What follows belongs to an exercise in optimizing a design on an open flow for small area and a short achievable clock period; a production flow would make more cautious choices. RTL that was checked went through simulation tests only; none was proved equivalent to the original. The series may have gaps, and a smaller design here may also do less where the tests do not look. No functional check of the RTL was part of runs 2 to 5, 7 and 8. Power is estimated from default activity; no workload was simulated.

**Run 1: cell area per tile**

24 x 24 tiles, from black (low) to pale yellow (high), 0 to 100% covered.
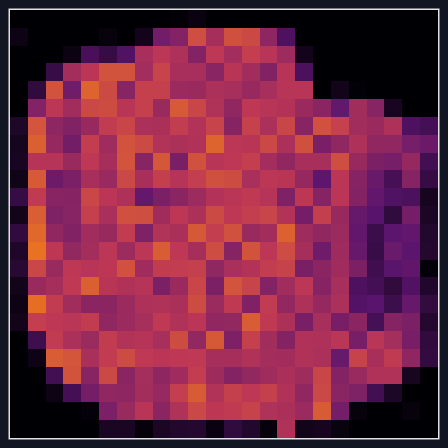
**Run 1: hierarchy map of the flops**

Bar = 100 µm. Other cells in grey.
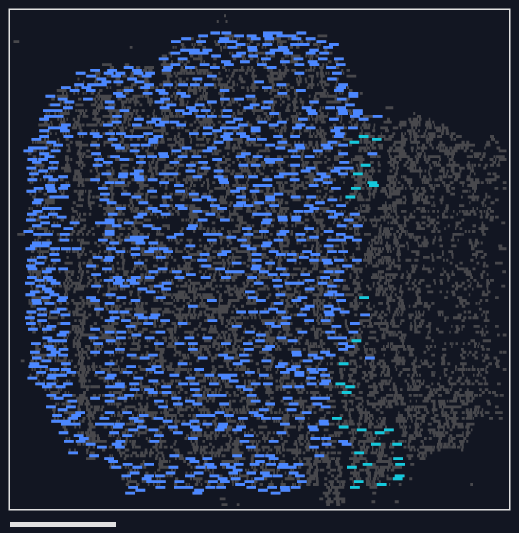
**Run 1: clock routing**

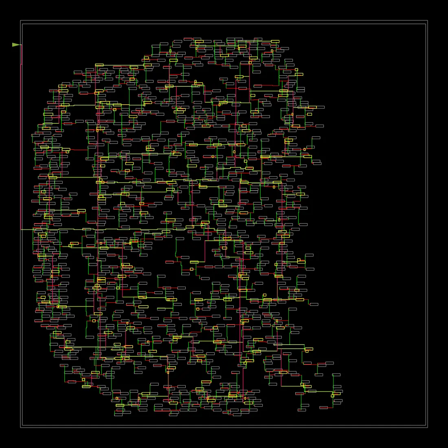
--- flow/run.sh ---
#!/bin/bash
# synth_recipe.tcl (not shown) runs the flow's synth.tcl, then flattens the netlist and writes it again
# the make line also repeats each setting of config.mk as NAME=value (left out here)
make -C /OpenROAD-flow-scripts/flow DESIGN_CONFIG=/design/flow/config.mk WORK_HOME=/design/flow/orfs CLKGATE_MAP_FILE= SYNTH_SCRIPT=/design/flow/synth_recipe.tcl finish
--- flow/config.mk ---
export PLATFORM = sky130hd
export DESIGN_NAME = top
export DESIGN_NICKNAME = top
export VERILOG_FILES = /design/flow/design.v
export SDC_FILE = /design/flow/constraint.sdc
export NUM_CORES = 4
export LEC_CHECK = 0
export CAP_MARGIN = 20
export CORE_MARGIN = 2
export CORE_UTILIZATION = 30
export PLACE_DENSITY = 0.5
export SLEW_MARGIN = 20
--- flow/constraint.sdc ---
create_clock -name core_clock -period 12.0 [get_ports {CLK}]
set_input_delay 2.4000 -clock core_clock [delete_from_list [all_inputs] [get_ports {CLK}]]
set_output_delay 2.4000 -clock core_clock [all_outputs]
set_load 0.01 [all_outputs]
--- flow/design.v ---
module regPC(CLK, RST_n, IN, OUT);
input CLK, RST_n;
input [31 : 0] IN;
output [31 : 0] OUT;
reg [31 : 0] aux;
assign OUT = aux;
always_ff @(posedge CLK or negedge RST_n) 
begin
	if(!RST_n)
		aux = 0;
	else 
		aux = IN;
end
endmodule 
module ALU(Op, Zero, sol, Op1, Op2);
input [3:0] Op;
input [31:0] Op1, Op2;
output Zero;
output [31:0] sol;
reg [31:0] res;
assign Zero = (res == 0) ? 1'b1 : 1'b0;
assign sol = res;
always_comb
begin
	case(Op)
		4'b0000 : res = Op1 + Op2;	 
		4'b1000 : res = Op1 - Op2;  
		4'b0001 : res = Op1 << Op2;  
		4'b0010 : res = (Op1 < Op2) ? 1 : 0;  
		4'b0011 : res = (Op1 < Op2) ? 1 : 0;  
		4'b0100 : res = Op1 ^ Op2;	 
		4'b0101 : res = Op1 >> Op2;  
		4'b1101 : res = Op1 >> Op2;  
		4'b0110 : res = Op1 | Op2;	 
		4'b0111 : res = Op1 & Op2;  
		4'b1001 : res = (Op1 == Op2) ? 1 : 0;  
		4'b1111 : res = Op2;  
		default : res = 0;
	endcase
end
endmodule 
module ALUControl(ALUOP, IN, OUT);
input [1 : 0] ALUOP;
input [3 : 0] IN;
output reg [3 : 0] OUT;
always_comb
begin
	case(ALUOP)
		2'b00 : OUT = IN;
		2'b01 : OUT = 4'b1000;
		2'b10 : OUT = 4'b0000;
		2'b11 : OUT = 4'b1111;  
		default : OUT = 0;			
	endcase
end
endmodule 
module ImmGen (IN, OUT);
input [31 : 0] IN;
output [31 : 0] OUT;
logic [31:0] OUT_a;
assign OUT = OUT_a;
always_comb
begin
	case(IN[6:2])
		5'b00100 : OUT_a = {{20{IN[31]}},IN[31:20]};  
		5'b01000 : OUT_a = {{20{IN[31]}},IN[31:25],IN[11:7]};  
		5'b11000 : OUT_a = {{20{IN[31]}},IN[7],IN[30:25],IN[11:8],1'b0};  
		5'b01101 : OUT_a = {IN[31:12],12'b0};  
		5'b00101 : OUT_a = {{12{IN[31]}},IN[31:12]};  
		5'b11011 : OUT_a = {{12{IN[31]}},IN[19:12],IN[20],IN[30:21],1'b0};  
		5'b11001 : OUT_a = {{19{IN[31]}},IN[31:20],1'b0};  
		5'b00000 : OUT_a = {{20{IN[31]}},IN[31:20]};  
		default : OUT_a = 0;
	endcase
end
endmodule 
module registers(CLK, RST_N, Rreg1, Rreg2, Wreg, Wdata, RegWrite, Read1, Read2);
input [4:0] Rreg1, Rreg2, Wreg;
input [31:0] Wdata;
input RegWrite, CLK, RST_N;
output [31:0] Read1, Read2;
reg [31:0] regis [31:0];
integer i;
assign Read1 = regis[Rreg1][31:0];
assign Read2 = regis[Rreg2][31:0];
always_ff @(posedge CLK, negedge RST_N)
begin
	if(!RST_N)
		begin
			for (i=0;i<=31;i=i+1)
				regis[i][31:0] = 0;
		end
	else
		if(RegWrite)
			if(Wreg != 0)  
				regis[Wreg][31:0] = Wdata;			
end
endmodule 
module adder(Op1, Op2, Sol);
input [31 : 0] Op1, Op2;
output logic [31 : 0] Sol;
always_comb
begin
	Sol = Op1 + Op2;
end
endmodule 
module MUX(in1, in2, ctr, out);
input [31 : 0] in1, in2;
input ctr;
output [31 : 0] out;
assign out = (ctr == 1) ? in2 : in1;
endmodule 
module control(IN, Brach, PCRead, MemtoReg, ALUOP, MemWrite, ALUSrc, RegWrite, AddPC);
input [6:0] IN;
output reg Brach, PCRead, MemtoReg, MemWrite, ALUSrc, RegWrite, AddPC;
output reg [1:0] ALUOP;
always_comb
begin
	case(IN[6:2])
		5'b00000 : 	 
			begin
				ALUOP =  2'b10;
				Brach = 1'b0;
				PCRead = 1'b0;
				MemtoReg = 1'b1;
				MemWrite = 1'b0;
				ALUSrc = 1'b1;
				RegWrite = 1'b1;
				AddPC = 1'b0;
			end
		5'b00100 : 	 
			begin
				ALUOP =  2'b00;
				Brach = 1'b0;
				PCRead = 1'b0;
				MemtoReg = 1'b0;
				MemWrite = 1'b0;
				ALUSrc = 1'b1;
				RegWrite = 1'b1;
				AddPC = 1'b0;
			end
		5'b01000 : 	 
			begin
				ALUOP =  2'b10;
				Brach = 1'b0;
				PCRead = 1'b0;
				MemtoReg = 1'b0;
				MemWrite = 1'b1;
				ALUSrc = 1'b1;
				RegWrite = 1'b0;
				AddPC = 1'b0;
			end
		5'b01100 : 	 
			begin
				ALUOP =  2'b00;
				Brach = 1'b0;
				PCRead = 1'b0;
				MemtoReg = 1'b0;
				MemWrite = 1'b0;
				ALUSrc = 1'b0;
				RegWrite = 1'b1;
				AddPC = 1'b0;
			end
		5'b11000 : 	 
			begin
				ALUOP =  2'b00;
				Brach = 1'b1;
				PCRead = 1'b0;
				MemtoReg = 1'b0;
				MemWrite = 1'b0;
				ALUSrc = 1'b0;
				RegWrite = 1'b0;
				AddPC = 1'b0;
			end
		5'b11001 : 	 
			begin
				ALUOP =  2'b10;
				Brach = 1'b0;
				PCRead = 1'b1;
				MemtoReg = 1'b0;
				MemWrite = 1'b0;
				ALUSrc = 1'b0;
				RegWrite = 1'b1;
				AddPC = 1'b1;
			end
		5'b11011	:  
			begin
				ALUOP =  2'b10;
				Brach = 1'b0;
				PCRead = 1'b1;
				MemtoReg = 1'b0;
				MemWrite = 1'b0;
				ALUSrc = 1'b1;
				RegWrite = 1'b1;
				AddPC = 1'b1;
			end
		5'b01101 :  
			begin
				ALUOP =  2'b11;
				Brach = 1'b0;
				PCRead = 1'b0;
				MemtoReg = 1'b0;
				MemWrite = 1'b0;
				ALUSrc = 1'b1;
				RegWrite = 1'b1;
				AddPC = 1'b0;
			end
		5'b00101 :  
			begin
				ALUOP =  2'b00;
				Brach = 1'b0;
				PCRead = 1'b1;
				MemtoReg = 1'b0;
				MemWrite = 1'b0;
				ALUSrc = 1'b1;
				RegWrite = 1'b1;
				AddPC = 1'b1;
			end
		default :
			begin
				ALUOP =  2'b00;
				Brach = 1'b0;
				PCRead = 1'b0;
				MemtoReg = 1'b0;
				MemWrite = 1'b0;
				ALUSrc = 1'b0;
				RegWrite = 1'b0;
				AddPC = 1'b0;
			end
	endcase
end
endmodule 
module top(CLK, RST_N, idata, ddata_r, iaddr, daddr, ddata_w, WRam);
parameter N = 1024;
localparam n = $clog2(N);
input CLK, RST_N;
input [31 : 0] idata;
input [31 : 0] ddata_r;
output [n-1 : 0] iaddr, daddr;
output [31 : 0] ddata_w;
output WRam;
wire Zero, RegWrite;
wire [3 : 0] OP;
wire [31 : 0] AluRes, AluIn1, AluIn2;
wire [31 : 0] NeoPC;
wire [31 : 0] ADRESS;
wire [31 : 0] Add1, Add2;
wire [31 : 0] OutImm;
wire [31 : 0] Reg1, Reg2, WData;
wire [1:0] AluOP;
wire ctrAddSum, ctrReg1, ctrReg2, ctrRam, ctrAddSum_aux, AddPC;
assign ctrAddSum = (AddPC || (Zero && ctrAddSum_aux)) ? 1'b1 : 1'b0;
assign daddr = AluRes;
assign ddata_w = Reg2;
assign iaddr = ADRESS[n+1 : 2];
regPC PC_a(
	.CLK(CLK), 
	.RST_n(RST_N), 
	.IN(NeoPC), 
	.OUT(ADRESS));
ALU ALU(
	.Op(OP), 
	.Zero(Zero), 
	.sol(AluRes), 
	.Op1(AluIn1), 
	.Op2(AluIn2));
registers Registers(
	.CLK(CLK), 
	.RST_N(RST_N), 
	.Rreg1(idata[19:15]), 
	.Rreg2(idata[24:20]), 
	.Wreg(idata[11:7]), 
	.Wdata(WData), 
	.RegWrite(RegWrite), 
	.Read1(Reg1), 
	.Read2(Reg2));
ImmGen ImmGen(
	.IN(idata[31:0]), 
	.OUT(OutImm));
adder	 Add(
	.Op1(ADRESS), 
	.Op2(4), 
	.Sol(Add1));
adder	AddSum(
	.Op1(ADRESS), 
	.Op2(OutImm), 
	.Sol(Add2));
MUX MUXAddSum(
	.in1(Add1), 
	.in2(Add2), 
	.ctr(ctrAddSum), 
	.out(NeoPC));
MUX MUXReg2(
	.in1(Reg2), 
	.in2(OutImm), 
	.ctr(ctrReg2), 
	.out(AluIn2));	
MUX MUXReg1(
	.in1(Reg1), 
	.in2(Add1), 
	.ctr(ctrReg1), 
	.out(AluIn1));		
MUX MUXRam(
	.in1(AluRes), 
	.in2(ddata_r), 
	.ctr(ctrRam), 
	.out(WData));		
ALUControl	ALUControl(
	.ALUOP(AluOP), 
	.IN({idata[30],idata[14:12]}), 
	.OUT(OP));
control conrtol(
	.IN(idata[6:0]), 
	.Brach(ctrAddSum_aux), 
	.PCRead(ctrReg1), 
	.MemtoReg(ctrRam), 
	.ALUOP(AluOP), 
	.MemWrite(WRam), 
	.ALUSrc(ctrReg2), 
	.RegWrite(RegWrite),
	.AddPC(AddPC));
endmodule 
==> flow_metrics.env, run 1 <==
export IMPL_timing_final_ws_setup_ps=160.3
export IMPL_dr_total_vias=72830
export IMPL_busiest_layer="met2"
export IMPL_report_final_slew_viol_count=0
export IMPL_grt_start_max_net_pins=166
export IMPL_drv_cap=0
export IMPL_yosysWarningCount=8
export IMPL_p_per_area_mw_per_mm2=163.9
export IMPL_rows=171
export IMPL_grt_pass1_vias=68050
export IMPL_crit_path_start="idata[18]"
export IMPL_startpoint_type="input port"
export IMPL_cts_tree="yes"
export IMPL_clk_pin_slew_ps=60
export IMPL_worst_hold_path_type="register to register"
export IMPL_endpoint="daddr[8]"
export IMPL_dp_slack_ps=504.9
export IMPL_grt_met1_usage_pct=46.09
export IMPL_nNetsFinal=8008
export IMPL_area_delta_synth_final_pct=18.44
export IMPL_wl_um=444100
export IMPL_netlist_area_mm2=0.06568
export IMPL_ios=119
export IMPL_crit_type="input port to primary output"
export IMPL_timing_rr_end="PC_a.aux[1]"
export IMPL_finalSetupViolations=0
export IMPL_hpwl_um=302900
export IMPL_ys_seq_area_share_pct=40.23
export IMPL_avgSynthCellArea_um2=8.517
export IMPL_drc=0
export IMPL_grt_setup_unrepaired="false"
export IMPL_clock_latency_ps=820
export IMPL_final_hold_violation_count=0
export IMPL_mostFrequentLayoutCell="dfrtp_1"
export IMPL_ys_top_cells_by_area="dfrtp_1 (40%), o21ai_0 (7.3%), nand2_1 (6.1%)"
export IMPL_clk_path_buf_depth=3
export IMPL_status="complete, no violations"
export IMPL_worstPathCellList="buf_2, nand2_1, nor2_4, a22oi_1, nand4_1, or3_1, o221ai_1, buf_4, inv_1, ha_1, fa_1, nand2b_1, a21oi_1, o21ai_0, a211oi_1, nor2_1, o221ai_1, o31ai_1, nand2_1, nor2_1, o31a_1, a31oi_1, clkdlybuf4s50_1"
export IMPL_grt_use_met3_pct=14.95
export IMPL_die_w_um=471.9
export IMPL_setup_tns_final_ps=0
export IMPL_grt_overflow=0
export IMPL_cts_setup_buffers=0
export IMPL_placed_area_mm2=0.07356
export IMPL_yosysTopAreaCell="dfrtp_1"
export IMPL_crit_required_ps=9600
export IMPL_min_period_ps=11840
export IMPL_antenna_left=0
export IMPL_drtIter0Drc=12140
export IMPL_timing_fmax_mhz=84.46
export IMPL_cp_max_fo=22
export IMPL_synth_seq_cells=1056
export IMPL_synth_flop_cell="dfrtp_1"
export IMPL_fin_area_mm2=0.07779
export IMPL_arrival_ps=9440
export IMPL_cts_made_buffers=117
export IMPL_r2r_setup_slack_ps=3520
export IMPL_drive_gt1_share_pct=16.51
export IMPL_synth_enable_flop_cells=0
export IMPL_cp_slowest_stage_delay_ps=1000
export IMPL_cts_resized=0
export IMPL_power_mw=12.75
export IMPL_tightestPinTransition_ps=1308
export IMPL_worst_r2r_path_depth=29
export IMPL_whs_ps=394.7
export IMPL_via_per_inst=6.745
export IMPL_die_h_um=471.9
export IMPL_placement_io_buffers=116
export IMPL_syn_inst=7712
export IMPL_relSlewSlack_pct=12.72
export IMPL_cts_hold_buf=0
About 'cell area per tile':
The mean over all tiles is 33%. The densest ninth of the die: centre. The emptiest ninth of the die: upper right.
fin util: 35.79%
initial core utilization: 30.22%
core area: 0.2174 mm²

About 'hierarchy map of the flops':
Key: blue = Registers [flops 1024]; cyan = PC_a [flops 32]

About 'clock routing':
clock network power: 3.94 mW
Clock Skews: 60.19 ps
Layout clock buffers: 168
clk sink count: 1056

## run 1: cells by family after synthesis
kind of cell / synth area share [%]
flip-flops: 40.23
multiplexers: 5.697
AND/OR/NAND/NOR: 21.93
AO/OA/AOI/OAI: 23.28
adder cells (fa/ha/maj): 2.549
buffers and inverters: 5.638
XOR/XNOR: 0.6800
## run 1: critical path: cells and delay by family
family,cells,cell delay (ps)
and+or+nand+nor,8,2590
AOI/OAI and AO/OA,9,2340
adders and majority gates,2,490
buffers and inverters,4,1560
## run 1: synth_stat cells, drive strengths merged (22+ instances only)
library cell	n
a221o	22
a31oi	37
a22o	46
nand3	365
dfrtp	1056
clkbuf	601
a21o	48
a2111oi	154
o21bai	22
a211oi	37
buf	181
ha	129
xnor2	30
a221oi	72
nand2b	27
mux2i	126
nor2	345
or4	22
nor3	102
and3	506
mux2	215
o21ai	959
o22ai	30
o221ai	36
or3	31
nor4	56
nand4	190
nand2	1064
o211ai	28
a22oi	362
a21oi	240
inv	112
nand3b	33
a32oi	27
nor3b	24
nor2b	34
## run 1: state kept, by name (all words and copies together) (netlist names)
register	count
PC_a.aux	32
Registers.regis	1024
## run 1: worst min path at each step
| stage | end | slack [ps] | cells past startpoint |
|---|---|---|---|
| 3_3_place_gp | Registers.regis[0][1] | 380 | 0 |
| 6_report | Registers.regis[0][18] | 390 | 0 |
| 2_1_floorplan | Registers.regis[0][1] | 440 | 1 |
| 5_1_grt | Registers.regis[0][18] | 400 | 0 |
| 4_1_cts | Registers.regis[0][18] | 400 | 0 |
| 3_5_place_dp | Registers.regis[0][18] | 380 | 0 |
## run 1: final cells by class
cell class              count  area (µm²)
repair buffers            761        6729
multi-input cells        5761       36480
flip-flops and latches   1056       26430
inverters                 113       424.2
clock buffers             168        3431
well taps                2854        3571
diodes                     34       85.08
fillers                 22530      139600
clock inverters            50       648.1
## run 1: where the power goes
part	switching (mW)	internal (mW)
registers	0.545	4.07
logic	2.83	1.36
clock network	1.71	2.23
## run 1: routing by layer
metal  part of all wire [%]  vias to the layer above
li1                       -                    28820
met1                     36                    35980
met2                     41                     5978
met3                     13                     1995
met4                    9.8                       52
met5                   0.13                        -
## run 1: metrics by stage
step	util, %	instances
after floorplan	-	7712
after global placement	33.83	10540
after detailed placement	33.84	10540
after CTS	35.72	10760
after global routing	35.75	10770
final	35.79	10800
## Run 2: files that changed since run 1, shown whole
==> flow/design.v <==
module regPC(CLK, RST_n, IN, OUT);
input CLK, RST_n;
input [31 : 0] IN;
output reg [31 : 0] OUT;
always_ff @(posedge CLK or negedge RST_n)
	if (!RST_n)
		OUT <= 0;
	else
		OUT <= IN;
endmodule
module ALU(Op, Zero, sol, Op1, Op2);
input [3:0] Op;
input [31:0] Op1, Op2;
output Zero;
output reg [31:0] sol;
wire sub = Op[3] | Op[1];
wire [32:0] sum = {1'b0, Op1} + {1'b0, Op2 ^ {32{sub}}} + {32'b0, sub};
wire ltu = ~sum[32];
wire eq = (Op1 == Op2);
wire left = ~Op[2];
wire big = |Op2[31:5];
wire [31:0] sin, sout, srev;
genvar g;
generate
	for (g = 0; g < 32; g = g + 1) begin : rev
		assign sin[g] = left ? Op1[31-g] : Op1[g];
		assign srev[g] = sout[31-g];
	end
endgenerate
assign sout = sin >> Op2[4:0];
wire [31:0] shres = big ? 32'b0 : (left ? srev : sout);
assign Zero = (sol == 0);
always_comb
begin
	case(Op)
		4'b0000, 4'b1000 : sol = sum[31:0];
		4'b0001, 4'b0101, 4'b1101 : sol = shres;
		4'b0010, 4'b0011 : sol = {31'b0, ltu};
		4'b0100 : sol = Op1 ^ Op2;
		4'b0110 : sol = Op1 | Op2;
		4'b0111 : sol = Op1 & Op2;
		4'b1001 : sol = {31'b0, eq};
		4'b1111 : sol = Op2;
		default : sol = 0;
	endcase
end
endmodule
module ALUControl(is_add, is_lui, IN, OUT);
input is_add, is_lui;
input [3 : 0] IN;
output [3 : 0] OUT;
assign OUT = is_add ? 4'b0000 : is_lui ? 4'b1111 : IN;
endmodule
module ImmGen (IN, OUT);
input [31 : 0] IN;
output reg [31 : 0] OUT;
always_comb
begin
	case(IN[6:2])
		5'b00100 : OUT = {{20{IN[31]}},IN[31:20]};  
		5'b01000 : OUT = {{20{IN[31]}},IN[31:25],IN[11:7]};  
		5'b11000 : OUT = {{20{IN[31]}},IN[7],IN[30:25],IN[11:8],1'b0};  
		5'b01101 : OUT = {IN[31:12],12'b0};  
		5'b00101 : OUT = {{12{IN[31]}},IN[31:12]};  
		5'b11011 : OUT = {{12{IN[31]}},IN[19:12],IN[20],IN[30:21],1'b0};  
		5'b11001 : OUT = {{19{IN[31]}},IN[31:20],1'b0};  
		5'b00000 : OUT = {{20{IN[31]}},IN[31:20]};  
		default : OUT = 0;
	endcase
end
endmodule
module registers(sel, data, q);
input [31:1] sel;
input [32*31-1:0] data;
output reg [31:0] q;
integer i;
always_comb
begin
	q = 0;
	for (i = 1; i < 32; i = i + 1)
		q = q | (data[32*(i-1) +: 32] & {32{sel[i]}});
end
endmodule
module adder(Op1, Op2, Sol);
input [31 : 0] Op1, Op2;
output [31 : 0] Sol;
assign Sol = Op1 + Op2;
endmodule
module MUX(in1, in2, ctr, out);
input [31 : 0] in1, in2;
input ctr;
output [31 : 0] out;
assign out = ctr ? in2 : in1;
endmodule
module control(IN, is_load, is_store, is_br, is_addpc, is_lui, selA, selB, RegWrite);
input [4:0] IN;
output is_load, is_store, is_br, is_addpc, is_lui, selA, selB, RegWrite;
wire is_alui  = (IN == 5'b00100);
wire is_alur  = (IN == 5'b01100);
wire is_jalr  = (IN == 5'b11001);
wire is_jal   = (IN == 5'b11011);
wire is_auipc = (IN == 5'b00101);
assign is_load  = (IN == 5'b00000);
assign is_store = (IN == 5'b01000);
assign is_br    = (IN == 5'b11000);
assign is_lui   = (IN == 5'b01101);
assign is_addpc = is_jalr | is_jal | is_auipc;
assign selA = is_addpc;
assign selB = is_load | is_alui | is_store | is_jal | is_lui | is_auipc;
assign RegWrite = is_load | is_alui | is_alur | is_addpc | is_lui;
endmodule
module top(CLK, RST_N, idata, ddata_r, iaddr, daddr, ddata_w, WRam);
input CLK, RST_N;
input [31 : 0] idata;
input [31 : 0] ddata_r;
output [9 : 0] iaddr, daddr;
output [31 : 0] ddata_w;
output WRam;
wire [31:0] PC, PC4, PCIMM, NeoPC;
wire [31:0] IMM, Reg1, Reg2, A, B, RES, WData;
wire [3:0]  OP;
wire is_load, is_store, is_br, is_addpc, is_lui, selA, selB, RegWrite, taken, taken_zero;
control ctrl(
	.IN(idata[6:2]),
	.is_load(is_load),
	.is_store(is_store),
	.is_br(is_br),
	.is_addpc(is_addpc),
	.is_lui(is_lui),
	.selA(selA),
	.selB(selB),
	.RegWrite(RegWrite));
ImmGen immgen(.IN(idata), .OUT(IMM));
ALUControl aluctl(
	.is_add(is_load | is_store | (is_addpc & ~idata[4])),
	.is_lui(is_lui),
	.IN({idata[30], idata[14:12]}),
	.OUT(OP));
regPC pcreg(.CLK(CLK), .RST_n(RST_N), .IN(NeoPC), .OUT(PC));
adder add4(.Op1(PC), .Op2(32'd4), .Sol(PC4));
adder addimm(.Op1(PC), .Op2(IMM), .Sol(PCIMM));
reg [31:0] regis [1:31];
reg [31:1] valid;
wire [31:1] we, sel1, sel2;
wire [32*31-1:0] flat;
genvar g;
generate
	for (g = 1; g < 32; g = g + 1) begin : wr
		assign we[g] = RegWrite && (idata[11:7] == g);
		assign sel1[g] = valid[g] && (idata[19:15] == g);
		assign sel2[g] = valid[g] && (idata[24:20] == g);
		assign flat[32*(g-1) +: 32] = regis[g];
		always_ff @(posedge CLK)
			if (we[g])
				regis[g] <= WData;
	end
endgenerate
always_ff @(posedge CLK, negedge RST_N)
	if (!RST_N)
		valid <= 0;
	else
		valid <= valid | we;
registers rd1(.sel(sel1), .data(flat), .q(Reg1));
registers rd2(.sel(sel2), .data(flat), .q(Reg2));
MUX muxA(.in1(Reg1), .in2(PC4), .ctr(selA), .out(A));
MUX muxB(.in1(Reg2), .in2(IMM), .ctr(selB), .out(B));
ALU alu(.Op(OP), .Op1(A), .Op2(B), .sol(RES), .Zero(taken_zero));
MUX muxW(.in1(RES), .in2(ddata_r), .ctr(is_load), .out(WData));
assign taken = is_addpc | (is_br & taken_zero);
assign NeoPC = taken ? PCIMM : PC4;
wire [9:0] dimm = {idata[29:25], is_store ? idata[11:7] : idata[24:20]};
assign daddr = Reg1[9:0] + dimm;
assign ddata_w = Reg2;
assign WRam = is_store;
assign iaddr = PC[11:2];
endmodule
==> flow/config.mk <==
export PLATFORM = sky130hd
export DESIGN_NAME = top
export DESIGN_NICKNAME = top
export VERILOG_FILES = /design/flow/design.v
export SDC_FILE = /design/flow/constraint.sdc
export NUM_CORES = 4
export LEC_CHECK = 0
export CAP_MARGIN = 20
export CORE_MARGIN = 2
export CORE_UTILIZATION = 30
export PLACE_DENSITY = 0.5
export SLEW_MARGIN = 20
export SYNTH_HIERARCHICAL = 1
export SYNTH_MINIMUM_KEEP_SIZE = 1000
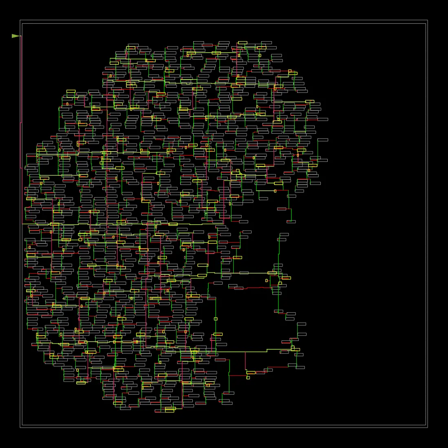
**Above:** run 2 (clock routing).
clock latency on the worst-skew pair: 760 ps
FFs & Latches: 1055

==> flow_metrics.env, run 2 <==
export IMPL_status="complete, no violations"
export IMPL_ir_drop_uv=138.6
export IMPL_placement_io_buffers=116
export IMPL_clk_path_buf_depth=3
export IMPL_cp_slowest_cell="clkdlybuf4s50_1"
export IMPL_grt_util_all_layers_pct=26.04
export IMPL_startpoint_type="input port"
export IMPL_synthDistinctLibCells=101
export IMPL_yosysTopAreaCellShare_pct=53.82
export IMPL_p_clk_share_pct=31.7
export IMPL_p_leak_nw=21.57
export IMPL_crit_required_ps=12630
export IMPL_h_tree_depth=3
export IMPL_antenna_left=0
export IMPL_timing_final_ws_setup_ps=1088
export IMPL_grt_pass1_wl_um=342100
export IMPL_drtIter0Drc=6542
export IMPL_cts_tree="yes"
export IMPL_period_share_pct=90.93
export IMPL_yosysWarningCount=12
export IMPL_ys_top_cells_by_area="edfxtp_1 (54%), a22oi_1 (11%), ha_1 (3.1%)"
export IMPL_area_delta_synth_final_pct=15.01
export IMPL_drv_cap=0
export IMPL_yosysTopAreaCell="edfxtp_1"
export IMPL_r2r_setup_slack_ps=3630
export IMPL_clkSinkCount=1055
export IMPL_min_period_ps=10910
export IMPL_hpwl_um=170900
export IMPL_largest_reg_flops=992
export IMPL_switchingPower_mw=3.348
export IMPL_syn_inst=4398
export IMPL_drc=0
export IMPL_synth_most_common_cell="edfxtp_1"
export IMPL_cts_hold_buf=0
export IMPL_sequentialPowerShare_pct=43.1
export IMPL_path_delay_family="compound AO/OA/AOI/OAI gates"
export IMPL_via_per_inst=6.362
export IMPL_synth_seq_cells=1055
export IMPL_setup_tns_final_ps=0
export IMPL_dp_slack_ps=681.4
export IMPL_tightestPinTransition_ps=1226
export IMPL_arrival_ps=11540
export IMPL_grt_setup_unrepaired="false"
export IMPL_async_flop_share_pct=5.972
export IMPL_grt_pass1_vias=42790
export IMPL_dr_total_vias=45120
export IMPL_wl_um=250600
export IMPL_crit_type="input port to register"
export IMPL_grt_overflow=0
export IMPL_netlist_area_mm2=0.05534
export IMPL_nNetsFinal=4732
export IMPL_cts_made_buffers=110
export IMPL_combPwrFrac_pct=25.1
export IMPL_layout_common_cells="edfxtp_1 (992), a22oi_1 (779), buf_4 (204)"
export IMPL_critPathBufInv=6
export IMPL_relSlewSlack_pct=18.25
export IMPL_timing_fmax_mhz=91.64
export IMPL_firstDrtPassIters=12
export IMPL_final_hold_violation_count=0
export IMPL_antenna_found_initial=33
export IMPL_ios=119
export IMPL_critPathMostFrequentCell="buf_4"
export IMPL_cp_max_fo=18
export IMPL_synth_enable_flop_cells=992
export IMPL_report_final_slew_viol_count=0
export IMPL_synth_common_cells="edfxtp_1 (992), a22oi_1 (779), clkbuf_1 (229)"
export IMPL_synth_flop_cell="edfxtp_1"
export IMPL_die_w_um=433.5
export IMPL_endpoint_kind="register"
export IMPL_cts_setup_buffers=0
export IMPL_finalSetupViolations=0
export IMPL_mostFrequentLayoutCell="edfxtp_1"
export IMPL_clock_skew_final_ps=32.62
export IMPL_p_int_mw=6.965
export IMPL_rows=157
export IMPL_post_drt_wl_per_cell_um=35.33
export IMPL_grt_start_max_net_pins=64
export IMPL_ys_seq_area_share_pct=56.67
export IMPL_clk_pin_slew_ps=60
export IMPL_p_per_area_mw_per_mm2=162.0
export IMPL_die_area_mm2=0.1879
export IMPL_worst_hold_path_type="register to register"
export IMPL_gp_congestion=1.000
export IMPL_cts_resized=0
export IMPL_cp_slowest_stage_delay_ps=990
export IMPL_avgSynthCellArea_um2=12.58
export IMPL_p_sw_share_pct=32.46
export IMPL_die_h_um=433.5
export IMPL_cts_root_buffer="clkbuf_16"
export IMPL_drive_gt1_share_pct=15.49
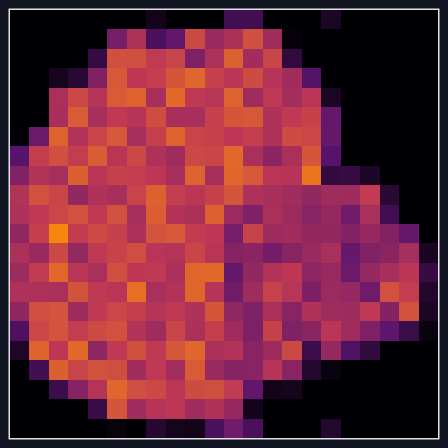
**Above:** run 2 (cell area per tile).
22 x 22 tiles, from black (low) to pale yellow (high), 0 to 100% covered.
fin util: 34.73%
initial core utilization: 30.20%
core area: 0.1833 mm²

## run 2: cell type report
class	count	area (µm²)
tap	2464	3083
inverter	94	352.8
sequential	1055	31370
multi-input combinational	2940	22700
timing repair buffer	324	2770
clock buffer	144	2890
clock inverter	58	457.9
antenna	14	35.03
fill	17910	119600
## run 2: path summary, 6_finish.rpt
kind / startpoint / end / cells past startpoint
worst max register to register: valid[7] / pcreg.OUT[10] / 26
min in group asynchronous: RST_N / valid[20] / 1
worst min-delay path: valid[12] / valid[12] / 1
worst min register to register: valid[12] / valid[12] / 1
max in group asynchronous: RST_N / pcreg.OUT[10] / 1
worst max-delay path: idata[23] / pcreg.OUT[10] / 30
## run 2: per-module statistics from Yosys (local to each module, per instance)
| module | cells | area [µm²] | flip-flops and latches | copies in the design |
|---|---|---|---|---|
| ALU | 979 | 7400 | 0 | 1 |
| registers | 733 | 5328 | 0 | 2 |
| top | 1953 | 37290 | 1055 | 1 |
## run 2: cell families after synthesis
family | after synthesis | share of synthesized area (%)
AO/OA/AOI/OAI | 1486 | 21.02
flip-flops | 1055 | 56.67
AND/OR/NAND/NOR | 1043 | 10.23
buffers and inverters | 403 | 3.122
multiplexers | 169 | 4.128
adder cells (fa/ha/maj) | 141 | 3.228
XOR/XNOR | 101 | 1.598
## run 2: layer usage
metal	routed length, µm	part of all wire (%)	vias up	GRT usage, %
li1	-	-	18550	-
met1	93940	37	22920	32.51
met2	114800	46	2950	41.43
met3	27220	11	690	6.882
met4	14520	5.8	16	13.28
met5	94	0.038	-	0
## run 2: per-stage QoR
stage / cell area [µm²] / hold slack (ps) / power (mW) / std cells
after CTS: 63610 / 477.3 / 10.27 / 7078
after floorplan: 55340 / 439.3 / 5.988 / 4398
final: 63650 / 481.4 / 10.31 / 7093
after global placement: 60240 / 456.8 / 7.028 / 6876
after global routing: 63640 / 496.9 / 10.66 / 7086
after detailed placement: 60260 / 462.8 / 7.043 / 6876
## run 2: power by group through the flow
stage               combinational [mW]  sequential (mW)  clock [mW]
finish                            2.59             4.45        3.27
global route                      2.76             4.46        3.44
CTS                               2.53             4.44        3.30
detailed placement                2.52             4.52           0
global placement                  2.51             4.52           0
floorplan                         1.52             4.46           0
**Run 2: signal metal coverage by tile**

22 x 22 tiles, from black (low) to pale yellow (high), scaled to the fullest tile. Values are wire area over tile area, all layers added.
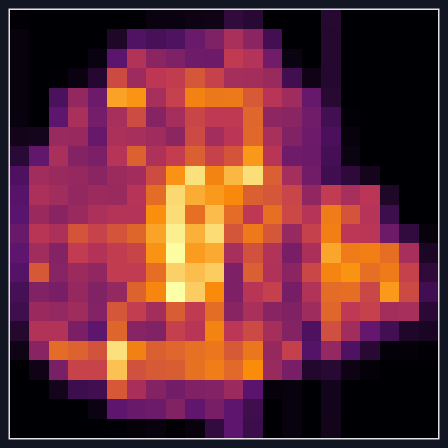

==> run 3: changes to the inputs <==
--- a/flow/config.mk
+++ b/flow/config.mk
@@ -9,6 +9,7 @@
 export CORE_MARGIN = 2
 export CORE_UTILIZATION = 30
 export PLACE_DENSITY = 0.5
+export SETUP_SLACK_MARGIN = 5
 export SLEW_MARGIN = 20
 export SYNTH_HIERARCHICAL = 1
 export SYNTH_MINIMUM_KEEP_SIZE = 1000
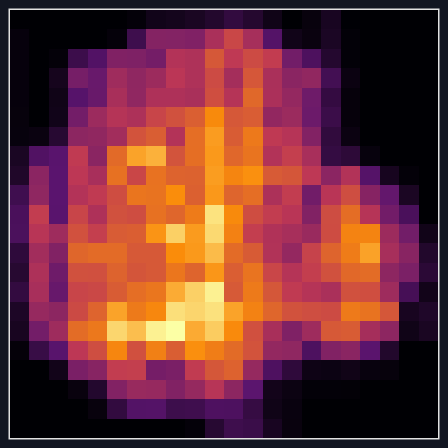
**Above:** run 3 (signal metal coverage by tile).
22 x 22 tiles, from black (low) to pale yellow (high), scaled to the fullest tile. Values are wire area over tile area, all layers added.
23% of the tiles are nearly empty. 34% of the tiles are over half the peak. The emptiest ninth of the die: upper right. The fullest tile reaches 0.86.

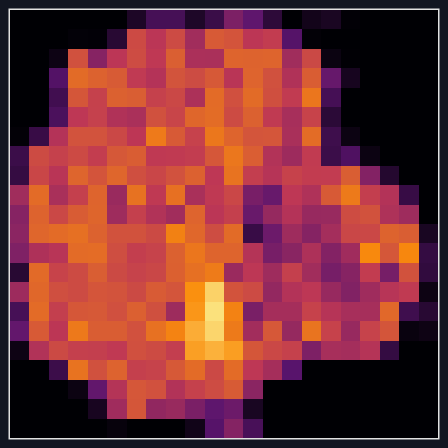
**Above:** run 3 (cell area per tile).
22 x 22 tiles, from black (low) to pale yellow (high), 0 to 100% covered.
The fullest tile reaches 93%. The mean over all tiles is 37%. The emptiest ninth of the die: upper right. 1.9% of the tiles are over 75% full. 24% of the tiles are nearly empty.
fin util: 39.33%

==> flow_metrics.env, run 3 <==
export IMPL_r2r_setup_slack_ps=4300
export IMPL_drv_cap=1
export IMPL_synth_flop_cell="edfxtp_1"
export IMPL_ys_top_cells_by_area="edfxtp_1 (54%), a22oi_1 (11%), ha_1 (3.1%)"
export IMPL_whs_ps=526.5
export IMPL_rows=157
export IMPL_switchingPower_mw=3.915
export IMPL_timing_rr_end="regis[4][10]"
export IMPL_path_delay_family="buffers and inverters"
export IMPL_period_share_pct=75.81
export IMPL_h_tree_depth=3
export IMPL_final_hold_violation_count=0
export IMPL_cts_hold_buf=0
export IMPL_tightestPinTransition_ps=1558
export IMPL_timing_fmax_mhz=109.9
export IMPL_cts_root_buffer="clkbuf_16"
export IMPL_drc=0
export IMPL_p_leak_nw=25.18
export IMPL_yosysTopAreaCell="edfxtp_1"
export IMPL_synth_seq_cells=1055
export IMPL_hpwl_um=175500
export IMPL_endpoint_kind="register"
export IMPL_report_final_slew_viol_count=21
export IMPL_finalSetupViolations=0
export IMPL_setup_tns_final_ps=0
export IMPL_drive_gt1_share_pct=31.25
export IMPL_grt_pass1_wl_um=398200
export IMPL_ys_seq_area_share_pct=56.67
export IMPL_so_faults="max-capacitance violations, max-slew violations"
export IMPL_cp_slowest_cell="or4_4"
export IMPL_p_int_mw=7.491
export IMPL_via_per_inst=6.670
export IMPL_clk_pin_slew_ps=60
export IMPL_post_drt_wl_per_cell_um=40.22
export IMPL_p_per_area_mw_per_mm2=158.2
export IMPL_ir_drop_uv=126.9
export IMPL_combPwrFrac_pct=31.6
export IMPL_design_core_area_mm2=0.1833
export IMPL_grt_start_max_net_pins=68
export IMPL_avgSynthCellArea_um2=12.58
export IMPL_p_sw_share_pct=34.33
export IMPL_clock_skew_final_ps=41.80
export IMPL_critPathBufInv=23
export IMPL_die_area_mm2=0.1879
export IMPL_arrival_ps=9520
export IMPL_min_path_cells=1
export IMPL_worst_hold_path_type="register to register"
export IMPL_synth_most_common_cell="edfxtp_1"
export IMPL_firstDrtPassIters=11
export IMPL_status="complete, but fails checks"
export IMPL_crit_path_start="idata[22]"
export IMPL_clock_latency_ps=750
export IMPL_gp_congestion=0.9711
export IMPL_yosysTopAreaCellShare_pct=53.82
export IMPL_dr_total_vias=50640
export IMPL_hp_start="valid[13]"
export IMPL_critPathMostFrequentCell="buf_4"
export IMPL_clkSinkCount=1055
export IMPL_crit_required_ps=12420
export IMPL_cts_made_buffers=107
export IMPL_nNetsFinal=5228
export IMPL_r2r_start="valid[18]"
export IMPL_grt_pass1_vias=46150
export IMPL_floorplan_initialDensity_pct=30.20
export IMPL_die_h_um=433.5
export IMPL_cts_tree="yes"
export IMPL_antenna_found_initial=50
export IMPL_relSlewSlack_pct=-4.115
export IMPL_antenna_left=0
[run 3: cell counts after synthesis]
No cell type changed its count.
[run 3: area by class of cell]
cell class / count / area (µm²)
clock buffer: 142 / 2872
timing repair buffer: 707 / 7159
inverter: 94 / 365.4
tap: 2464 / 3083
antenna: 24 / 60.06
clock inverter: 50 / 440.4
sequential: 1055 / 31370
fill: 17210 / 111200
multi-input combinational: 3056 / 26740
[run 3: cells by family (layout without fill, tap and decap cells)]
group | count (synthesis) | count (layout) | synth area share (%)
AOI/OAI and AO/OA | 1486 | 1487 | 21.02
DFF | 1055 | 1055 | 56.67
and+or+nand+nor | 1043 | 1073 | 10.23
buffers and inverters | 403 | 993 | 3.122
muxes | 169 | 254 | 4.128
adders and majority gates | 141 | 141 | 3.228
xor gates and xnor gates | 101 | 101 | 1.598
other | 0 | 24 | 0
[run 3: per-layer routing]
metal | vias up | part of all wire [%] | track usage (%)
li1 | 19820 | - | -
met1 | 25400 | 35 | 37.44
met2 | 4278 | 43 | 45.80
met3 | 1118 | 13 | 10.58
met4 | 26 | 8.8 | 22.67
met5 | - | 0.072 | 0
[run 3: power groups by stage]
stage,combinational [mW],clock (mW),sequential (mW)
2_1_floorplan,1.60,0,4.46
6_report,3.60,3.31,4.49
4_1_cts,3.18,3.31,4.48
5_1_grt,3.73,3.45,4.49
3_3_place_gp,2.63,0,4.52
3_5_place_dp,2.63,0,4.52
[run 3: how the worst max path moves through the flow]
stage | depth (start not counted) | endpoint
2_1_floorplan | 31 | pcreg.OUT[28]
3_3_place_gp | 28 | pcreg.OUT[10]
3_5_place_dp | 28 | pcreg.OUT[10]
4_1_cts | 31 | pcreg.OUT[28]
5_1_grt | 32 | pcreg.OUT[28]
6_report | 37 | regis[4][10]
[run 3: repair_timing]
action	4_1_cts	5_1_grt
resized for setup	711	307
buffers inserted	280	110
endpoints found under the setup margin	1067	1066
endpoints found under the hold margin	0	0
pin swaps	193	149
cloned	95	29
[run 3: Yosys stat by module (local to each module, per instance)]
module / flops+latches / cells / times used
top: 1055 / 1953 / 1
registers: 0 / 733 / 2
ALU: 0 / 979 / 1
[run 3: metrics by stage]
stage                     power (mW)  area (µm²)  std cells  utilization [%]
after global placement         7.142       60630       6860            33.08
final                          11.41       72080       7592            39.33
after floorplan                6.068       56220       4398                -
after global routing           11.67       72050       7577            39.31
after detailed placement       7.149       60630       6860            33.08
after CTS                      10.97       69480       7427            37.91
**Run 3: clock routing**

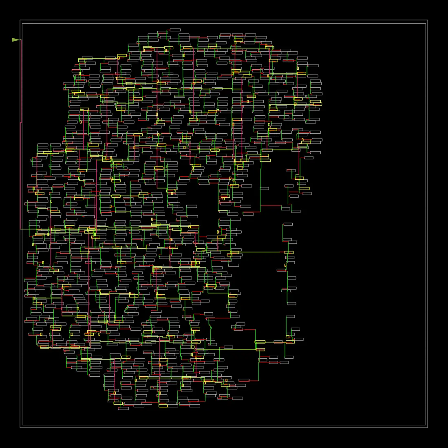

==> run 4: a larger rewrite; changed files in full <==
==> flow/design.v <==
module regPC(CLK, RST_n, IN, OUT);
input CLK, RST_n;
input [31 : 0] IN;
output reg [31 : 0] OUT;
always_ff @(posedge CLK or negedge RST_n)
	if (!RST_n)
		OUT <= 0;
	else
		OUT <= IN;
endmodule
module ALU(Op, Zero, sol, Op1, Op2);
input [3:0] Op;
input [31:0] Op1, Op2;
output reg Zero;
output reg [31:0] sol;
wire sub = Op[3] | Op[1];
wire [32:0] sum = {1'b0, Op1} + {1'b0, Op2 ^ {32{sub}}} + {32'b0, sub};
wire ltu = ~sum[32];
wire [31:0] x = Op1 ^ Op2;
wire [31:0] o = Op1 | Op2;
wire [31:0] a = Op1 & Op2;
wire eq = ~|x;
wire left = ~Op[2];
wire big = |Op2[31:5];
wire [31:0] sin, sout, srev;
genvar g;
generate
	for (g = 0; g < 32; g = g + 1) begin : rev
		assign sin[g] = left ? Op1[31-g] : Op1[g];
		assign srev[g] = sout[31-g];
	end
endgenerate
assign sout = sin >> Op2[4:0];
wire [31:0] shres = big ? 32'b0 : (left ? srev : sout);
always_comb
begin
	case(Op)
		4'b0000, 4'b1000 : sol = sum[31:0];
		4'b0001, 4'b0101, 4'b1101 : sol = shres;
		4'b0010, 4'b0011 : sol = {31'b0, ltu};
		4'b0100 : sol = x;
		4'b0110 : sol = o;
		4'b0111 : sol = a;
		4'b1001 : sol = {31'b0, eq};
		4'b1111 : sol = Op2;
		default : sol = 0;
	endcase
end
wire [31:0] lmask = 32'hffffffff >> Op2[4:0];	 
wire [31:0] rmask = 32'hffffffff << Op2[4:0];	 
always_comb
begin
	case(Op)
		4'b0000 : Zero = (x == {o[30:0], 1'b0});	 
		4'b1000, 4'b0100 : Zero = eq;
		4'b0001 : Zero = big | ~|(Op1 & lmask);
		4'b0101, 4'b1101 : Zero = big | ~|(Op1 & rmask);
		4'b0010, 4'b0011 : Zero = ~ltu;
		4'b0110 : Zero = ~|o;
		4'b0111 : Zero = ~|a;
		4'b1001 : Zero = ~eq;
		4'b1111 : Zero = ~|Op2;
		default : Zero = 1'b1;
	endcase
end
endmodule
module ALUControl(is_add, is_lui, IN, OUT);
input is_add, is_lui;
input [3 : 0] IN;
output [3 : 0] OUT;
assign OUT = is_add ? 4'b0000 : is_lui ? 4'b1111 : IN;
endmodule
module ImmGen (IN, OUT);
input [31 : 0] IN;
output reg [31 : 0] OUT;
always_comb
begin
	case(IN[6:2])
		5'b00100 : OUT = {{20{IN[31]}},IN[31:20]};  
		5'b01000 : OUT = {{20{IN[31]}},IN[31:25],IN[11:7]};  
		5'b11000 : OUT = {{20{IN[31]}},IN[7],IN[30:25],IN[11:8],1'b0};  
		5'b01101 : OUT = {IN[31:12],12'b0};  
		5'b00101 : OUT = {{12{IN[31]}},IN[31:12]};  
		5'b11011 : OUT = {{12{IN[31]}},IN[19:12],IN[20],IN[30:21],1'b0};  
		5'b11001 : OUT = {{19{IN[31]}},IN[31:20],1'b0};  
		5'b00000 : OUT = {{20{IN[31]}},IN[31:20]};  
		default : OUT = 0;
	endcase
end
endmodule
module registers(sel, data, ext, extsel, q);
input [31:1] sel;
input [32*31-1:0] data;
input [31:0] ext;
input extsel;
output reg [31:0] q;
integer i;
always_comb
begin
	q = ext & {32{extsel}};
	for (i = 1; i < 32; i = i + 1)
		q = q | (data[32*(i-1) +: 32] & {32{sel[i]}});
end
endmodule
module adder(Op1, Op2, Sol);
input [31 : 0] Op1, Op2;
output [31 : 0] Sol;
assign Sol = Op1 + Op2;
endmodule
module MUX(in1, in2, ctr, out);
input [31 : 0] in1, in2;
input ctr;
output [31 : 0] out;
assign out = ctr ? in2 : in1;
endmodule
module control(IN, is_load, is_store, is_br, is_addpc, is_lui, foldB, RegWrite);
input [4:0] IN;
output is_load, is_store, is_br, is_addpc, is_lui, foldB, RegWrite;
wire is_alui  = (IN == 5'b00100);
wire is_alur  = (IN == 5'b01100);
wire is_jalr  = (IN == 5'b11001);
wire is_jal   = (IN == 5'b11011);
wire is_auipc = (IN == 5'b00101);
assign is_load  = (IN == 5'b00000);
assign is_store = (IN == 5'b01000);
assign is_br    = (IN == 5'b11000);
assign is_lui   = (IN == 5'b01101);
assign is_addpc = is_jalr | is_jal | is_auipc;
assign foldB = is_alui | is_jal | is_lui | is_auipc;
assign RegWrite = is_load | is_alui | is_alur | is_addpc | is_lui;
endmodule
module top(CLK, RST_N, idata, ddata_r, iaddr, daddr, ddata_w, WRam);
input CLK, RST_N;
input [31 : 0] idata;
input [31 : 0] ddata_r;
output [9 : 0] iaddr, daddr;
output [31 : 0] ddata_w;
output WRam;
wire [31:0] PC, PC4, PCIMM, NeoPC;
wire [31:0] IMM, A, B, RES, WData;
wire [3:0]  OP;
wire is_load, is_store, is_br, is_addpc, is_lui, foldB, RegWrite, br_taken;
control ctrl(
	.IN(idata[6:2]),
	.is_load(is_load),
	.is_store(is_store),
	.is_br(is_br),
	.is_addpc(is_addpc),
	.is_lui(is_lui),
	.foldB(foldB),
	.RegWrite(RegWrite));
ImmGen immgen(.IN(idata), .OUT(IMM));
ALUControl aluctl(
	.is_add(is_load | is_store | (is_addpc & ~idata[4])),
	.is_lui(is_lui),
	.IN({idata[30], idata[14:12]}),
	.OUT(OP));
regPC pcreg(.CLK(CLK), .RST_n(RST_N), .IN(NeoPC), .OUT(PC));
adder add4(.Op1(PC), .Op2(32'd4), .Sol(PC4));
adder addimm(.Op1(PC), .Op2(IMM), .Sol(PCIMM));
reg [31:0] regis [1:31];
reg [31:1] valid;
wire [31:1] we, sel1, sel2;
wire [32*31-1:0] flat;
genvar g;
generate
	for (g = 1; g < 32; g = g + 1) begin : wr
		assign we[g] = RegWrite && (idata[11:7] == g);
		assign sel1[g] = valid[g] && !is_addpc && (idata[19:15] == g);
		assign sel2[g] = valid[g] && !foldB && (idata[24:20] == g);
		assign flat[32*(g-1) +: 32] = regis[g];
		always_ff @(posedge CLK)
			if (we[g])
				regis[g] <= WData;
	end
endgenerate
always_ff @(posedge CLK, negedge RST_N)
	if (!RST_N)
		valid <= 0;
	else
		valid <= valid | we;
registers rdA(.sel(sel1), .data(flat), .ext(PC4), .extsel(is_addpc), .q(A));
registers rdB(.sel(sel2), .data(flat), .ext(IMM), .extsel(foldB), .q(B));
ALU alu(.Op(OP), .Op1(A), .Op2(B), .sol(RES), .Zero(br_taken));
MUX muxW(.in1(RES), .in2(ddata_r), .ctr(is_load), .out(WData));
assign NeoPC = (is_addpc | (is_br & br_taken)) ? PCIMM : PC4;
wire [9:0] dimm = {idata[29:25], is_store ? idata[11:7] : idata[24:20]};
assign daddr = A[9:0] + dimm;
assign ddata_w = B;
assign WRam = is_store;
assign iaddr = PC[11:2];
endmodule
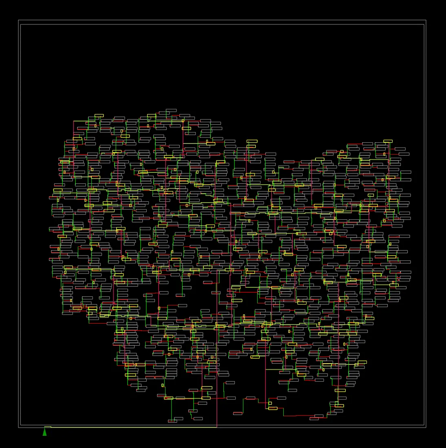
**Above:** run 4 (clock routing).
clock network power: 3.43 mW
clk sink count: 1055
clock latency on the worst-skew pair: 800 ps
Layout clock buffers: 137
CTS Buf Count: 111

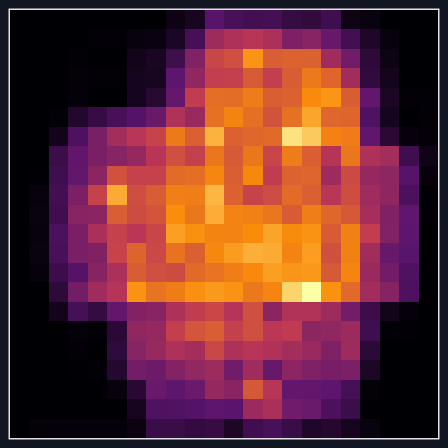
**Above:** run 4 (signal metal coverage by tile).
22 x 22 tiles, from black (low) to pale yellow (high), scaled to the fullest tile. Values are wire area over tile area, all layers added.
The densest ninth of the die: centre. The emptiest ninth of the die: upper left. 26% of the tiles are nearly empty. 31% of the tiles are over half the peak.
via count: 52160
GRT Total Usage: 32.41%
Routed WL: 317600 µm
Routed WL per cell: 41.45 µm

==> flow_metrics.env, run 4 <==
export IMPL_status="complete, no violations"
export IMPL_ys_top_cells_by_area="edfxtp_1 (54%), a22oi_1 (14%), nand4_1 (3.4%)"
export IMPL_synth_enable_flop_cells=992
export IMPL_grt_start_max_net_pins=106
export IMPL_cp_slowest_stage_delay_ps=790
export IMPL_p_leak_nw=25.07
export IMPL_setup_tns_final_ps=0
export IMPL_grt_setup_unrepaired="true"
export IMPL_clk_pin_slew_ps=70
export IMPL_numPlacedInstances=6785
export IMPL_drive_gt1_share_pct=30.09
export IMPL_nNetsFinal=5364
export IMPL_grt_pass1_wl_um=413800
export IMPL_p_sw_share_pct=35.83
export IMPL_crit_type="input port to primary output"
export IMPL_h_tree_depth=3
export IMPL_p_per_area_mw_per_mm2=164.9
export IMPL_synth_flop_cell="edfxtp_1"
export IMPL_layout_common_cells="edfxtp_1 (992), a22oi_1 (978), buf_4 (422)"
export IMPL_async_flop_share_pct=5.972
export IMPL_crit_required_ps=9600
export IMPL_cp_slowest_cell="or4_4"
export IMPL_drtIter0Drc=10070
export IMPL_synth_common_cells="a22oi_1 (1060), edfxtp_1 (992), nand4_1 (296)"
export IMPL_ios=119
export IMPL_largest_reg_flops=992
export IMPL_cp_max_fo=7
export IMPL_antenna_left=0
export IMPL_yosysTopAreaCell="edfxtp_1"
export IMPL_timing_fmax_mhz=108.8
export IMPL_die_area_mm2=0.1864
export IMPL_dr_wl_met2_um=126100
export IMPL_period_share_pct=76.56
export IMPL_placed_area_mm2=0.05942
export IMPL_report_final_slew_viol_count=0
export IMPL_utilization_pct=39.95
export IMPL_ir_drop_uv=150.1
export IMPL_endpoint_kind="primary output"
export IMPL_worstPathCellList="buf_12, nand2b_4, nor3_4, o21ai_4, and3_4, and3_4, buf_8, a22oi_2, nand4_1, or4_4, ha_4, a21o_1, a21oi_4, o21bai_1, a21oi_2, nor2b_1, o21a_1, o21ai_1, nand2b_1, a21oi_2, xnor2_2, buf_2"
export IMPL_worst_hold_path_type="register to register"
export IMPL_die_h_um=431.7
export IMPL_cts_tree="yes"
export IMPL_relSlewSlack_pct=21.55
export IMPL_switchingPower_mw=4.281
export IMPL_min_period_ps=9187
export IMPL_cts_root_buffer="clkbuf_16"
export IMPL_p_int_mw=7.665
export IMPL_wl_met3_um=49560
export IMPL_m1WireLength_um=110500
export IMPL_floorplan_initialDensity_pct=30.27
export IMPL_synth_seq_cells=1055
export IMPL_die_w_um=431.7
export IMPL_power_mw=11.95
export IMPL_p_clk_share_pct=28.7
export IMPL_rows=156
export IMPL_startpoint_type="input port"
export IMPL_via_per_inst=6.808
export IMPL_synthDistinctLibCells=92
export IMPL_firstDrtPassIters=9
export IMPL_final_hold_violation_count=0
export IMPL_dp_slack_ps=1215
export IMPL_clock_skew_final_ps=82.87
export IMPL_gp_congestion=1.002
export IMPL_maxUsedRoutingLayer="met5"
export IMPL_grt_overflow=0
export IMPL_finalSetupViolations=0
export IMPL_netlist_area_mm2=0.05489
export IMPL_yosysTopAreaCellShare_pct=54.27
export IMPL_hpwl_um=166900
export IMPL_sequentialPowerShare_pct=37.4
export IMPL_fin_area_mm2=0.07244
export IMPL_design_core_area_mm2=0.1813
export IMPL_placement_io_buffers=116
export IMPL_syn_inst=4477
export IMPL_synth_most_common_cell="a22oi_1"
export IMPL_drc=0
export IMPL_yosysWarningCount=12
export IMPL_tightestPinTransition_ps=1172
export IMPL_antenna_found_initial=55
export IMPL_grt_pass1_vias=47030
export IMPL_ys_seq_area_share_pct=57.15
export IMPL_arrival_ps=6790
export IMPL_avgSynthCellArea_um2=12.26
export IMPL_drv_cap=0
export IMPL_whs_ps=494.8
export IMPL_combPwrFrac_pct=33.9
export IMPL_final_cells=7661
## run 4: critical path, delay by kind of cell
family | cells | cell delay [ps]
compound gates | 9 | 1290
xor+xnor | 1 | 130
fa+ha+maj | 1 | 250
buf+inv | 3 | 400
simple gates | 8 | 2260
## run 4: per-layer routing
layer  vias up  track usage (%)
li1      20100                -
met1     26020            40.01
met2      4834            45.05
met3      1183            13.60
met4        20            23.51
met5         -           0.3383
## run 4: path summary, 6_finish.rpt
| check | startpoint | depth (start not counted) | slack (ps) | endpoint |
|---|---|---|---|---|
| max | idata[6] | 22 | 2810 | daddr[9] |
| min | pcreg.OUT[31] | 1 | 490 | pcreg.OUT[31] |
| max reg2reg | pcreg.OUT[2] | 27 | 4220 | pcreg.OUT[30] |
| min reg2reg | pcreg.OUT[31] | 1 | 490 | pcreg.OUT[31] |
| max in group asynchronous | RST_N | 1 | 9540 | pcreg.OUT[21] |
| min in group asynchronous | RST_N | 1 | 1790 | pcreg.OUT[19] |
## run 4: power by group through the flow
stage	Clock [mW]	Combinational, mW	Sequential, mW
3_5_place_dp	0	2.69	4.51
2_1_floorplan	0	1.59	4.47
6_report	3.43	4.05	4.47
3_3_place_gp	0	2.68	4.50
4_1_cts	3.43	3.53	4.46
5_1_grt	3.56	4.08	4.47
## run 4: cell families (layout without fill, tap and decap cells)
| kind of cell | after synthesis | count (layout) | synth area share [%] |
|---|---|---|---|
| AOI/OAI and AO/OA | 1587 | 1587 | 20.84 |
| xor gates and xnor gates | 149 | 149 | 2.378 |
| adders and majority gates | 141 | 141 | 3.255 |
| buffers and inverters | 412 | 1070 | 3.504 |
| DFF | 1055 | 1055 | 57.15 |
| muxes | 105 | 184 | 2.765 |
| other | 0 | 36 | 0 |
| and+or+nand+nor | 1028 | 1069 | 10.11 |
## run 4: per-module statistics from Yosys, one instance, submodules excluded
module,flops+latches,copies in the design
top,1055,1
registers,0,2
ALU,0,1
## run 4: repair_timing
| item | 4_1_cts | 5_1_grt |
|---|---|---|
| endpoints found under the setup margin | 1067 | 1067 |
| resized for setup | 754 | 279 |
| setup buffers | 378 | 111 |
| pin swaps | 193 | 170 |
| cloned | 126 | 12 |
| hold buffers | 0 | 0 |
## run 4: final cells by class
type | count | area (µm²)
well taps | 2370 | 2965
flip-flops and latches | 1055 | 31370
fillers | 16900 | 108900
multi-input cells | 3130 | 26230
inverters | 102 | 386.6
clock inverters | 74 | 628.1
clock buffers | 137 | 2897
repair buffers | 757 | 7876
diodes | 36 | 90.09
**Run 4: cell area per tile**

22 x 22 tiles, from black (low) to pale yellow (high), 0 to 100% covered.
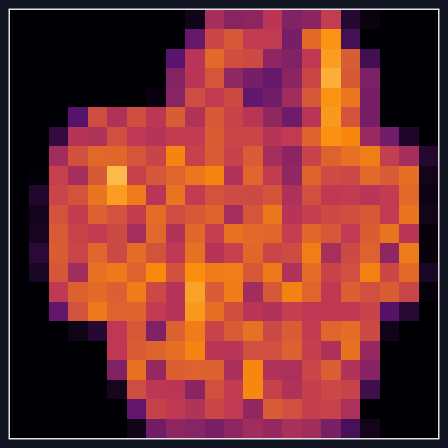

## Run 5: files that changed since run 4, shown whole
==> flow/design.v <==
module regPC(CLK, RST_n, IN, OUT);
input CLK, RST_n;
input [31 : 0] IN;
output reg [31 : 0] OUT;
always_ff @(posedge CLK or negedge RST_n)
	if (!RST_n)
		OUT <= 32'hfffffffc;
	else
		OUT <= IN;
endmodule
module ALU(Op, sol, Op1, Op2);
input [3:0] Op;
input [31:0] Op1, Op2;
output reg [31:0] sol;
wire sub = Op[3] | Op[1];
wire [31:0] sum;
wire cout;
ksadd add(.a(Op1), .b(Op2 ^ {32{sub}}), .cin(sub), .s(sum), .cout(cout));
wire ltu = ~cout;
wire left = ~Op[2];
wire big = |Op2[31:5];
wire [31:0] sin, sout, srev;
genvar g;
generate
	for (g = 0; g < 32; g = g + 1) begin : rev
		assign sin[g] = left ? Op1[31-g] : Op1[g];
		assign srev[g] = sout[31-g];
	end
endgenerate
assign sout = sin >> Op2[4:0];
wire [31:0] shres = big ? 32'b0 : (left ? srev : sout);
always_comb
begin
	case(Op)
		4'b0000, 4'b1000 : sol = sum;
		4'b0001, 4'b0101, 4'b1101 : sol = shres;
		4'b0010, 4'b0011 : sol = {31'b0, ltu};
		4'b0100 : sol = Op1 ^ Op2;
		4'b0110 : sol = Op1 | Op2;
		4'b0111 : sol = Op1 & Op2;
		4'b1001 : sol = {31'b0, Op1 == Op2};
		4'b1111 : sol = Op2;
		default : sol = 0;
	endcase
end
endmodule
module Branch(Op, R1, R2, Zero);
input [3:0] Op;
input [31:0] R1, R2;
output reg Zero;
wire [31:0] x = R1 ^ R2;
wire [31:0] o = R1 | R2;
wire eq = ~|x;
wire big = |R2[31:5];
wire [31:0] lmask = 32'hffffffff >> R2[4:0];	 
wire [31:0] rmask = 32'hffffffff << R2[4:0];	 
always_comb
begin
	case(Op)
		4'b0000 : Zero = (x == {o[30:0], 1'b0});	 
		4'b1000, 4'b0100 : Zero = eq;
		4'b0001 : Zero = big | ~|(R1 & lmask);
		4'b0101, 4'b1101 : Zero = big | ~|(R1 & rmask);
		4'b0010, 4'b0011 : Zero = ~(R1 < R2);
		4'b0110 : Zero = ~|o;
		4'b0111 : Zero = ~|(R1 & R2);
		4'b1001 : Zero = ~eq;
		4'b1111 : Zero = ~|R2;
		default : Zero = 1'b1;
	endcase
end
endmodule
module ksadd(a, b, cin, s, cout);
input [31:0] a, b;
input cin;
output [31:0] s;
output cout;
wire [31:0] p = a ^ b;
wire [32:0] g0 = {a & b, cin};
wire [32:0] p0 = {p, 1'b0};
wire [32:0] g1, p1, g2, p2, g3, p3, g4, p4, g5, p5;
kslevel #(1)  k1(.gi(g0), .pi(p0), .go(g1), .po(p1));
kslevel #(2)  k2(.gi(g1), .pi(p1), .go(g2), .po(p2));
kslevel #(4)  k3(.gi(g2), .pi(p2), .go(g3), .po(p3));
kslevel #(8)  k4(.gi(g3), .pi(p3), .go(g4), .po(p4));
kslevel #(16) k5(.gi(g4), .pi(p4), .go(g5), .po(p5));
assign s = p ^ g5[31:0];
assign cout = g5[32] | (p5[32] & cin);
endmodule
module kslevel #(parameter D = 1) (gi, pi, go, po);
input [32:0] gi, pi;
output [32:0] go, po;
assign go = gi | (pi & {gi[32-D:0], {D{1'b0}}});
assign po = pi & {pi[32-D:0], {D{1'b0}}};
endmodule
module ALUControl(is_add, is_passB, IN, OUT);
input is_add, is_passB;
input [3 : 0] IN;
output [3 : 0] OUT;
assign OUT = is_add ? 4'b0000 : is_passB ? 4'b1111 : IN;
endmodule
module ImmGen (IN, OUT);
input [31 : 0] IN;
output reg [31 : 0] OUT;
always_comb
begin
	case(IN[6:2])
		5'b00100 : OUT = {{20{IN[31]}},IN[31:20]};  
		5'b01000 : OUT = {{20{IN[31]}},IN[31:25],IN[11:7]};  
		5'b11000 : OUT = {{20{IN[31]}},IN[7],IN[30:25],IN[11:8],1'b0};  
		5'b01101 : OUT = {IN[31:12],12'b0};  
		5'b00101 : OUT = {{12{IN[31]}},IN[31:12]};  
		5'b11011 : OUT = {{12{IN[31]}},IN[19:12],IN[20],IN[30:21],1'b0};  
		5'b11001 : OUT = {{19{IN[31]}},IN[31:20],1'b0};  
		5'b00000 : OUT = {{20{IN[31]}},IN[31:20]};  
		default : OUT = 0;
	endcase
end
endmodule
module registers(sel, data, ext, extsel, q);
input [31:1] sel;
input [32*31-1:0] data;
input [31:0] ext;
input extsel;
output reg [31:0] q;
integer i;
always_comb
begin
	q = ext & {32{extsel}};
	for (i = 1; i < 32; i = i + 1)
		q = q | (data[32*(i-1) +: 32] & {32{sel[i]}});
end
endmodule
module adder(Op1, Op2, Sol);
input [31 : 0] Op1, Op2;
output [31 : 0] Sol;
assign Sol = Op1 + Op2;
endmodule
module MUX(in1, in2, ctr, out);
input [31 : 0] in1, in2;
input ctr;
output [31 : 0] out;
assign out = ctr ? in2 : in1;
endmodule
module control(IN, is_load, is_store, is_br, is_addpc, is_lui, selB, RegWrite);
input [4:0] IN;
output is_load, is_store, is_br, is_addpc, is_lui, selB, RegWrite;
wire is_alui  = (IN == 5'b00100);
wire is_alur  = (IN == 5'b01100);
wire is_jalr  = (IN == 5'b11001);
wire is_jal   = (IN == 5'b11011);
wire is_auipc = (IN == 5'b00101);
assign is_load  = (IN == 5'b00000);
assign is_store = (IN == 5'b01000);
assign is_br    = (IN == 5'b11000);
assign is_lui   = (IN == 5'b01101);
assign is_addpc = is_jalr | is_jal | is_auipc;
assign selB = is_alui | is_store | is_jal | is_lui | is_auipc;
assign RegWrite = is_load | is_alui | is_alur | is_addpc | is_lui;
endmodule
module top(CLK, RST_N, idata, ddata_r, iaddr, daddr, ddata_w, WRam);
input CLK, RST_N;
input [31 : 0] idata;
input [31 : 0] ddata_r;
output [9 : 0] iaddr, daddr;
output [31 : 0] ddata_w;
output WRam;
wire [4:0] rs1 = idata[19:15];
wire [4:0] rs2 = idata[24:20];
wire [4:0] rd  = idata[11:7];
wire [31:0] PC, PC4, PCIMM, PCSEQ, PCPREV;
wire [31:0] IMM, Reg1, Reg2, A, B, RES;
wire [3:0]  OP;
wire is_load, is_store, is_br, is_addpc, is_lui, selB, RegWrite, zero;
control ctrl(
	.IN(idata[6:2]),
	.is_load(is_load),
	.is_store(is_store),
	.is_br(is_br),
	.is_addpc(is_addpc),
	.is_lui(is_lui),
	.selB(selB),
	.RegWrite(RegWrite));
ImmGen immgen(.IN(idata), .OUT(IMM));
ALUControl aluctl(
	.is_add(is_store | (is_addpc & ~idata[4])),
	.is_passB(is_lui | is_load),
	.IN({idata[30], idata[14:12]}),
	.OUT(OP));
reg [31:0] Areg, Breg, tgt;
reg [3:0]  opreg;
reg [4:0]  prd;
reg        pvalid, pjmp, pbr;
always_ff @(posedge CLK)
begin
	Areg  <= A;
	Breg  <= B;
	opreg <= OP;
	prd   <= rd;
	tgt   <= PCIMM;
end
always_ff @(posedge CLK or negedge RST_N)
	if (!RST_N) begin
		pvalid <= 1'b0;
		pjmp   <= 1'b0;
		pbr    <= 1'b0;
	end else begin
		pvalid <= RegWrite && (rd != 0);
		pjmp   <= is_addpc;
		pbr    <= is_br;
	end
regPC pcreg(.CLK(CLK), .RST_n(RST_N), .IN(PC), .OUT(PCPREV));
ALU alu(.Op(opreg), .Op1(Areg), .Op2(Breg), .sol(RES));
Branch br(.Op(opreg), .R1(Areg), .R2(Breg), .Zero(zero));
adder addseq(.Op1(PCPREV), .Op2(32'd4), .Sol(PCSEQ));
MUX muxPC(.in1(PCSEQ), .in2(tgt), .ctr(pjmp | (pbr & zero)), .out(PC));
adder add4(.Op1(PC), .Op2(32'd4), .Sol(PC4));
adder addimm(.Op1(PC), .Op2(IMM), .Sol(PCIMM));
reg [31:0] regis [1:31];
reg [31:1] valid;
wire [31:1] cap, com, sel1, sel2;
wire [32*31-1:0] flat;
genvar g;
generate
	for (g = 1; g < 32; g = g + 1) begin : rf
		assign cap[g] = RegWrite && (rd == g);
		assign com[g] = pvalid && (prd == g);
		assign sel1[g] = valid[g] && (rs1 == g);
		assign sel2[g] = valid[g] && (rs2 == g);
		assign flat[32*(g-1) +: 32] = regis[g];
		always_ff @(posedge CLK)
			if (com[g])
				regis[g] <= RES;
	end
endgenerate
always_ff @(posedge CLK, negedge RST_N)
	if (!RST_N)
		valid <= 0;
	else
		valid <= (valid | com) & ~cap;
wire byp1 = pvalid && (prd == rs1);
wire byp2 = pvalid && (prd == rs2);
registers rd1(.sel(sel1), .data(flat), .ext(RES), .extsel(byp1), .q(Reg1));
registers rd2(.sel(sel2), .data(flat), .ext(RES), .extsel(byp2), .q(Reg2));
assign A = is_addpc ? PC4 : Reg1;
assign B = is_load ? ddata_r : selB ? IMM : Reg2;
wire [9:0] dimm = {idata[29:25], is_store ? idata[11:7] : idata[24:20]};
assign daddr = Reg1[9:0] + dimm;
assign ddata_w = Reg2;
assign WRam = is_store;
assign iaddr = PC[11:2];
endmodule
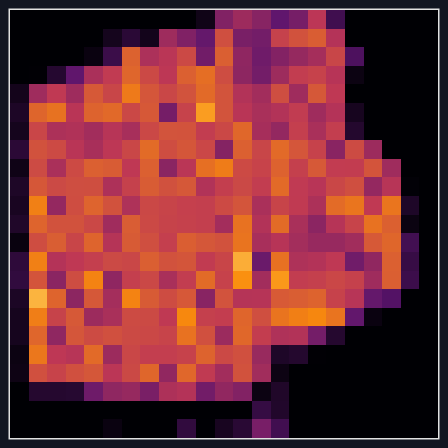
**Above:** run 5 (cell area per tile).
23 x 23 tiles, from black (low) to pale yellow (high), 0 to 100% covered.
26% of the tiles are nearly empty. 0.90% of the tiles are over 75% full. The emptiest ninth of the die: lower right. The densest ninth of the die: centre. The fullest tile reaches 84%.

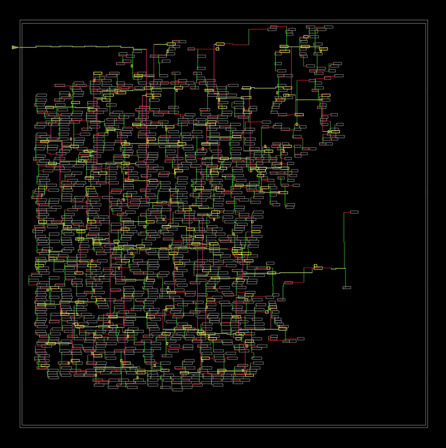
**Above:** run 5 (clock routing).
clock network power: 3.84 mW
Clock Skews: 33.19 ps
clock latency on the worst-skew pair: 790 ps

==> flow_metrics.env, run 5 <==
export IMPL_critPathBufInv=4
export IMPL_async_flop_share_pct=5.675
export IMPL_p_leak_nw=25.80
export IMPL_firstDrtPassIters=8
export IMPL_cts_made_buffers=130
export IMPL_grt_setup_unrepaired="true"
export IMPL_timing_fmax_mhz=112.0
export IMPL_hpwl_um=179300
export IMPL_ios=119
export IMPL_synth_enable_flop_cells=992
export IMPL_drive_gt1_share_pct=22.24
export IMPL_relSlewSlack_pct=32.25
export IMPL_period_share_pct=74.39
export IMPL_synth_most_common_cell="a22oi_1"
export IMPL_grt_pass1_wl_um=387900
export IMPL_placement_io_buffers=116
export IMPL_startpoint_type="register"
export IMPL_synth_flop_cell="edfxtp_1"
export IMPL_post_drt_wl_per_cell_um=34.72
export IMPL_timing_rr_end="tgt[28]"
export IMPL_endpoint_kind="primary output"
export IMPL_worst_r2r_path_depth=24
export IMPL_grt_start_max_net_pins=67
export IMPL_wl_um=287700
export IMPL_crit_type="register to primary output"
export IMPL_grt_pass1_vias=48240
export IMPL_ys_seq_area_share_pct=54.96
export IMPL_grt_overflow=0
export IMPL_antenna_left=0
export IMPL_die_area_mm2=0.2073
export IMPL_p_int_mw=8.496
export IMPL_largest_reg_flops=992
export IMPL_gp_congestion=0.9730
export IMPL_r2r_setup_slack_ps=5230
export IMPL_cts_hold_buf=0
export IMPL_cts_tree="yes"
export IMPL_cp_slowest_cell="or4_4"
export IMPL_cp_slowest_stage_delay_ps=580
export IMPL_yosysTopAreaCellShare_pct=48.75
export IMPL_avgSynthCellArea_um2=11.95
export IMPL_antenna_found_initial=29
export IMPL_drtIter0Drc=7781
export IMPL_worstHoldEndpoint="pcreg.OUT[10]"
export IMPL_ys_top_cells_by_area="edfxtp_1 (49%), a22oi_1 (13%), ha_1 (4.8%)"
export IMPL_grt_util_all_layers_pct=26.51
export IMPL_switchingPower_mw=4.360
export IMPL_netlist_area_mm2=0.06110
export IMPL_cp_max_fo=7
export IMPL_layout_common_cells="a22oi_1 (1007), edfxtp_1 (992), buf_4 (306)"
export IMPL_worst_hold_path_type="register to register"
export IMPL_sequentialPowerShare_pct=39.0
export IMPL_r2r_start="Areg[7]"
export IMPL_finalSetupViolations=0
export IMPL_clk_pin_slew_ps=60
export IMPL_tightestPinTransition_ps=1016
export IMPL_yosysWarningCount=13
export IMPL_mostFrequentLayoutCell="a22oi_1"
export IMPL_floorplan_initialDensity_pct=30.20
export IMPL_fill_cells=19560
export IMPL_syn_inst=5113
export IMPL_design_core_area_mm2=0.2023
export IMPL_h_tree_depth=4
export IMPL_nNetsFinal=5806
export IMPL_min_period_ps=8927
export IMPL_yosysTopAreaCell="edfxtp_1"
export IMPL_die_w_um=455.3
export IMPL_arrival_ps=6530
export IMPL_crit_required_ps=9600
export IMPL_synth_seq_cells=1163
export IMPL_p_per_area_mw_per_mm2=169.9
export IMPL_p_sw_share_pct=33.92
export IMPL_hp_start="tgt[10]"
export IMPL_fin_area_mm2=0.07567
export IMPL_synth_common_cells="a22oi_1 (1035), edfxtp_1 (992), nand4_1 (294)"
export IMPL_dr_total_vias=51970
export IMPL_drc=0
export IMPL_rows=165
export IMPL_seqCellArea_mm2=0.03365
export IMPL_placed_area_mm2=0.06577
export IMPL_p_clk_share_pct=29.8
export IMPL_cts_root_buffer="clkbuf_16"
export IMPL_combPwrFrac_pct=31.1
export IMPL_die_h_um=455.3
export IMPL_final_hold_violation_count=0
export IMPL_min_path_cells=2
export IMPL_report_final_slew_viol_count=0
export IMPL_clkSinkCount=1163
export IMPL_via_per_inst=6.272
export IMPL_status="complete, no violations"
export IMPL_area_delta_synth_final_pct=23.83
export IMPL_drv_cap=0
export IMPL_path_delay_family="compound AO/OA/AOI/OAI gates"
export IMPL_multiInputGateArea_mm2=0.02740
export IMPL_ir_drop_uv=117.9
export IMPL_synthDistinctLibCells=118
export IMPL_setup_tns_final_ps=0
export IMPL_utilization_pct=37.40
[run 5: cells by family after synthesis]
logic type | Yosys count | synth area share [%]
muxes | 108 | 2.715
buffers and inverters | 533 | 4.048
xor gates and xnor gates | 178 | 2.551
DFF | 1163 | 54.96
and+or+nand+nor | 1174 | 10.51
adders and majority gates | 237 | 4.873
AOI/OAI and AO/OA | 1720 | 20.34
[run 5: routing by layer]
layer	vias up	track usage (%)	routed length, µm
li1	21520	-	-
met5	-	0	138
met2	3357	40.77	127000
met1	26360	33.89	108700
met3	700	5.591	29890
met4	22	16.88	21930
[run 5: through the flow]
step | cells | total power [mW] | setup slack [ps] | hold slack [ps]
after global routing | 8280 | 13.23 | 2880 | 469.9
after global placement | 7742 | 8.048 | 1856 | 434.2
after detailed placement | 7742 | 8.066 | 1873 | 442.3
after floorplan | 5113 | 6.831 | 4181 | 436.5
after CTS | 8170 | 12.45 | 3057 | 423.5
final | 8285 | 12.86 | 3073 | 423.9
[run 5: area by class of cell]
type | instances | share of cell area [%]
repair inverters | 1 | 0.006614
clock inverters | 65 | 0.7408
flip-flops and latches | 1163 | 44.47
inverters | 192 | 0.9988
multi-input cells | 3432 | 36.21
diodes | 10 | 0.03307
repair buffers | 584 | 8.584
well taps | 2672 | 4.418
clock buffers | 166 | 4.547
[run 5: worst max-delay path by stage]
stage                     cells past startpoint  slack, ps       end      start
final                                        29       3070  daddr[8]   opreg[1]
after global routing                         29       2880  daddr[8]   opreg[1]
after CTS                                    29       3060  daddr[8]   opreg[1]
after detailed placement                     17       1870  daddr[9]  idata[17]
after global placement                       18       1860  daddr[8]  idata[17]
after floorplan                              29       4180  daddr[8]    Breg[2]
[run 5: modules after synthesis (local to each module, per instance)]
| module | cells inside | times used | flip-flops and latches |
|---|---|---|---|
| ALU | 892 | 1 | 0 |
| Branch | 436 | 1 | 0 |
| registers | 768 | 2 | 0 |
| top | 2249 | 1 | 1163 |
[run 5: power by group through the flow]
stage          sequential [mW]  combinational (mW)  clock (mW)
6_report                  5.01                4.00        3.84
3_3_place_gp              5.06                2.98           0
2_1_floorplan             5.04                1.80           0
4_1_cts                   5.01                3.57        3.87
3_5_place_dp              5.07                3.00           0
5_1_grt                   5.03                4.18        4.02
[run 5: what timing repair did]
action                     in CTS  in global routing
gates cloned                   43                  9
resized for setup             640                261
setup endpoints to repair      64                 56
pin swaps                     142                134
setup buffers                 154                 96
[run 5: worst register-to-register path, stage by stage, from the launching register on]
cell and delay, ps:
dfxtp_1 290, buf_4 210, ha_1 250, nor4_1 770, and4_1 410, nand4_1 210
nor4_1 290, nor4b_2 100, nand4_1 120, buf_6 140, a21oi_4 70, buf_12 140
buf_4 190, o311a_1 150, a221oi_2 530, inv_1 210, ha_1 420, nand2_1 60
o21ai_0 430, a211o_1 190, nand4b_1 200, o31ai_1 500, a31oi_1 300, mux2i_1 190
a211o_1 280
**Run 5: signal metal coverage by tile**

23 x 23 tiles, from black (low) to pale yellow (high), scaled to the fullest tile. Values are wire area over tile area, all layers added.
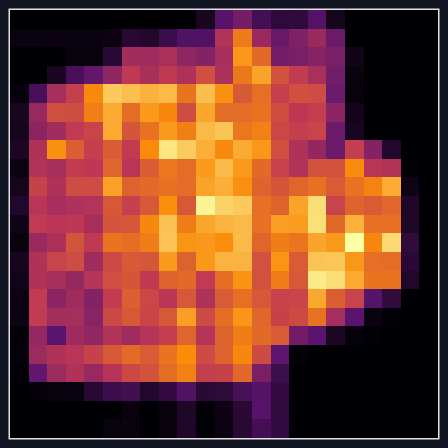

==> run 6: changes to the inputs <==
--- a/flow/design.v
+++ b/flow/design.v
@@ -8,15 +8,20 @@
 	else
 		OUT <= IN;
 endmodule
-module ALU(Op, sol, Op1, Op2);
+module ALU(Op, Zero, sol, Op1, Op2);
 input [3:0] Op;
 input [31:0] Op1, Op2;
+output reg Zero;
 output reg [31:0] sol;
 wire sub = Op[3] | Op[1];
 wire [31:0] sum;
 wire cout;
 ksadd add(.a(Op1), .b(Op2 ^ {32{sub}}), .cin(sub), .s(sum), .cout(cout));
 wire ltu = ~cout;
+wire [31:0] x = Op1 ^ Op2;
+wire [31:0] o = Op1 | Op2;
+wire [31:0] a = Op1 & Op2;
+wire eq = ~|x;
 wire left = ~Op[2];
 wire big = |Op2[31:5];
 wire [31:0] sin, sout, srev;
@@ -35,37 +40,25 @@
 		4'b0000, 4'b1000 : sol = sum;
 		4'b0001, 4'b0101, 4'b1101 : sol = shres;
 		4'b0010, 4'b0011 : sol = {31'b0, ltu};
-		4'b0100 : sol = Op1 ^ Op2;
-		4'b0110 : sol = Op1 | Op2;
-		4'b0111 : sol = Op1 & Op2;
-		4'b1001 : sol = {31'b0, Op1 == Op2};
+		4'b0100 : sol = x;
+		4'b0110 : sol = o;
+		4'b0111 : sol = a;
+		4'b1001 : sol = {31'b0, eq};
 		4'b1111 : sol = Op2;
 		default : sol = 0;
 	endcase
 end
-endmodule
-module Branch(Op, R1, R2, Zero);
-input [3:0] Op;
-input [31:0] R1, R2;
-output reg Zero;
-wire [31:0] x = R1 ^ R2;
-wire [31:0] o = R1 | R2;
-wire eq = ~|x;
-wire big = |R2[31:5];
-wire [31:0] lmask = 32'hffffffff >> R2[4:0];	 
-wire [31:0] rmask = 32'hffffffff << R2[4:0];	 
 always_comb
 begin
 	case(Op)
 		4'b0000 : Zero = (x == {o[30:0], 1'b0});	 
 		4'b1000, 4'b0100 : Zero = eq;
-		4'b0001 : Zero = big | ~|(R1 & lmask);
-		4'b0101, 4'b1101 : Zero = big | ~|(R1 & rmask);
-		4'b0010, 4'b0011 : Zero = ~(R1 < R2);
+		4'b0001, 4'b0101, 4'b1101 : Zero = ~|shres;
+		4'b0010, 4'b0011 : Zero = ~ltu;
 		4'b0110 : Zero = ~|o;
-		4'b0111 : Zero = ~|(R1 & R2);
+		4'b0111 : Zero = ~|a;
 		4'b1001 : Zero = ~eq;
-		4'b1111 : Zero = ~|R2;
+		4'b1111 : Zero = ~|Op2;
 		default : Zero = 1'b1;
 	endcase
 end
@@ -136,6 +129,20 @@
 output [31 : 0] Sol;
 assign Sol = Op1 + Op2;
 endmodule
+module adder10(Op1, Op2, Sol);
+input [9:0] Op1, Op2;
+output [9:0] Sol;
+wire [9:0] p = Op1 ^ Op2;
+wire [9:0] g0 = Op1 & Op2;
+wire [9:0] g1 = g0 | (p  & {g0[8:0], 1'b0});
+wire [9:0] p1 = p  & {p[8:0], 1'b0};
+wire [9:0] g2 = g1 | (p1 & {g1[7:0], 2'b0});
+wire [9:0] p2 = p1 & {p1[7:0], 2'b0};
+wire [9:0] g3 = g2 | (p2 & {g2[5:0], 4'b0});
+wire [9:0] p3 = p2 & {p2[5:0], 4'b0};
+wire [9:0] g4 = g3 | (p3 & {g3[1:0], 8'b0});
+assign Sol = p ^ {g4[8:0], 1'b0};
+endmodule
 module MUX(in1, in2, ctr, out);
 input [31 : 0] in1, in2;
 input ctr;
@@ -169,7 +176,7 @@
 wire [4:0] rs2 = idata[24:20];
 wire [4:0] rd  = idata[11:7];
 wire [31:0] PC, PC4, PCIMM, PCSEQ, PCPREV;
-wire [31:0] IMM, Reg1, Reg2, A, B, RES;
+wire [31:0] IMM, Reg1, Reg1a, Reg2, A, B, RES;
 wire [3:0]  OP;
 wire is_load, is_store, is_br, is_addpc, is_lui, selB, RegWrite, zero;
 control ctrl(
@@ -210,8 +217,7 @@
 		pbr    <= is_br;
 	end
 regPC pcreg(.CLK(CLK), .RST_n(RST_N), .IN(PC), .OUT(PCPREV));
-ALU alu(.Op(opreg), .Op1(Areg), .Op2(Breg), .sol(RES));
-Branch br(.Op(opreg), .R1(Areg), .R2(Breg), .Zero(zero));
+ALU alu(.Op(opreg), .Op1(Areg), .Op2(Breg), .sol(RES), .Zero(zero));
 adder addseq(.Op1(PCPREV), .Op2(32'd4), .Sol(PCSEQ));
 MUX muxPC(.in1(PCSEQ), .in2(tgt), .ctr(pjmp | (pbr & zero)), .out(PC));
 adder add4(.Op1(PC), .Op2(32'd4), .Sol(PC4));
@@ -240,12 +246,16 @@
 		valid <= (valid | com) & ~cap;
 wire byp1 = pvalid && (prd == rs1);
 wire byp2 = pvalid && (prd == rs2);
-registers rd1(.sel(sel1), .data(flat), .ext(RES), .extsel(byp1), .q(Reg1));
+registers rd1(.sel(sel1), .data(flat), .ext(32'b0), .extsel(1'b0), .q(Reg1a));
+assign Reg1 = Reg1a | (RES & {32{byp1}});
 registers rd2(.sel(sel2), .data(flat), .ext(RES), .extsel(byp2), .q(Reg2));
 assign A = is_addpc ? PC4 : Reg1;
 assign B = is_load ? ddata_r : selB ? IMM : Reg2;
 wire [9:0] dimm = {idata[29:25], is_store ? idata[11:7] : idata[24:20]};
-assign daddr = Reg1[9:0] + dimm;
+wire [9:0] daddr_rf, daddr_byp;
+adder10 adrf(.Op1(Reg1a[9:0]), .Op2(dimm), .Sol(daddr_rf));
+adder10 adbyp(.Op1(RES[9:0]), .Op2(dimm), .Sol(daddr_byp));
+assign daddr = byp1 ? daddr_byp : daddr_rf;
 assign ddata_w = Reg2;
 assign WRam = is_store;
 assign iaddr = PC[11:2];
==> flow/flow/run.sh (new file) <==
#!/bin/bash
# The standard layout, with two changes: the port buffers are buf_4
# (the default pick is a delay cell), and timing repair may resize cells
# across footprints.
set -euo pipefail
bash standard.sh MATCH_CELL_FOOTPRINT=0 "BUFFER_PORTS_ARGS=-buffer_cell sky130_fd_sc_hd__buf_4" finish > standard.log 2>&1
==> flow/standard.sh (new file) <==
#!/bin/bash
# synth_recipe.tcl (not shown) runs the flow's synth.tcl, then flattens the netlist and writes it again
# the make line also repeats each setting of config.mk as NAME=value (left out here)
make -C /OpenROAD-flow-scripts/flow DESIGN_CONFIG=/design/flow/config.mk WORK_HOME=/design/flow/orfs CLKGATE_MAP_FILE= SYNTH_SCRIPT=/design/flow/synth_recipe.tcl "${@:-finish}"
==> flow/config.mk (replaced) <==
export PLATFORM = sky130hd
export DESIGN_NAME = top
export DESIGN_NICKNAME = top
export VERILOG_FILES = /design/flow/design.v
export SDC_FILE = /design/flow/constraint.sdc
export NUM_CORES = 4
export LEC_CHECK = 0
export CAP_MARGIN = 30
export CORE_MARGIN = 2
export CORE_UTILIZATION = 50
export CTS_BUF_LIST = sky130_fd_sc_hd__clkbuf_4 sky130_fd_sc_hd__clkbuf_8
export CTS_CLUSTER_SIZE = 30
export PLACE_DENSITY = 0.6
export SETUP_SLACK_MARGIN = 3
export SLEW_MARGIN = 30
export SYNTH_HIERARCHICAL = 1
export SYNTH_MINIMUM_KEEP_SIZE = 1000
removed: flow/run.sh
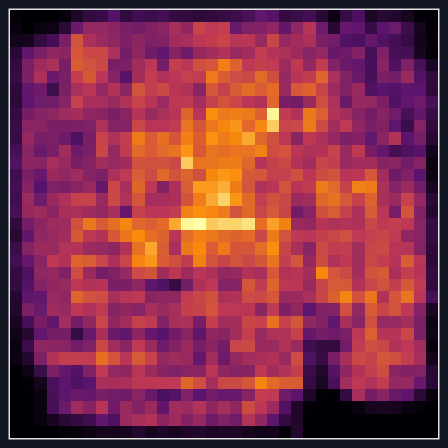
**Above:** run 6 (signal metal coverage by tile).
35 x 35 tiles, from black (low) to pale yellow (high), scaled to the fullest tile. Values are wire area over tile area, all layers added.
The densest ninth of the die: centre. The mean over all tiles is 0.39. 4.6% of the tiles are nearly empty. The fullest tile reaches 0.98.

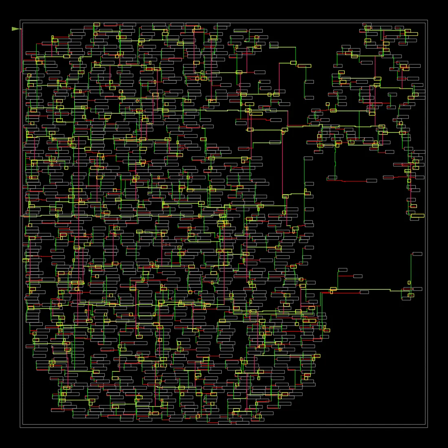
**Above:** run 6 (clock routing).
FFs & Latches: 1163
clk sink count: 1163

==> flow_metrics.env, run 6 <==
export IMPL_status="complete, no violations"
export IMPL_cts_made_buffers=190
export IMPL_design_core_area_mm2=0.1178
export IMPL_grt_util_all_layers_pct=41.36
export IMPL_synth_xor_area_share_pct=2.799
export IMPL_tightestPinTransition_ps=1091
export IMPL_rows=126
export IMPL_area_delta_synth_final_pct=13.41
export IMPL_synthDistinctLibCells=99
export IMPL_placement_io_buffers=116
export IMPL_worst_r2r_path_depth=26
export IMPL_grt_overflow=0
export IMPL_p_per_area_mw_per_mm2=170.6
export IMPL_yosysWarningCount=12
export IMPL_report_final_slew_viol_count=0
export IMPL_timing_fmax_mhz=108.4
export IMPL_largest_reg_flops=992
export IMPL_die_h_um=347.9
export IMPL_worst_hold_path_type="register to register"
export IMPL_synth_seq_cells=1163
export IMPL_avgSynthCellArea_um2=12.13
export IMPL_grt_pass1_vias=47190
export IMPL_final_hold_violation_count=0
export IMPL_syn_inst=4876
export IMPL_wl_um=259600
export IMPL_async_flop_share_pct=5.675
export IMPL_layout_common_cells="a22oi_1 (1035), edfxtp_1 (992), nand4_1 (300)"
export IMPL_min_period_ps=9227
export IMPL_fin_area_mm2=0.06707
export IMPL_hpwl_um=159500
export IMPL_h_tree_depth=4
export IMPL_startpoint_type="input port"
export IMPL_ys_seq_area_share_pct=56.78
export IMPL_drc=0
export IMPL_crit_type="input port to primary output"
export IMPL_synth_flop_cell="edfxtp_1"
export IMPL_fill_cells=9761
export IMPL_synthMuxAreaShare_pct=3.076
export IMPL_antenna_found_initial=23
export IMPL_gp_congestion=1.051
export IMPL_via_per_inst=7.401
export IMPL_cts_root_buffer="clkbuf_8"
export IMPL_crit_required_ps=9600
export IMPL_post_drt_wl_per_cell_um=38.11
export IMPL_yosysTopAreaCellShare_pct=50.37
export IMPL_ys_top_cells_by_area="edfxtp_1 (50%), a22oi_1 (13%), dfxtp_1 (3.6%)"
export IMPL_antenna_left=0
export IMPL_dr_total_vias=50420
export IMPL_placed_area_mm2=0.06211
export IMPL_p_leak_nw=22.81
export IMPL_synth_top_family_by_area="compound AO/OA/AOI/OAI gates"
export IMPL_synth_common_cells="a22oi_1 (1041), edfxtp_1 (992), nand4_1 (300)"
export IMPL_relSlewSlack_pct=27.24
export IMPL_netlist_area_mm2=0.05914
export IMPL_cts_tree="yes"
export IMPL_clock_latency_ps=970
export IMPL_drive_gt1_share_pct=17.92
export IMPL_grt_start_max_net_pins=67
export IMPL_arrival_ps=6830
export IMPL_synth_fa_ha_area_share_pct=3.211
export IMPL_synth_enable_flop_cells=992
export IMPL_period_share_pct=76.90
export IMPL_grt_pass1_wl_um=351000
export IMPL_endpoint_kind="primary output"
export IMPL_mostFrequentLayoutCell="a22oi_1"
export IMPL_die_area_mm2=0.1211
export IMPL_finalSetupViolations=0
export IMPL_setup_tns_final_ps=0
export IMPL_nNetsFinal=5320
export IMPL_ios=119
export IMPL_drtIter0Drc=8701
export IMPL_clock_skew_final_ps=80.04
export IMPL_firstDrtPassIters=14
export IMPL_grt_setup_unrepaired="true"
export IMPL_synth_compound_area_share_pct=20.46
export IMPL_synth_most_common_cell="a22oi_1"
export IMPL_floorplan_initialDensity_pct=50.22
export IMPL_ir_drop_uv=118.5
export IMPL_min_path_cells=2
export IMPL_cp_max_fo=32
[run 6: power by group]
group	switching, mW	total, mW	internal (mW)
sequential	0.232	5.02	4.79
clock	1.73	3.57	1.85
combinational	1.89	2.84	0.950
[run 6: timing repair]
action	in CTS	in global routing
gates cloned	1	5
hold endpoints to repair	0	0
pin swaps	7	24
setup buffers	14	38
resized for setup	56	73
endpoints found under the setup margin	34	12
[run 6: layer usage]
metal | global-route usage (%) | share of wire (%) | vias to the layer above
met4 | 28.37 | 8.6 | 17
met2 | 61.46 | 43 | 4178
met1 | 51.80 | 35 | 24810
li1 | - | - | 20370
met3 | 12.65 | 14 | 1043
met5 | 0.4402 | 0.065 | -
[run 6: cell type report]
| cell class | instances | area, µm² | area share (%) |
|---|---|---|---|
| antenna | 15 | 37.54 | 0.05596 |
| clock buffer | 256 | 3167 | 4.721 |
| clock inverter | 93 | 688.2 | 1.026 |
| inverter | 109 | 412.9 | 0.6156 |
| multi-input combinational | 3310 | 24510 | 36.54 |
| sequential | 1163 | 33590 | 50.08 |
| tap | 1536 | 1922 | 2.865 |
| timing repair buffer | 330 | 2741 | 4.087 |
[run 6: Yosys stat by module (local to each module, per instance)]
module,times used,flops+latches
top,1,1163
registers,2,0
ALU,1,0
[run 6: worst paths after layout]
| kind | endpoint | start | slack (ps) |
|---|---|---|---|
| max in group asynchronous | valid[18] | RST_N | 10030 |
| hold / removal | pcreg.OUT[0] | tgt[0] | 480 |
| setup / recovery | daddr[9] | idata[18] | 2770 |
| min in group asynchronous | valid[8] | RST_N | 1490 |
| setup reg to reg | tgt[31] | Breg[0] | 3770 |
| hold reg to reg | pcreg.OUT[0] | tgt[0] | 480 |
[run 6: worst max-delay path: stages]
cell and delay [ps]:
buf_4 170, nor2b_1 210, and3_2 260, buf_12 220, a22oi_1 210, nand4_1 420
or4_4 720, ha_4 200, a21o_1 180, a21oi_2 150, nor2b_1 60, o21a_1 210
nor4_4 370, o41ai_2 110, xnor2_1 200, nor2_1 70, a21oi_2 330, xnor2_1 170
buf_4 150
[run 6: stage by stage]
stage / hold slack (ps) / cells / total power, mW / utilization [%] / setup WS, ps
after floorplan: 445.5 / 4912 / 6.682 / - / 3439
after CTS: 480.7 / 6753 / 11.28 / 56.32 / 2962
after detailed placement: 472.6 / 6389 / 7.744 / 52.74 / 2290
after global routing: 519.1 / 6806 / 11.78 / 56.94 / 2772
final: 478.2 / 6812 / 11.44 / 56.96 / 2773
after global placement: 473.9 / 6389 / 7.726 / 52.74 / 2302
[run 6: logic make-up after synthesis]
| family | count (synthesis) |
|---|---|
| compound gates | 1705 |
| mux | 132 |
| simple gates | 1093 |
| flops | 1163 |
| xor+xnor | 189 |
| other cells | 1 |
| buf+inv | 443 |
| fa+ha+maj | 150 |
**Run 6: gate-type map**

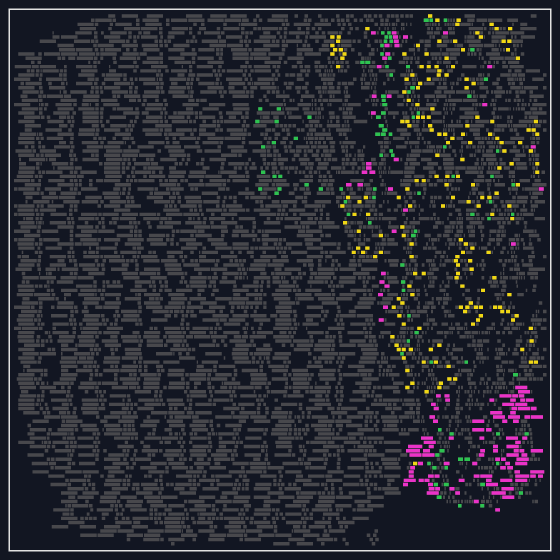

==> run 7: changes to the inputs <==
--- a/flow/design.v
+++ b/flow/design.v
@@ -1,12 +1,9 @@
-module regPC(CLK, RST_n, IN, OUT);
-input CLK, RST_n;
-input [31 : 0] IN;
-output reg [31 : 0] OUT;
-always_ff @(posedge CLK or negedge RST_n)
-	if (!RST_n)
-		OUT <= 32'hfffffffc;
-	else
-		OUT <= IN;
+module regPC(PCPREV, TGT, taken, PC);
+input [31 : 0] PCPREV, TGT;
+input taken;
+output [31 : 0] PC;
+wire [31 : 0] PCSEQ = PCPREV + 32'd4;
+assign PC = taken ? TGT : PCSEQ;
 endmodule
 module ALU(Op, Zero, sol, Op1, Op2);
 input [3:0] Op;
@@ -71,20 +68,18 @@
 wire [31:0] p = a ^ b;
 wire [32:0] g0 = {a & b, cin};
 wire [32:0] p0 = {p, 1'b0};
-wire [32:0] g1, p1, g2, p2, g3, p3, g4, p4, g5, p5;
-kslevel #(1)  k1(.gi(g0), .pi(p0), .go(g1), .po(p1));
-kslevel #(2)  k2(.gi(g1), .pi(p1), .go(g2), .po(p2));
-kslevel #(4)  k3(.gi(g2), .pi(p2), .go(g3), .po(p3));
-kslevel #(8)  k4(.gi(g3), .pi(p3), .go(g4), .po(p4));
-kslevel #(16) k5(.gi(g4), .pi(p4), .go(g5), .po(p5));
+wire [32:0] g1 = g0 | (p0 & {g0[31:0], 1'b0});
+wire [32:0] p1 = p0 & {p0[31:0], 1'b0};
+wire [32:0] g2 = g1 | (p1 & {g1[30:0], 2'b0});
+wire [32:0] p2 = p1 & {p1[30:0], 2'b0};
+wire [32:0] g3 = g2 | (p2 & {g2[28:0], 4'b0});
+wire [32:0] p3 = p2 & {p2[28:0], 4'b0};
+wire [32:0] g4 = g3 | (p3 & {g3[24:0], 8'b0});
+wire [32:0] p4 = p3 & {p3[24:0], 8'b0};
+wire [32:0] g5 = g4 | (p4 & {g4[16:0], 16'b0});
+wire [32:0] p5 = p4 & {p4[16:0], 16'b0};
 assign s = p ^ g5[31:0];
 assign cout = g5[32] | (p5[32] & cin);
-endmodule
-module kslevel #(parameter D = 1) (gi, pi, go, po);
-input [32:0] gi, pi;
-output [32:0] go, po;
-assign go = gi | (pi & {gi[32-D:0], {D{1'b0}}});
-assign po = pi & {pi[32-D:0], {D{1'b0}}};
 endmodule
 module ALUControl(is_add, is_passB, IN, OUT);
 input is_add, is_passB;
@@ -175,7 +170,7 @@
 wire [4:0] rs1 = idata[19:15];
 wire [4:0] rs2 = idata[24:20];
 wire [4:0] rd  = idata[11:7];
-wire [31:0] PC, PC4, PCIMM, PCSEQ, PCPREV;
+wire [31:0] PC, PC4, PCIMM, PCPREV;
 wire [31:0] IMM, Reg1, Reg1a, Reg2, A, B, RES;
 wire [3:0]  OP;
 wire is_load, is_store, is_br, is_addpc, is_lui, selB, RegWrite, zero;
@@ -216,11 +211,16 @@
 		pjmp   <= is_addpc;
 		pbr    <= is_br;
 	end
-regPC pcreg(.CLK(CLK), .RST_n(RST_N), .IN(PC), .OUT(PCPREV));
+reg [31:0] pcprev;
+always_ff @(posedge CLK or negedge RST_N)
+	if (!RST_N)
+		pcprev <= 32'hfffffffc;
+	else
+		pcprev <= PC;
+assign PCPREV = pcprev;
 ALU alu(.Op(opreg), .Op1(Areg), .Op2(Breg), .sol(RES), .Zero(zero));
-adder addseq(.Op1(PCPREV), .Op2(32'd4), .Sol(PCSEQ));
-MUX muxPC(.in1(PCSEQ), .in2(tgt), .ctr(pjmp | (pbr & zero)), .out(PC));
-adder add4(.Op1(PC), .Op2(32'd4), .Sol(PC4));
+regPC pcsel(.PCPREV(PCPREV), .TGT(tgt), .taken(pjmp | (pbr & zero)), .PC(PC));
+assign PC4 = PC + 32'd4;
 adder addimm(.Op1(PC), .Op2(IMM), .Sol(PCIMM));
 reg [31:0] regis [1:31];
 reg [31:1] valid;
@@ -249,7 +249,7 @@
 registers rd1(.sel(sel1), .data(flat), .ext(32'b0), .extsel(1'b0), .q(Reg1a));
 assign Reg1 = Reg1a | (RES & {32{byp1}});
 registers rd2(.sel(sel2), .data(flat), .ext(RES), .extsel(byp2), .q(Reg2));
-assign A = is_addpc ? PC4 : Reg1;
+MUX muxA(.in1(Reg1), .in2(PC4), .ctr(is_addpc), .out(A));
 assign B = is_load ? ddata_r : selB ? IMM : Reg2;
 wire [9:0] dimm = {idata[29:25], is_store ? idata[11:7] : idata[24:20]};
 wire [9:0] daddr_rf, daddr_byp;
--- a/flow/config.mk
+++ b/flow/config.mk
@@ -8,10 +8,8 @@
 export CAP_MARGIN = 30
 export CORE_MARGIN = 2
 export CORE_UTILIZATION = 50
-export CTS_BUF_LIST = sky130_fd_sc_hd__clkbuf_4 sky130_fd_sc_hd__clkbuf_8
-export CTS_CLUSTER_SIZE = 30
 export PLACE_DENSITY = 0.6
 export SETUP_SLACK_MARGIN = 3
 export SLEW_MARGIN = 30
 export SYNTH_HIERARCHICAL = 1
-export SYNTH_MINIMUM_KEEP_SIZE = 1000
+export SYNTH_MINIMUM_KEEP_SIZE = 0
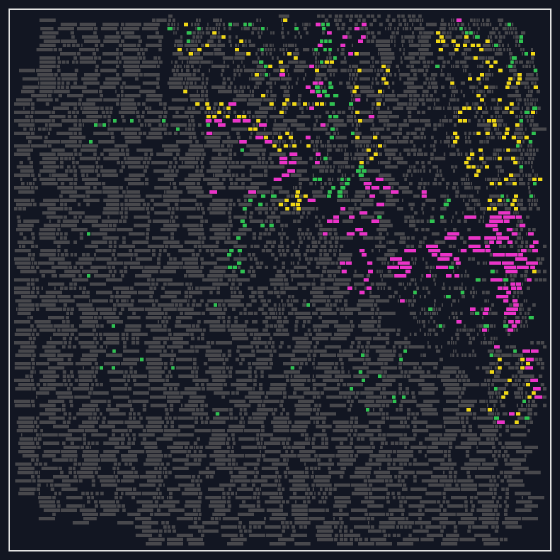
**Above:** run 7 (gate-type map).
Key: green = non-inverting ao/oa cells [cells 152, where widely spread]; yellow = xor and xnor cells [cells 188]; magenta = mux cells [cells 173]

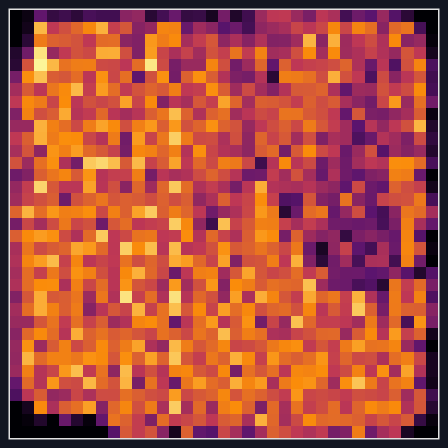
**Above:** run 7 (cell area per tile).
35 x 35 tiles, from black (low) to pale yellow (high), 0 to 100% covered.
2.1% of the tiles are nearly empty. 12% of the tiles are over 75% full. The fullest tile reaches 98%. The emptiest ninth of the die: middle right.

==> flow_metrics.env, run 7 <==
export IMPL_status="complete, no violations"
export IMPL_async_flop_share_pct=5.675
export IMPL_tightestPinTransition_ps=1031
export IMPL_cp_slowest_stage_delay_ps=650
export IMPL_multiInputGateArea_mm2=0.02517
export IMPL_timing_rr_end="tgt[28]"
export IMPL_via_per_inst=7.461
export IMPL_grt_pass1_wl_um=360800
export IMPL_antenna_left=0
export IMPL_report_final_slew_viol_count=0
export IMPL_r2r_start="opreg[2]"
export IMPL_critPathBufInv=3
export IMPL_whs_ps=503.2
export IMPL_worst_hold_path_type="register to register"
export IMPL_antenna_found_initial=21
export IMPL_path_delay_family="simple AND/OR/NAND/NOR gates"
export IMPL_syn_inst=4894
export IMPL_wl_um=265600
export IMPL_numPlacedInstances=6498
export IMPL_synth_flop_cell="edfxtp_1"
export IMPL_synth_seq_cells=1163
export IMPL_p_per_area_mw_per_mm2=175.6
export IMPL_nNetsFinal=5238
export IMPL_grt_setup_unrepaired="true"
export IMPL_synth_common_cells="a22oi_1 (1062), edfxtp_1 (992), nand4_1 (309)"
export IMPL_worstPathCellList="buf_4, and2_1, and3_2, buf_4, a22oi_1, nand4_1, or4_4, ha_1, a21o_1, a2111oi_4, o211a_1, nor3_2, mux2_2, buf_4"
export IMPL_clk_pin_slew_ps=60
export IMPL_fill_cells=9943
export IMPL_seqCellArea_mm2=0.03359
export IMPL_synth_top_family_by_area="compound AO/OA/AOI/OAI gates"
export IMPL_synthDistinctLibCells=103
export IMPL_drv_cap=0
export IMPL_ios=119
export IMPL_grt_util_all_layers_pct=42.30
export IMPL_synth_most_common_cell="a22oi_1"
export IMPL_worstHoldEndpoint="pcprev[28]"
export IMPL_largest_reg_flops=992
export IMPL_setup_tns_final_ps=0
export IMPL_ir_drop_uv=149.2
export IMPL_p_leak_nw=23.10
export IMPL_power_mw=11.84
export IMPL_clock_skew_final_ps=90.87
export IMPL_yosysTopAreaCellShare_pct=49.55
export IMPL_dr_total_vias=50390
export IMPL_drc=0
export IMPL_finalSetupViolations=0
export IMPL_relSlewSlack_pct=31.10
export IMPL_hp_start="tgt[28]"
export IMPL_synth_fa_ha_area_share_pct=3.193
export IMPL_worst_r2r_path_depth=20
export IMPL_synth_compound_area_share_pct=20.22
export IMPL_final_hold_violation_count=0
export IMPL_h_tree_depth=3
export IMPL_clkSinkCount=1163
export IMPL_startpoint_type="input port"
export IMPL_die_area_mm2=0.1230
export IMPL_floorplan_initialDensity_pct=50.24
export IMPL_grt_overflow=0
export IMPL_critPathMostFrequentCell="buf_4"
export IMPL_clock_latency_ps=810
export IMPL_grt_start_max_net_pins=67
export IMPL_final_cells=6753
export IMPL_drive_gt1_share_pct=14.97
export IMPL_ys_top_cells_by_area="edfxtp_1 (50%), a22oi_1 (13%), dfxtp_1 (3.5%)"
export IMPL_cp_slowest_cell="or4_4"
export IMPL_ys_seq_area_share_pct=55.86
export IMPL_r2r_setup_slack_ps=3650
export IMPL_grt_pass1_vias=46530
export IMPL_mostFrequentLayoutCell="a22oi_1"
export IMPL_synthMuxAreaShare_pct=4.044
export IMPL_yosysWarningCount=11
export IMPL_cp_max_fo=20
export IMPL_cts_tree="yes"
export IMPL_avgSynthCellArea_um2=12.28
export IMPL_utilization_pct=56.35
export IMPL_rows=127
export IMPL_drtIter0Drc=8359
export IMPL_layout_common_cells="a22oi_1 (1061), edfxtp_1 (992), nand4_1 (309)"
export IMPL_design_core_area_mm2=0.1197
export IMPL_crit_type="input port to primary output"
export IMPL_synth_enable_flop_cells=992
export IMPL_arrival_ps=6550
export IMPL_hpwl_um=173400
export IMPL_netlist_area_mm2=0.06012
export IMPL_area_delta_synth_final_pct=12.15
export IMPL_min_period_ps=8951
export IMPL_gp_congestion=1.050
export IMPL_cts_root_buffer="clkbuf_16"
export IMPL_min_path_cells=2
export IMPL_post_drt_wl_per_cell_um=39.33
export IMPL_crit_required_ps=9600
export IMPL_die_h_um=350.8
export IMPL_synth_xor_area_share_pct=2.739
export IMPL_firstDrtPassIters=8
export IMPL_period_share_pct=74.59
export IMPL_endpoint_kind="primary output"
export IMPL_placement_io_buffers=116
export IMPL_timing_fmax_mhz=111.7
export IMPL_cts_made_buffers=120
## run 7: changes by cell type in the layout (fill, tap and decap cells not counted), sizes merged, moves of 37 or more
cell,previous run,this run
mux2,30,72
o21ai,197,135
a21o,31,73
buf,327,290
a21oi,172,98
clkbuf,259,148
## run 7: cells by family (layout without fill, tap and decap cells)
group | Yosys count | count (layout)
XOR/XNOR | 188 | 188
other | 1 | 53
AO/OA/AOI/OAI | 1657 | 1657
flip-flops | 1163 | 1163
AND/OR/NAND/NOR | 1144 | 1144
buffers and inverters | 417 | 612
adder cells (fa/ha/maj) | 151 | 151
multiplexers | 173 | 173
## run 7: Yosys stat by module (local to each module, per instance), excerpt
| module | cells | area, µm² | flops+latches | times used |
|---|---|---|---|---|
| ksadd | 275 | 1873 | 0 | 1 |
| top | 1623 | 36620 | 1163 | 1 |
| ALU | 806 | 5966 | 0 | 1 |
| ImmGen | 86 | 650.6 | 0 | 1 |
| registers | 768 | 5381 | 0 | 2 |
| control | 21 | 112.6 | 0 | 1 |
| adder10 | 52 | 436.7 | 0 | 2 |
| regPC | 155 | 938.4 | 0 | 1 |
## run 7: power breakdown
part	total (mW)	leakage, nW	switching [mW]	internal (mW)
sequential	5.02	10.8	0.221	4.80
combinational	3.05	10.4	2.01	1.04
clock	3.77	1.91	1.65	2.12
total	11.8	23.1	3.88	7.96
## run 7: worst min-delay path: cells and delay by family (launching register included)
| kind | cells | cell delay [ps] |
|---|---|---|
| AOI/OAI and AO/OA | 1 | 110 |
| DFF | 1 | 300 |
| and+or+nand+nor | 1 | 80 |
## run 7: how the worst max path moves through the flow
stage | from | endpoint | slack [ps] | cells past startpoint
3_3_place_gp | idata[16] | daddr[9] | 2780 | 15
4_1_cts | idata[18] | daddr[8] | 3000 | 16
6_report | idata[18] | daddr[9] | 3050 | 14
3_5_place_dp | idata[16] | daddr[9] | 2750 | 15
5_1_grt | opreg[3] | daddr[8] | 2880 | 23
2_1_floorplan | opreg[1] | daddr[8] | 3620 | 23
## run 7: through the flow
| step | area, µm² | setup WS (ps) |
|---|---|---|
| 6_report | 67420 | 3049 |
| 5_1_grt | 67390 | 2883 |
| 3_3_place_gp | 63020 | 2776 |
| 3_5_place_dp | 63050 | 2747 |
| 2_1_floorplan | 60250 | 3621 |
| 4_1_cts | 67160 | 2995 |
## run 7: metal layers
| metal | track usage, % | up-vias | wire, µm |
|---|---|---|---|
| li1 | - | 20330 | - |
| met1 | 54.78 | 24980 | 96310 |
| met2 | 61.35 | 4060 | 112000 |
| met3 | 12.47 | 1002 | 35660 |
| met4 | 28.69 | 16 | 21570 |
| met5 | 0 | - | 107 |
## run 7: repair_timing
action | in CTS | in global routing
gates cloned | 1 | 0
gates resized for setup | 33 | 32
hold endpoints to repair | 0 | 0
pin swaps | 2 | 13
buffers inserted | 0 | 12
setup endpoints to repair | 12 | 16
## run 7: cell type report
class	instances	share of cell area [%]
sequential	1163	49.82
multi-input combinational	3350	37.34
clock buffer	147	4.651
timing repair buffer	291	3.379
tap	1612	2.992
clock inverter	79	1.229
inverter	95	0.5289
antenna	16	0.05939
**Run 7: clock routing**

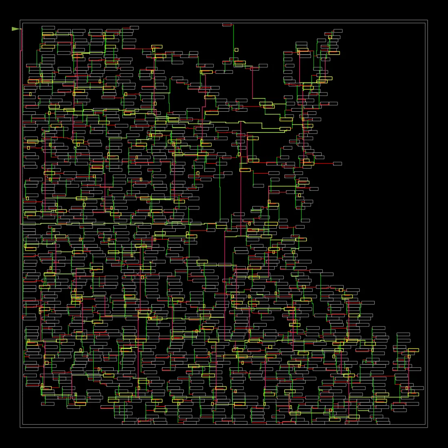

==> run 8: changes to the inputs <==
--- a/flow/config.mk
+++ b/flow/config.mk
@@ -9,7 +9,7 @@
 export CORE_MARGIN = 2
 export CORE_UTILIZATION = 50
 export PLACE_DENSITY = 0.6
-export SETUP_SLACK_MARGIN = 3
+export SETUP_SLACK_MARGIN = 4
 export SLEW_MARGIN = 30
 export SYNTH_HIERARCHICAL = 1
 export SYNTH_MINIMUM_KEEP_SIZE = 0
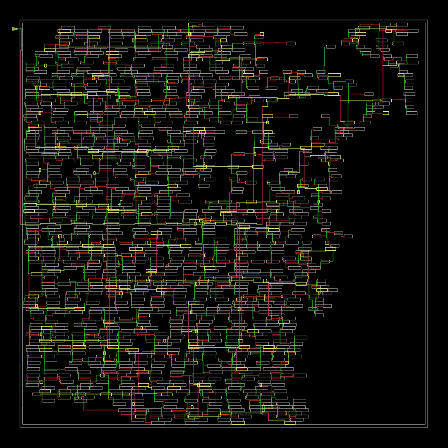
**Above:** run 8 (clock routing).
CTS Buf Count: 119
Clock Skews: 33.42 ps
clock network power: 3.94 mW
Layout clock buffers: 140

==> flow_metrics.env, run 8 <==
export IMPL_status="complete, no violations"
export IMPL_grt_overflow=0
export IMPL_synth_seq_cells=1163
export IMPL_floorplan_initialDensity_pct=50.24
export IMPL_worst_hold_path_type="register to register"
export IMPL_sequentialPowerShare_pct=40.2
export IMPL_clock_latency_ps=740
export IMPL_ys_seq_area_share_pct=55.86
export IMPL_drive_gt1_share_pct=21.38
export IMPL_report_final_slew_viol_count=0
export IMPL_antenna_found_initial=21
export IMPL_clkSinkCount=1163
export IMPL_placement_io_buffers=116
export IMPL_min_period_ps=8365
export IMPL_design_core_area_mm2=0.1197
export IMPL_p_leak_nw=24.60
export IMPL_startpoint_type="input port"
export IMPL_rows=127
export IMPL_yosysWarningCount=11
export IMPL_synth_flop_cell="edfxtp_1"
export IMPL_async_flop_share_pct=5.675
export IMPL_yosysTopAreaCellShare_pct=49.55
export IMPL_p_per_area_mw_per_mm2=176.6
export IMPL_timing_final_ws_setup_ps=3635
export IMPL_grt_setup_unrepaired="true"
export IMPL_synth_most_common_cell="a22oi_1"
export IMPL_gp_congestion=1.110
export IMPL_ir_drop_uv=128.2
export IMPL_combPwrFrac_pct=28.3
export IMPL_grt_pass1_wl_um=373600
export IMPL_cts_tree="yes"
export IMPL_syn_inst=4894
export IMPL_cts_root_buffer="clkbuf_16"
export IMPL_clk_pin_slew_ps=60
export IMPL_endpoint_kind="primary output"
export IMPL_ios=119
export IMPL_p_sw_share_pct=32.84
export IMPL_switchingPower_mw=4.110
export IMPL_setup_tns_final_ps=0
export IMPL_relSlewSlack_pct=38.73
export IMPL_p_clk_share_pct=31.5
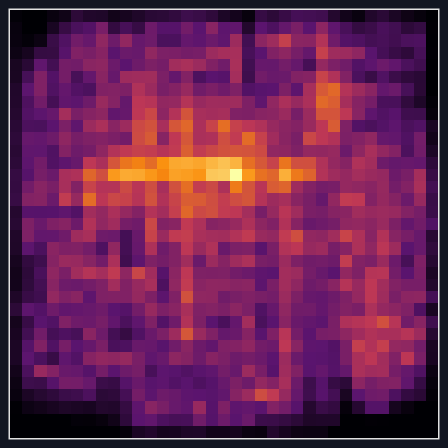
**Above:** run 8 (signal metal coverage by tile).
35 x 35 tiles, from black (low) to pale yellow (high), scaled to the fullest tile. Values are wire area over tile area, all layers added.
The fullest tile reaches 1.3. 10% of the tiles are over half the peak. 4.6% of the tiles are nearly empty. The mean over all tiles is 0.42. The emptiest ninth of the die: lower left. The densest ninth of the die: centre.
via count: 51810
Routed WL per cell: 39.58 µm
Routed WL: 275200 µm
GRT Total Usage: 43.59%

-- run 8: changes by cell type in the layout (fill, tap and decap cells not counted), sizes merged, moves of 4 or more --
cell / previous run / this run
clkbuf: 148 / 155
buf: 290 / 483
clkinv: 62 / 46
diode: 16 / 12
and3: 87 / 91
bufinv: 12 / 20
clkinvlp: 6 / 12
-- run 8: layout make-up --
cell class	instances	area (µm²)
repair buffers	498	4469
clock buffers	140	3212
diodes	12	30.03
well taps	1612	2017
inverters	95	360.3
multi-input cells	3354	26260
flip-flops and latches	1163	33590
fillers	9719	48790
clock inverters	78	920.9
-- run 8: modules after synthesis, one instance, submodules excluded, a selection --
module / cell area [µm²] / flops+latches
MUX: 544.3 / 0
ALUControl: 40.04 / 0
control: 112.6 / 0
ALU: 5966 / 0
regPC: 938.4 / 0
ImmGen: 650.6 / 0
adder: 1739 / 0
top: 36620 / 1163
-- run 8: timing repair --
| action | in CTS | in global routing |
|---|---|---|
| setup buffers | 155 | 47 |
| gates cloned | 13 | 5 |
| pin swaps | 93 | 49 |
| gates resized for setup | 243 | 116 |
| setup endpoints to repair | 73 | 44 |
-- run 8: logic make-up after synthesis --
kind of cell | synth area share [%]
AOI/OAI and AO/OA | 20.22
xor gates and xnor gates | 2.739
adders and majority gates | 3.193
buffers and inverters | 3.413
DFF | 55.86
muxes | 4.044
other | 0.006238
and+or+nand+nor | 10.52
-- run 8: layer usage --
metal  vias to the layer above  routed length, µm  track usage, %
met1                     25540              94210           52.56
met2                      4296             117600           64.56
met3                      1197              38050           15.50
met4                        32              24550           31.45
met5                         -                761           2.355
li1                      20750                  -               -
-- run 8: worst paths after layout --
kind / slack, ps / endpoint / start
min in group asynchronous: 1670 / pcprev[1] / RST_N
max reg2reg: 4120 / tgt[31] / Areg[30]
min: 500 / pcprev[29] / tgt[29]
min reg2reg: 500 / pcprev[29] / tgt[29]
max: 3640 / daddr[8] / idata[17]
max in group asynchronous: 9820 / valid[27] / RST_N
-- run 8: per-stage QoR --
step	utilization (%)	total power [mW]	area (µm²)	std cells	hold slack [ps]
final	59.22	12.52	70860	6952	503.4
after global routing	59.21	12.83	70850	6946	529.9
after CTS	58.30	12.17	69760	6886	496.3
after detailed placement	52.75	8.084	63120	6500	479.2
after global placement	52.68	8.070	63040	6497	487.8
after floorplan	-	6.824	60260	4930	439.7
-- run 8: power groups by stage --
stage,clock network (mW),logic [mW],registers (mW)
2_1_floorplan,0,1.82,5.00
3_3_place_gp,0,2.98,5.09
3_5_place_dp,0,2.99,5.10
4_1_cts,3.95,3.21,5.01
5_1_grt,4.11,3.67,5.04
6_report,3.94,3.54,5.03
-- run 8: critical path, cell delays in order --
cell and delay [ps]:
buf_8 140, nor2_4 100, and2_4 220, and3_4 330, a22oi_1 260, nand4_1 200
or4_4 520, ha_4 210, fa_2 380, a21oi_4 150, o211ai_1 170, o41ai_2 360
xnor2_1 100, mux2_4 270, buf_4 140
**Run 8: cell area per tile**

35 x 35 tiles, from black (low) to pale yellow (high), 0 to 100% covered.
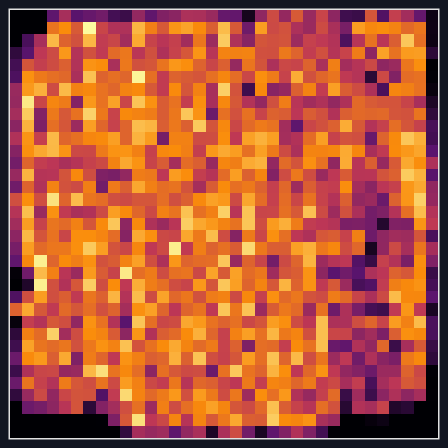

==> run 9: changes to the inputs <==
--- a/flow/design.v
+++ b/flow/design.v
@@ -5,22 +5,26 @@
 wire [31 : 0] PCSEQ = PCPREV + 32'd4;
 assign PC = taken ? TGT : PCSEQ;
 endmodule
-module ALU(Op, Zero, sol, Op1, Op2);
-input [3:0] Op;
+module ALU(ctl, big, Zero, sol, Op1, Op2);
+input [19:0] ctl;
+input big;
 input [31:0] Op1, Op2;
-output reg Zero;
-output reg [31:0] sol;
-wire sub = Op[3] | Op[1];
+output Zero;
+output [31:0] sol;
+wire sub   = ctl[0];
+wire left  = ctl[1];
+wire r_sum = ctl[2], r_sh = ctl[3], r_ltu = ctl[4], r_x = ctl[5];
+wire r_o   = ctl[6], r_a  = ctl[7], r_eq  = ctl[8], r_b = ctl[9];
+wire z_add = ctl[10], z_eqs = ctl[11], z_eqx = ctl[12], z_sh = ctl[13];
+wire z_ltu = ctl[14], z_o = ctl[15], z_a = ctl[16], z_ne = ctl[17];
+wire z_b   = ctl[18], z_one = ctl[19];
 wire [31:0] sum;
 wire cout;
-ksadd add(.a(Op1), .b(Op2 ^ {32{sub}}), .cin(sub), .s(sum), .cout(cout));
-wire ltu = ~cout;
+ksadd add(.a(Op1), .b(Op2), .cin(sub), .s(sum), .cout(cout));
 wire [31:0] x = Op1 ^ Op2;
 wire [31:0] o = Op1 | Op2;
 wire [31:0] a = Op1 & Op2;
 wire eq = ~|x;
-wire left = ~Op[2];
-wire big = |Op2[31:5];
 wire [31:0] sin, sout, srev;
 genvar g;
 generate
@@ -31,34 +35,24 @@
 endgenerate
 assign sout = sin >> Op2[4:0];
 wire [31:0] shres = big ? 32'b0 : (left ? srev : sout);
-always_comb
-begin
-	case(Op)
-		4'b0000, 4'b1000 : sol = sum;
-		4'b0001, 4'b0101, 4'b1101 : sol = shres;
-		4'b0010, 4'b0011 : sol = {31'b0, ltu};
-		4'b0100 : sol = x;
-		4'b0110 : sol = o;
-		4'b0111 : sol = a;
-		4'b1001 : sol = {31'b0, eq};
-		4'b1111 : sol = Op2;
-		default : sol = 0;
-	endcase
-end
-always_comb
-begin
-	case(Op)
-		4'b0000 : Zero = (x == {o[30:0], 1'b0});	 
-		4'b1000, 4'b0100 : Zero = eq;
-		4'b0001, 4'b0101, 4'b1101 : Zero = ~|shres;
-		4'b0010, 4'b0011 : Zero = ~ltu;
-		4'b0110 : Zero = ~|o;
-		4'b0111 : Zero = ~|a;
-		4'b1001 : Zero = ~eq;
-		4'b1111 : Zero = ~|Op2;
-		default : Zero = 1'b1;
-	endcase
-end
+assign sol = ({32{r_sum}} & sum)
+           | ({32{r_sh}} & shres)
+           | {31'b0, r_ltu & ~cout}
+           | ({32{r_x}} & x)
+           | ({32{r_o}} & o)
+           | ({32{r_a}} & a)
+           | {31'b0, r_eq & eq}
+           | ({32{r_b}} & Op2);
+assign Zero = z_one
+            | (z_add & (x == {o[30:0], 1'b0}))	 
+            | (z_eqs & (&x))			 
+            | (z_eqx & eq)
+            | (z_sh & ~|shres)
+            | (z_ltu & cout)
+            | (z_o & ~|o)
+            | (z_a & ~|a)
+            | (z_ne & ~eq)
+            | (z_b & ~|Op2);
 endmodule
 module ksadd(a, b, cin, s, cout);
 input [31:0] a, b;
@@ -86,6 +80,34 @@
 input [3 : 0] IN;
 output [3 : 0] OUT;
 assign OUT = is_add ? 4'b0000 : is_passB ? 4'b1111 : IN;
+endmodule
+module ALUDecode(Op, ctl);
+input [3:0] Op;
+output [19:0] ctl;
+wire sub = (Op == 4'b1000) | (Op == 4'b0010) | (Op == 4'b0011);
+wire sh  = (Op == 4'b0001) | (Op == 4'b0101) | (Op == 4'b1101);
+wire known = (Op == 4'b0000) | sub | sh | (Op == 4'b0100) | (Op == 4'b0110)
+           | (Op == 4'b0111) | (Op == 4'b1001) | (Op == 4'b1111);
+assign ctl[0]  = sub;
+assign ctl[1]  = (Op == 4'b0001);			 
+assign ctl[2]  = (Op == 4'b0000) | (Op == 4'b1000);	 
+assign ctl[3]  = sh;
+assign ctl[4]  = (Op == 4'b0010) | (Op == 4'b0011);	 
+assign ctl[5]  = (Op == 4'b0100);
+assign ctl[6]  = (Op == 4'b0110);
+assign ctl[7]  = (Op == 4'b0111);
+assign ctl[8]  = (Op == 4'b1001);
+assign ctl[9]  = (Op == 4'b1111);
+assign ctl[10] = (Op == 4'b0000);			 
+assign ctl[11] = (Op == 4'b1000);			 
+assign ctl[12] = (Op == 4'b0100);
+assign ctl[13] = sh;
+assign ctl[14] = (Op == 4'b0010) | (Op == 4'b0011);
+assign ctl[15] = (Op == 4'b0110);
+assign ctl[16] = (Op == 4'b0111);
+assign ctl[17] = (Op == 4'b1001);
+assign ctl[18] = (Op == 4'b1111);
+assign ctl[19] = ~known;				 
 endmodule
 module ImmGen (IN, OUT);
 input [31 : 0] IN;
@@ -190,14 +212,18 @@
 	.IN({idata[30], idata[14:12]}),
 	.OUT(OP));
 reg [31:0] Areg, Breg, tgt;
-reg [3:0]  opreg;
+reg [19:0] ctlreg;
+reg        bigreg;
+wire [19:0] CTL;
+ALUDecode aludec(.Op(OP), .ctl(CTL));
 reg [4:0]  prd;
 reg        pvalid, pjmp, pbr;
 always_ff @(posedge CLK)
 begin
 	Areg  <= A;
-	Breg  <= B;
-	opreg <= OP;
+	Breg  <= B ^ {32{CTL[0]}};
+	ctlreg <= CTL;
+	bigreg <= |B[31:5];
 	prd   <= rd;
 	tgt   <= PCIMM;
 end
@@ -218,7 +244,7 @@
 	else
 		pcprev <= PC;
 assign PCPREV = pcprev;
-ALU alu(.Op(opreg), .Op1(Areg), .Op2(Breg), .sol(RES), .Zero(zero));
+ALU alu(.ctl(ctlreg), .big(bigreg), .Op1(Areg), .Op2(Breg), .sol(RES), .Zero(zero));
 regPC pcsel(.PCPREV(PCPREV), .TGT(tgt), .taken(pjmp | (pbr & zero)), .PC(PC));
 assign PC4 = PC + 32'd4;
 adder addimm(.Op1(PC), .Op2(IMM), .Sol(PCIMM));
--- a/flow/config.mk
+++ b/flow/config.mk
@@ -9,7 +9,7 @@
 export CORE_MARGIN = 2
 export CORE_UTILIZATION = 50
 export PLACE_DENSITY = 0.6
-export SETUP_SLACK_MARGIN = 4
+export SETUP_SLACK_MARGIN = 3
 export SLEW_MARGIN = 30
 export SYNTH_HIERARCHICAL = 1
 export SYNTH_MINIMUM_KEEP_SIZE = 0
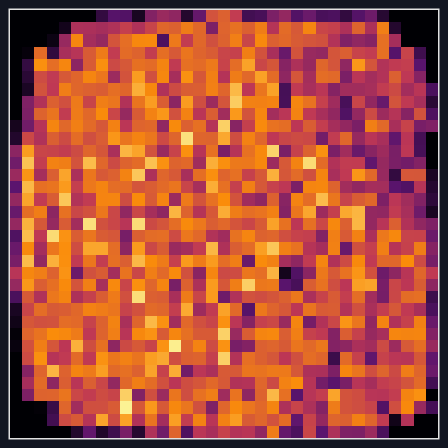
**Above:** run 9 (cell area per tile).
35 x 35 tiles, from black (low) to pale yellow (high), 0 to 100% covered.
initial core utilization: 50.41%
fin util: 56.42%
core area: 0.1198 mm²

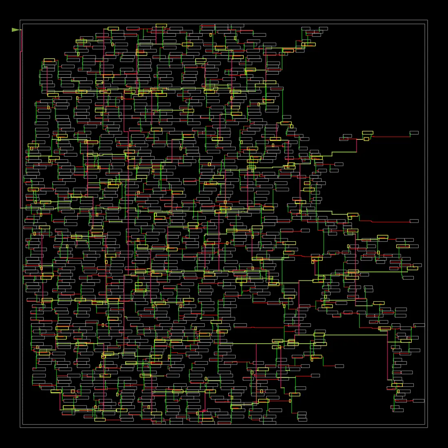
**Above:** run 9 (clock routing).
Clock Skews: 38.77 ps
FFs & Latches: 1180
clock network power: 3.87 mW

==> flow_metrics.env, run 9 <==
export IMPL_antenna_found_initial=12
export IMPL_synth_fa_ha_area_share_pct=3.178
export IMPL_dr_total_vias=49470
export IMPL_clock_latency_ps=770
export IMPL_hp_start="tgt[4]"
export IMPL_placement_io_buffers=116
export IMPL_grt_setup_unrepaired="false"
export IMPL_maxUsedRoutingLayer="met5"
export IMPL_worstHoldEndpoint="pcprev[4]"
export IMPL_synth_flop_cell="edfxtp_1"
export IMPL_cts_tree="yes"
export IMPL_synth_top_family_by_area="compound AO/OA/AOI/OAI gates"
export IMPL_endpoint="daddr[8]"
export IMPL_async_flop_share_pct=5.593
export IMPL_startpoint_type="input port"
export IMPL_relSlewSlack_pct=21.58
export IMPL_clkSinkCount=1180
export IMPL_setup_tns_final_ps=0
export IMPL_synth_seq_cells=1180
export IMPL_timing_final_ws_setup_ps=3066
export IMPL_post_drt_wl_per_cell_um=37.22
export IMPL_endpoint_kind="primary output"
export IMPL_status="complete, no violations"
export IMPL_crit_path_start="idata[16]"
export IMPL_path_delay_family="simple AND/OR/NAND/NOR gates"
export IMPL_clk_pin_slew_ps=50
export IMPL_yosysTopAreaCellShare_pct=49.32
export IMPL_grt_util_all_layers_pct=39.71
export IMPL_p_leak_nw=23.42
export IMPL_p_clk_share_pct=31.5
export IMPL_wl_met3_um=32010
export IMPL_syn_inst=4855
export IMPL_ys_seq_area_share_pct=56.16
export IMPL_ios=119
export IMPL_worst_hold_path_type="register to register"
export IMPL_cts_root_buffer="clkbuf_16"
export IMPL_final_cells=6696
run 9: cell types whose count changed after synthesis, sizes merged, moves of 11 or more:
cell,previous run,this run
a221oi,38,3
a222oi,7,38
a2bb2oi,17,3
clkbuf,167,155
dfxtp,105,122
inv,92,124
mux2,72,89
mux2i,64,75
nand2,182,143
nand3,82,65
nor2,202,171
o21ai,135,86
run 9: metal layers:
layer | track usage [%] | up-vias
li1 | - | 20170
met1 | 48.92 | 24400
met2 | 60.26 | 3856
met3 | 11.70 | 1035
met4 | 27.36 | 14
met5 | 0 | -
run 9: power groups by stage:
stage / clock network (mW) / registers (mW) / logic (mW)
finish: 3.87 / 5.13 / 3.29
detailed placement: 0 / 5.20 / 3.15
CTS: 3.89 / 5.12 / 3.17
global route: 4.05 / 5.14 / 3.47
global placement: 0 / 5.20 / 3.14
floorplan: 0 / 5.11 / 2.00
run 9: what timing repair did:
action,CTS,global route
hold buffers,0,0
cloned,0,0
gates resized for setup,21,29
endpoints found under the setup margin,5,4
run 9: area by class of cell:
cell class,instances,area (µm²)
multi-input cells,3266,24960
flip-flops and latches,1180,33940
clock buffers,178,3517
well taps,1612,2017
fillers,10050,52210
clock inverters,50,534.3
inverters,127,476.7
repair buffers,283,2160
run 9: cells by family (layout without fill, tap and decap cells):
kind of cell | Yosys count | count (layout)
AOI/OAI and AO/OA | 1614 | 1614
DFF | 1180 | 1180
and+or+nand+nor | 1079 | 1079
buffers and inverters | 445 | 638
muxes | 196 | 196
xor gates and xnor gates | 189 | 189
adders and majority gates | 151 | 151
other | 1 | 37

==> gallery <==
Sizing map.
image #1
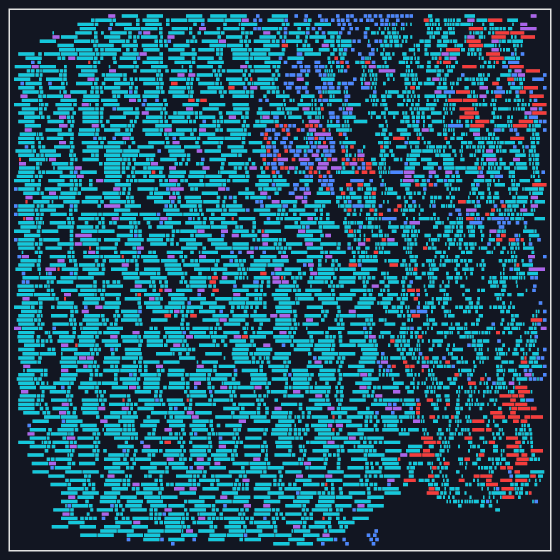
image #2
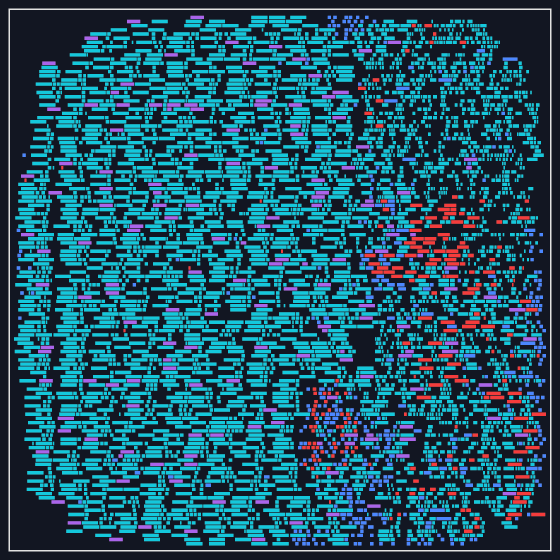
image #3
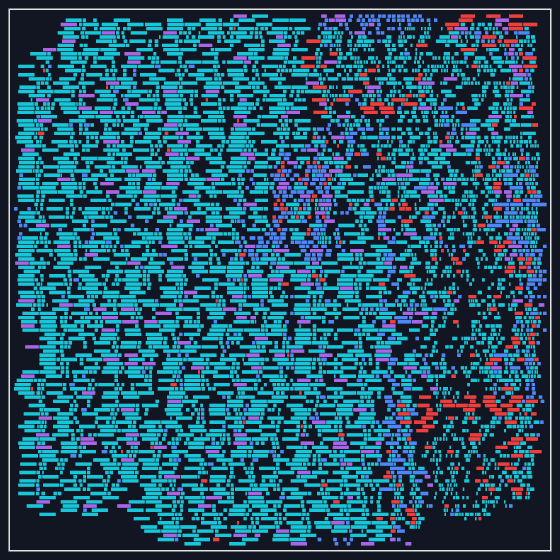
image #4
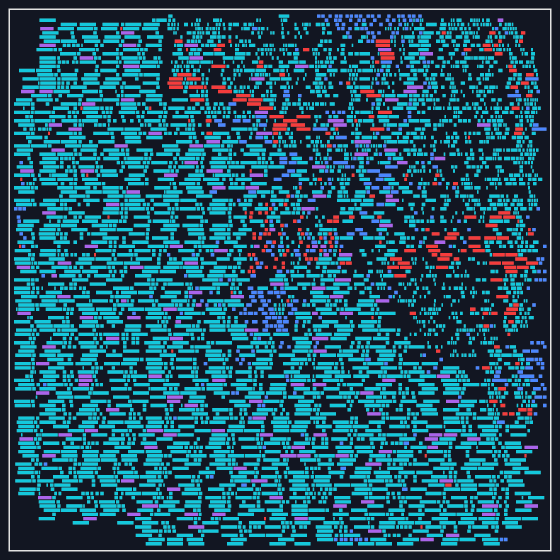
- image #2 = run 9
- image #3 = run 8
- image #1 = run 6
- image #4 = run 7

Key to image #4:
Key: purple = _6 and larger [cells 156, share 3.0%]; cyan = _0 and _1 cells [cells 4358, share 85%]; red = _2 cells [cells 223, share 4.4%]; blue = _3 and _4 cells [cells 388, share 7.6%]

==> separate check: timing with driven ports <==
The flow's constraints put no driver on any port. The routed layouts listed below were extracted and timed again, unchanged, in two steps.
Step 1 sets driving cells, clkbuf_16 on the clock port and buf_2 on the other inputs (assumed; they add their load-dependent delay and slew).
Step 2, shift: input delay + t, output delay - t, t = (earliest + latest rising clock arrival at the registers) / 2. This alone moves slack from input paths to output paths.
Three values: ideal, step 1, step 2; two values: the first two.
run	t, ns	setup slack, ns	hold slack, ns	worst register clock-pin slew, ns	cell pins on the clock port's net
run 1	0.872	0.160 / 0.137 / 0.002	0.395 / 0.395 / 0.395	0.07 / 0.07	1
run 2	0.821	1.088 / 0.978 / 0.158	0.481 / 0.481 / 0.481	0.07 / 0.07	1
run 3	0.808	2.902 / 2.861 / 2.053	0.527 / 0.527 / 0.527	0.07 / 0.07	1
run 4	0.837	2.813 / 2.750 / 2.328	0.495 / 0.495 / 0.495	0.07 / 0.07	1
run 5	0.859	3.073 / 2.992 / 3.111	0.424 / 0.424 / 0.424	0.08 / 0.08	1
run 6	1.003	2.773 / 2.749 / 2.749	0.478 / 0.478 / 0.478	0.07 / 0.07	1
run 7	0.837	3.049 / 2.999 / 3.005	0.503 / 0.503 / 0.503	0.07 / 0.07	1
run 8	0.790	3.635 / 3.545 / 3.545	0.503 / 0.503 / 0.503	0.07 / 0.07	1
run 9	0.821	3.066 / 3.041 / 3.041	0.461 / 0.461 / 0.461	0.07 / 0.07	1
For run 2, which loses most, drivers alone change the setup slack by -0.110 ns; drivers and shift together by -0.930 ns.
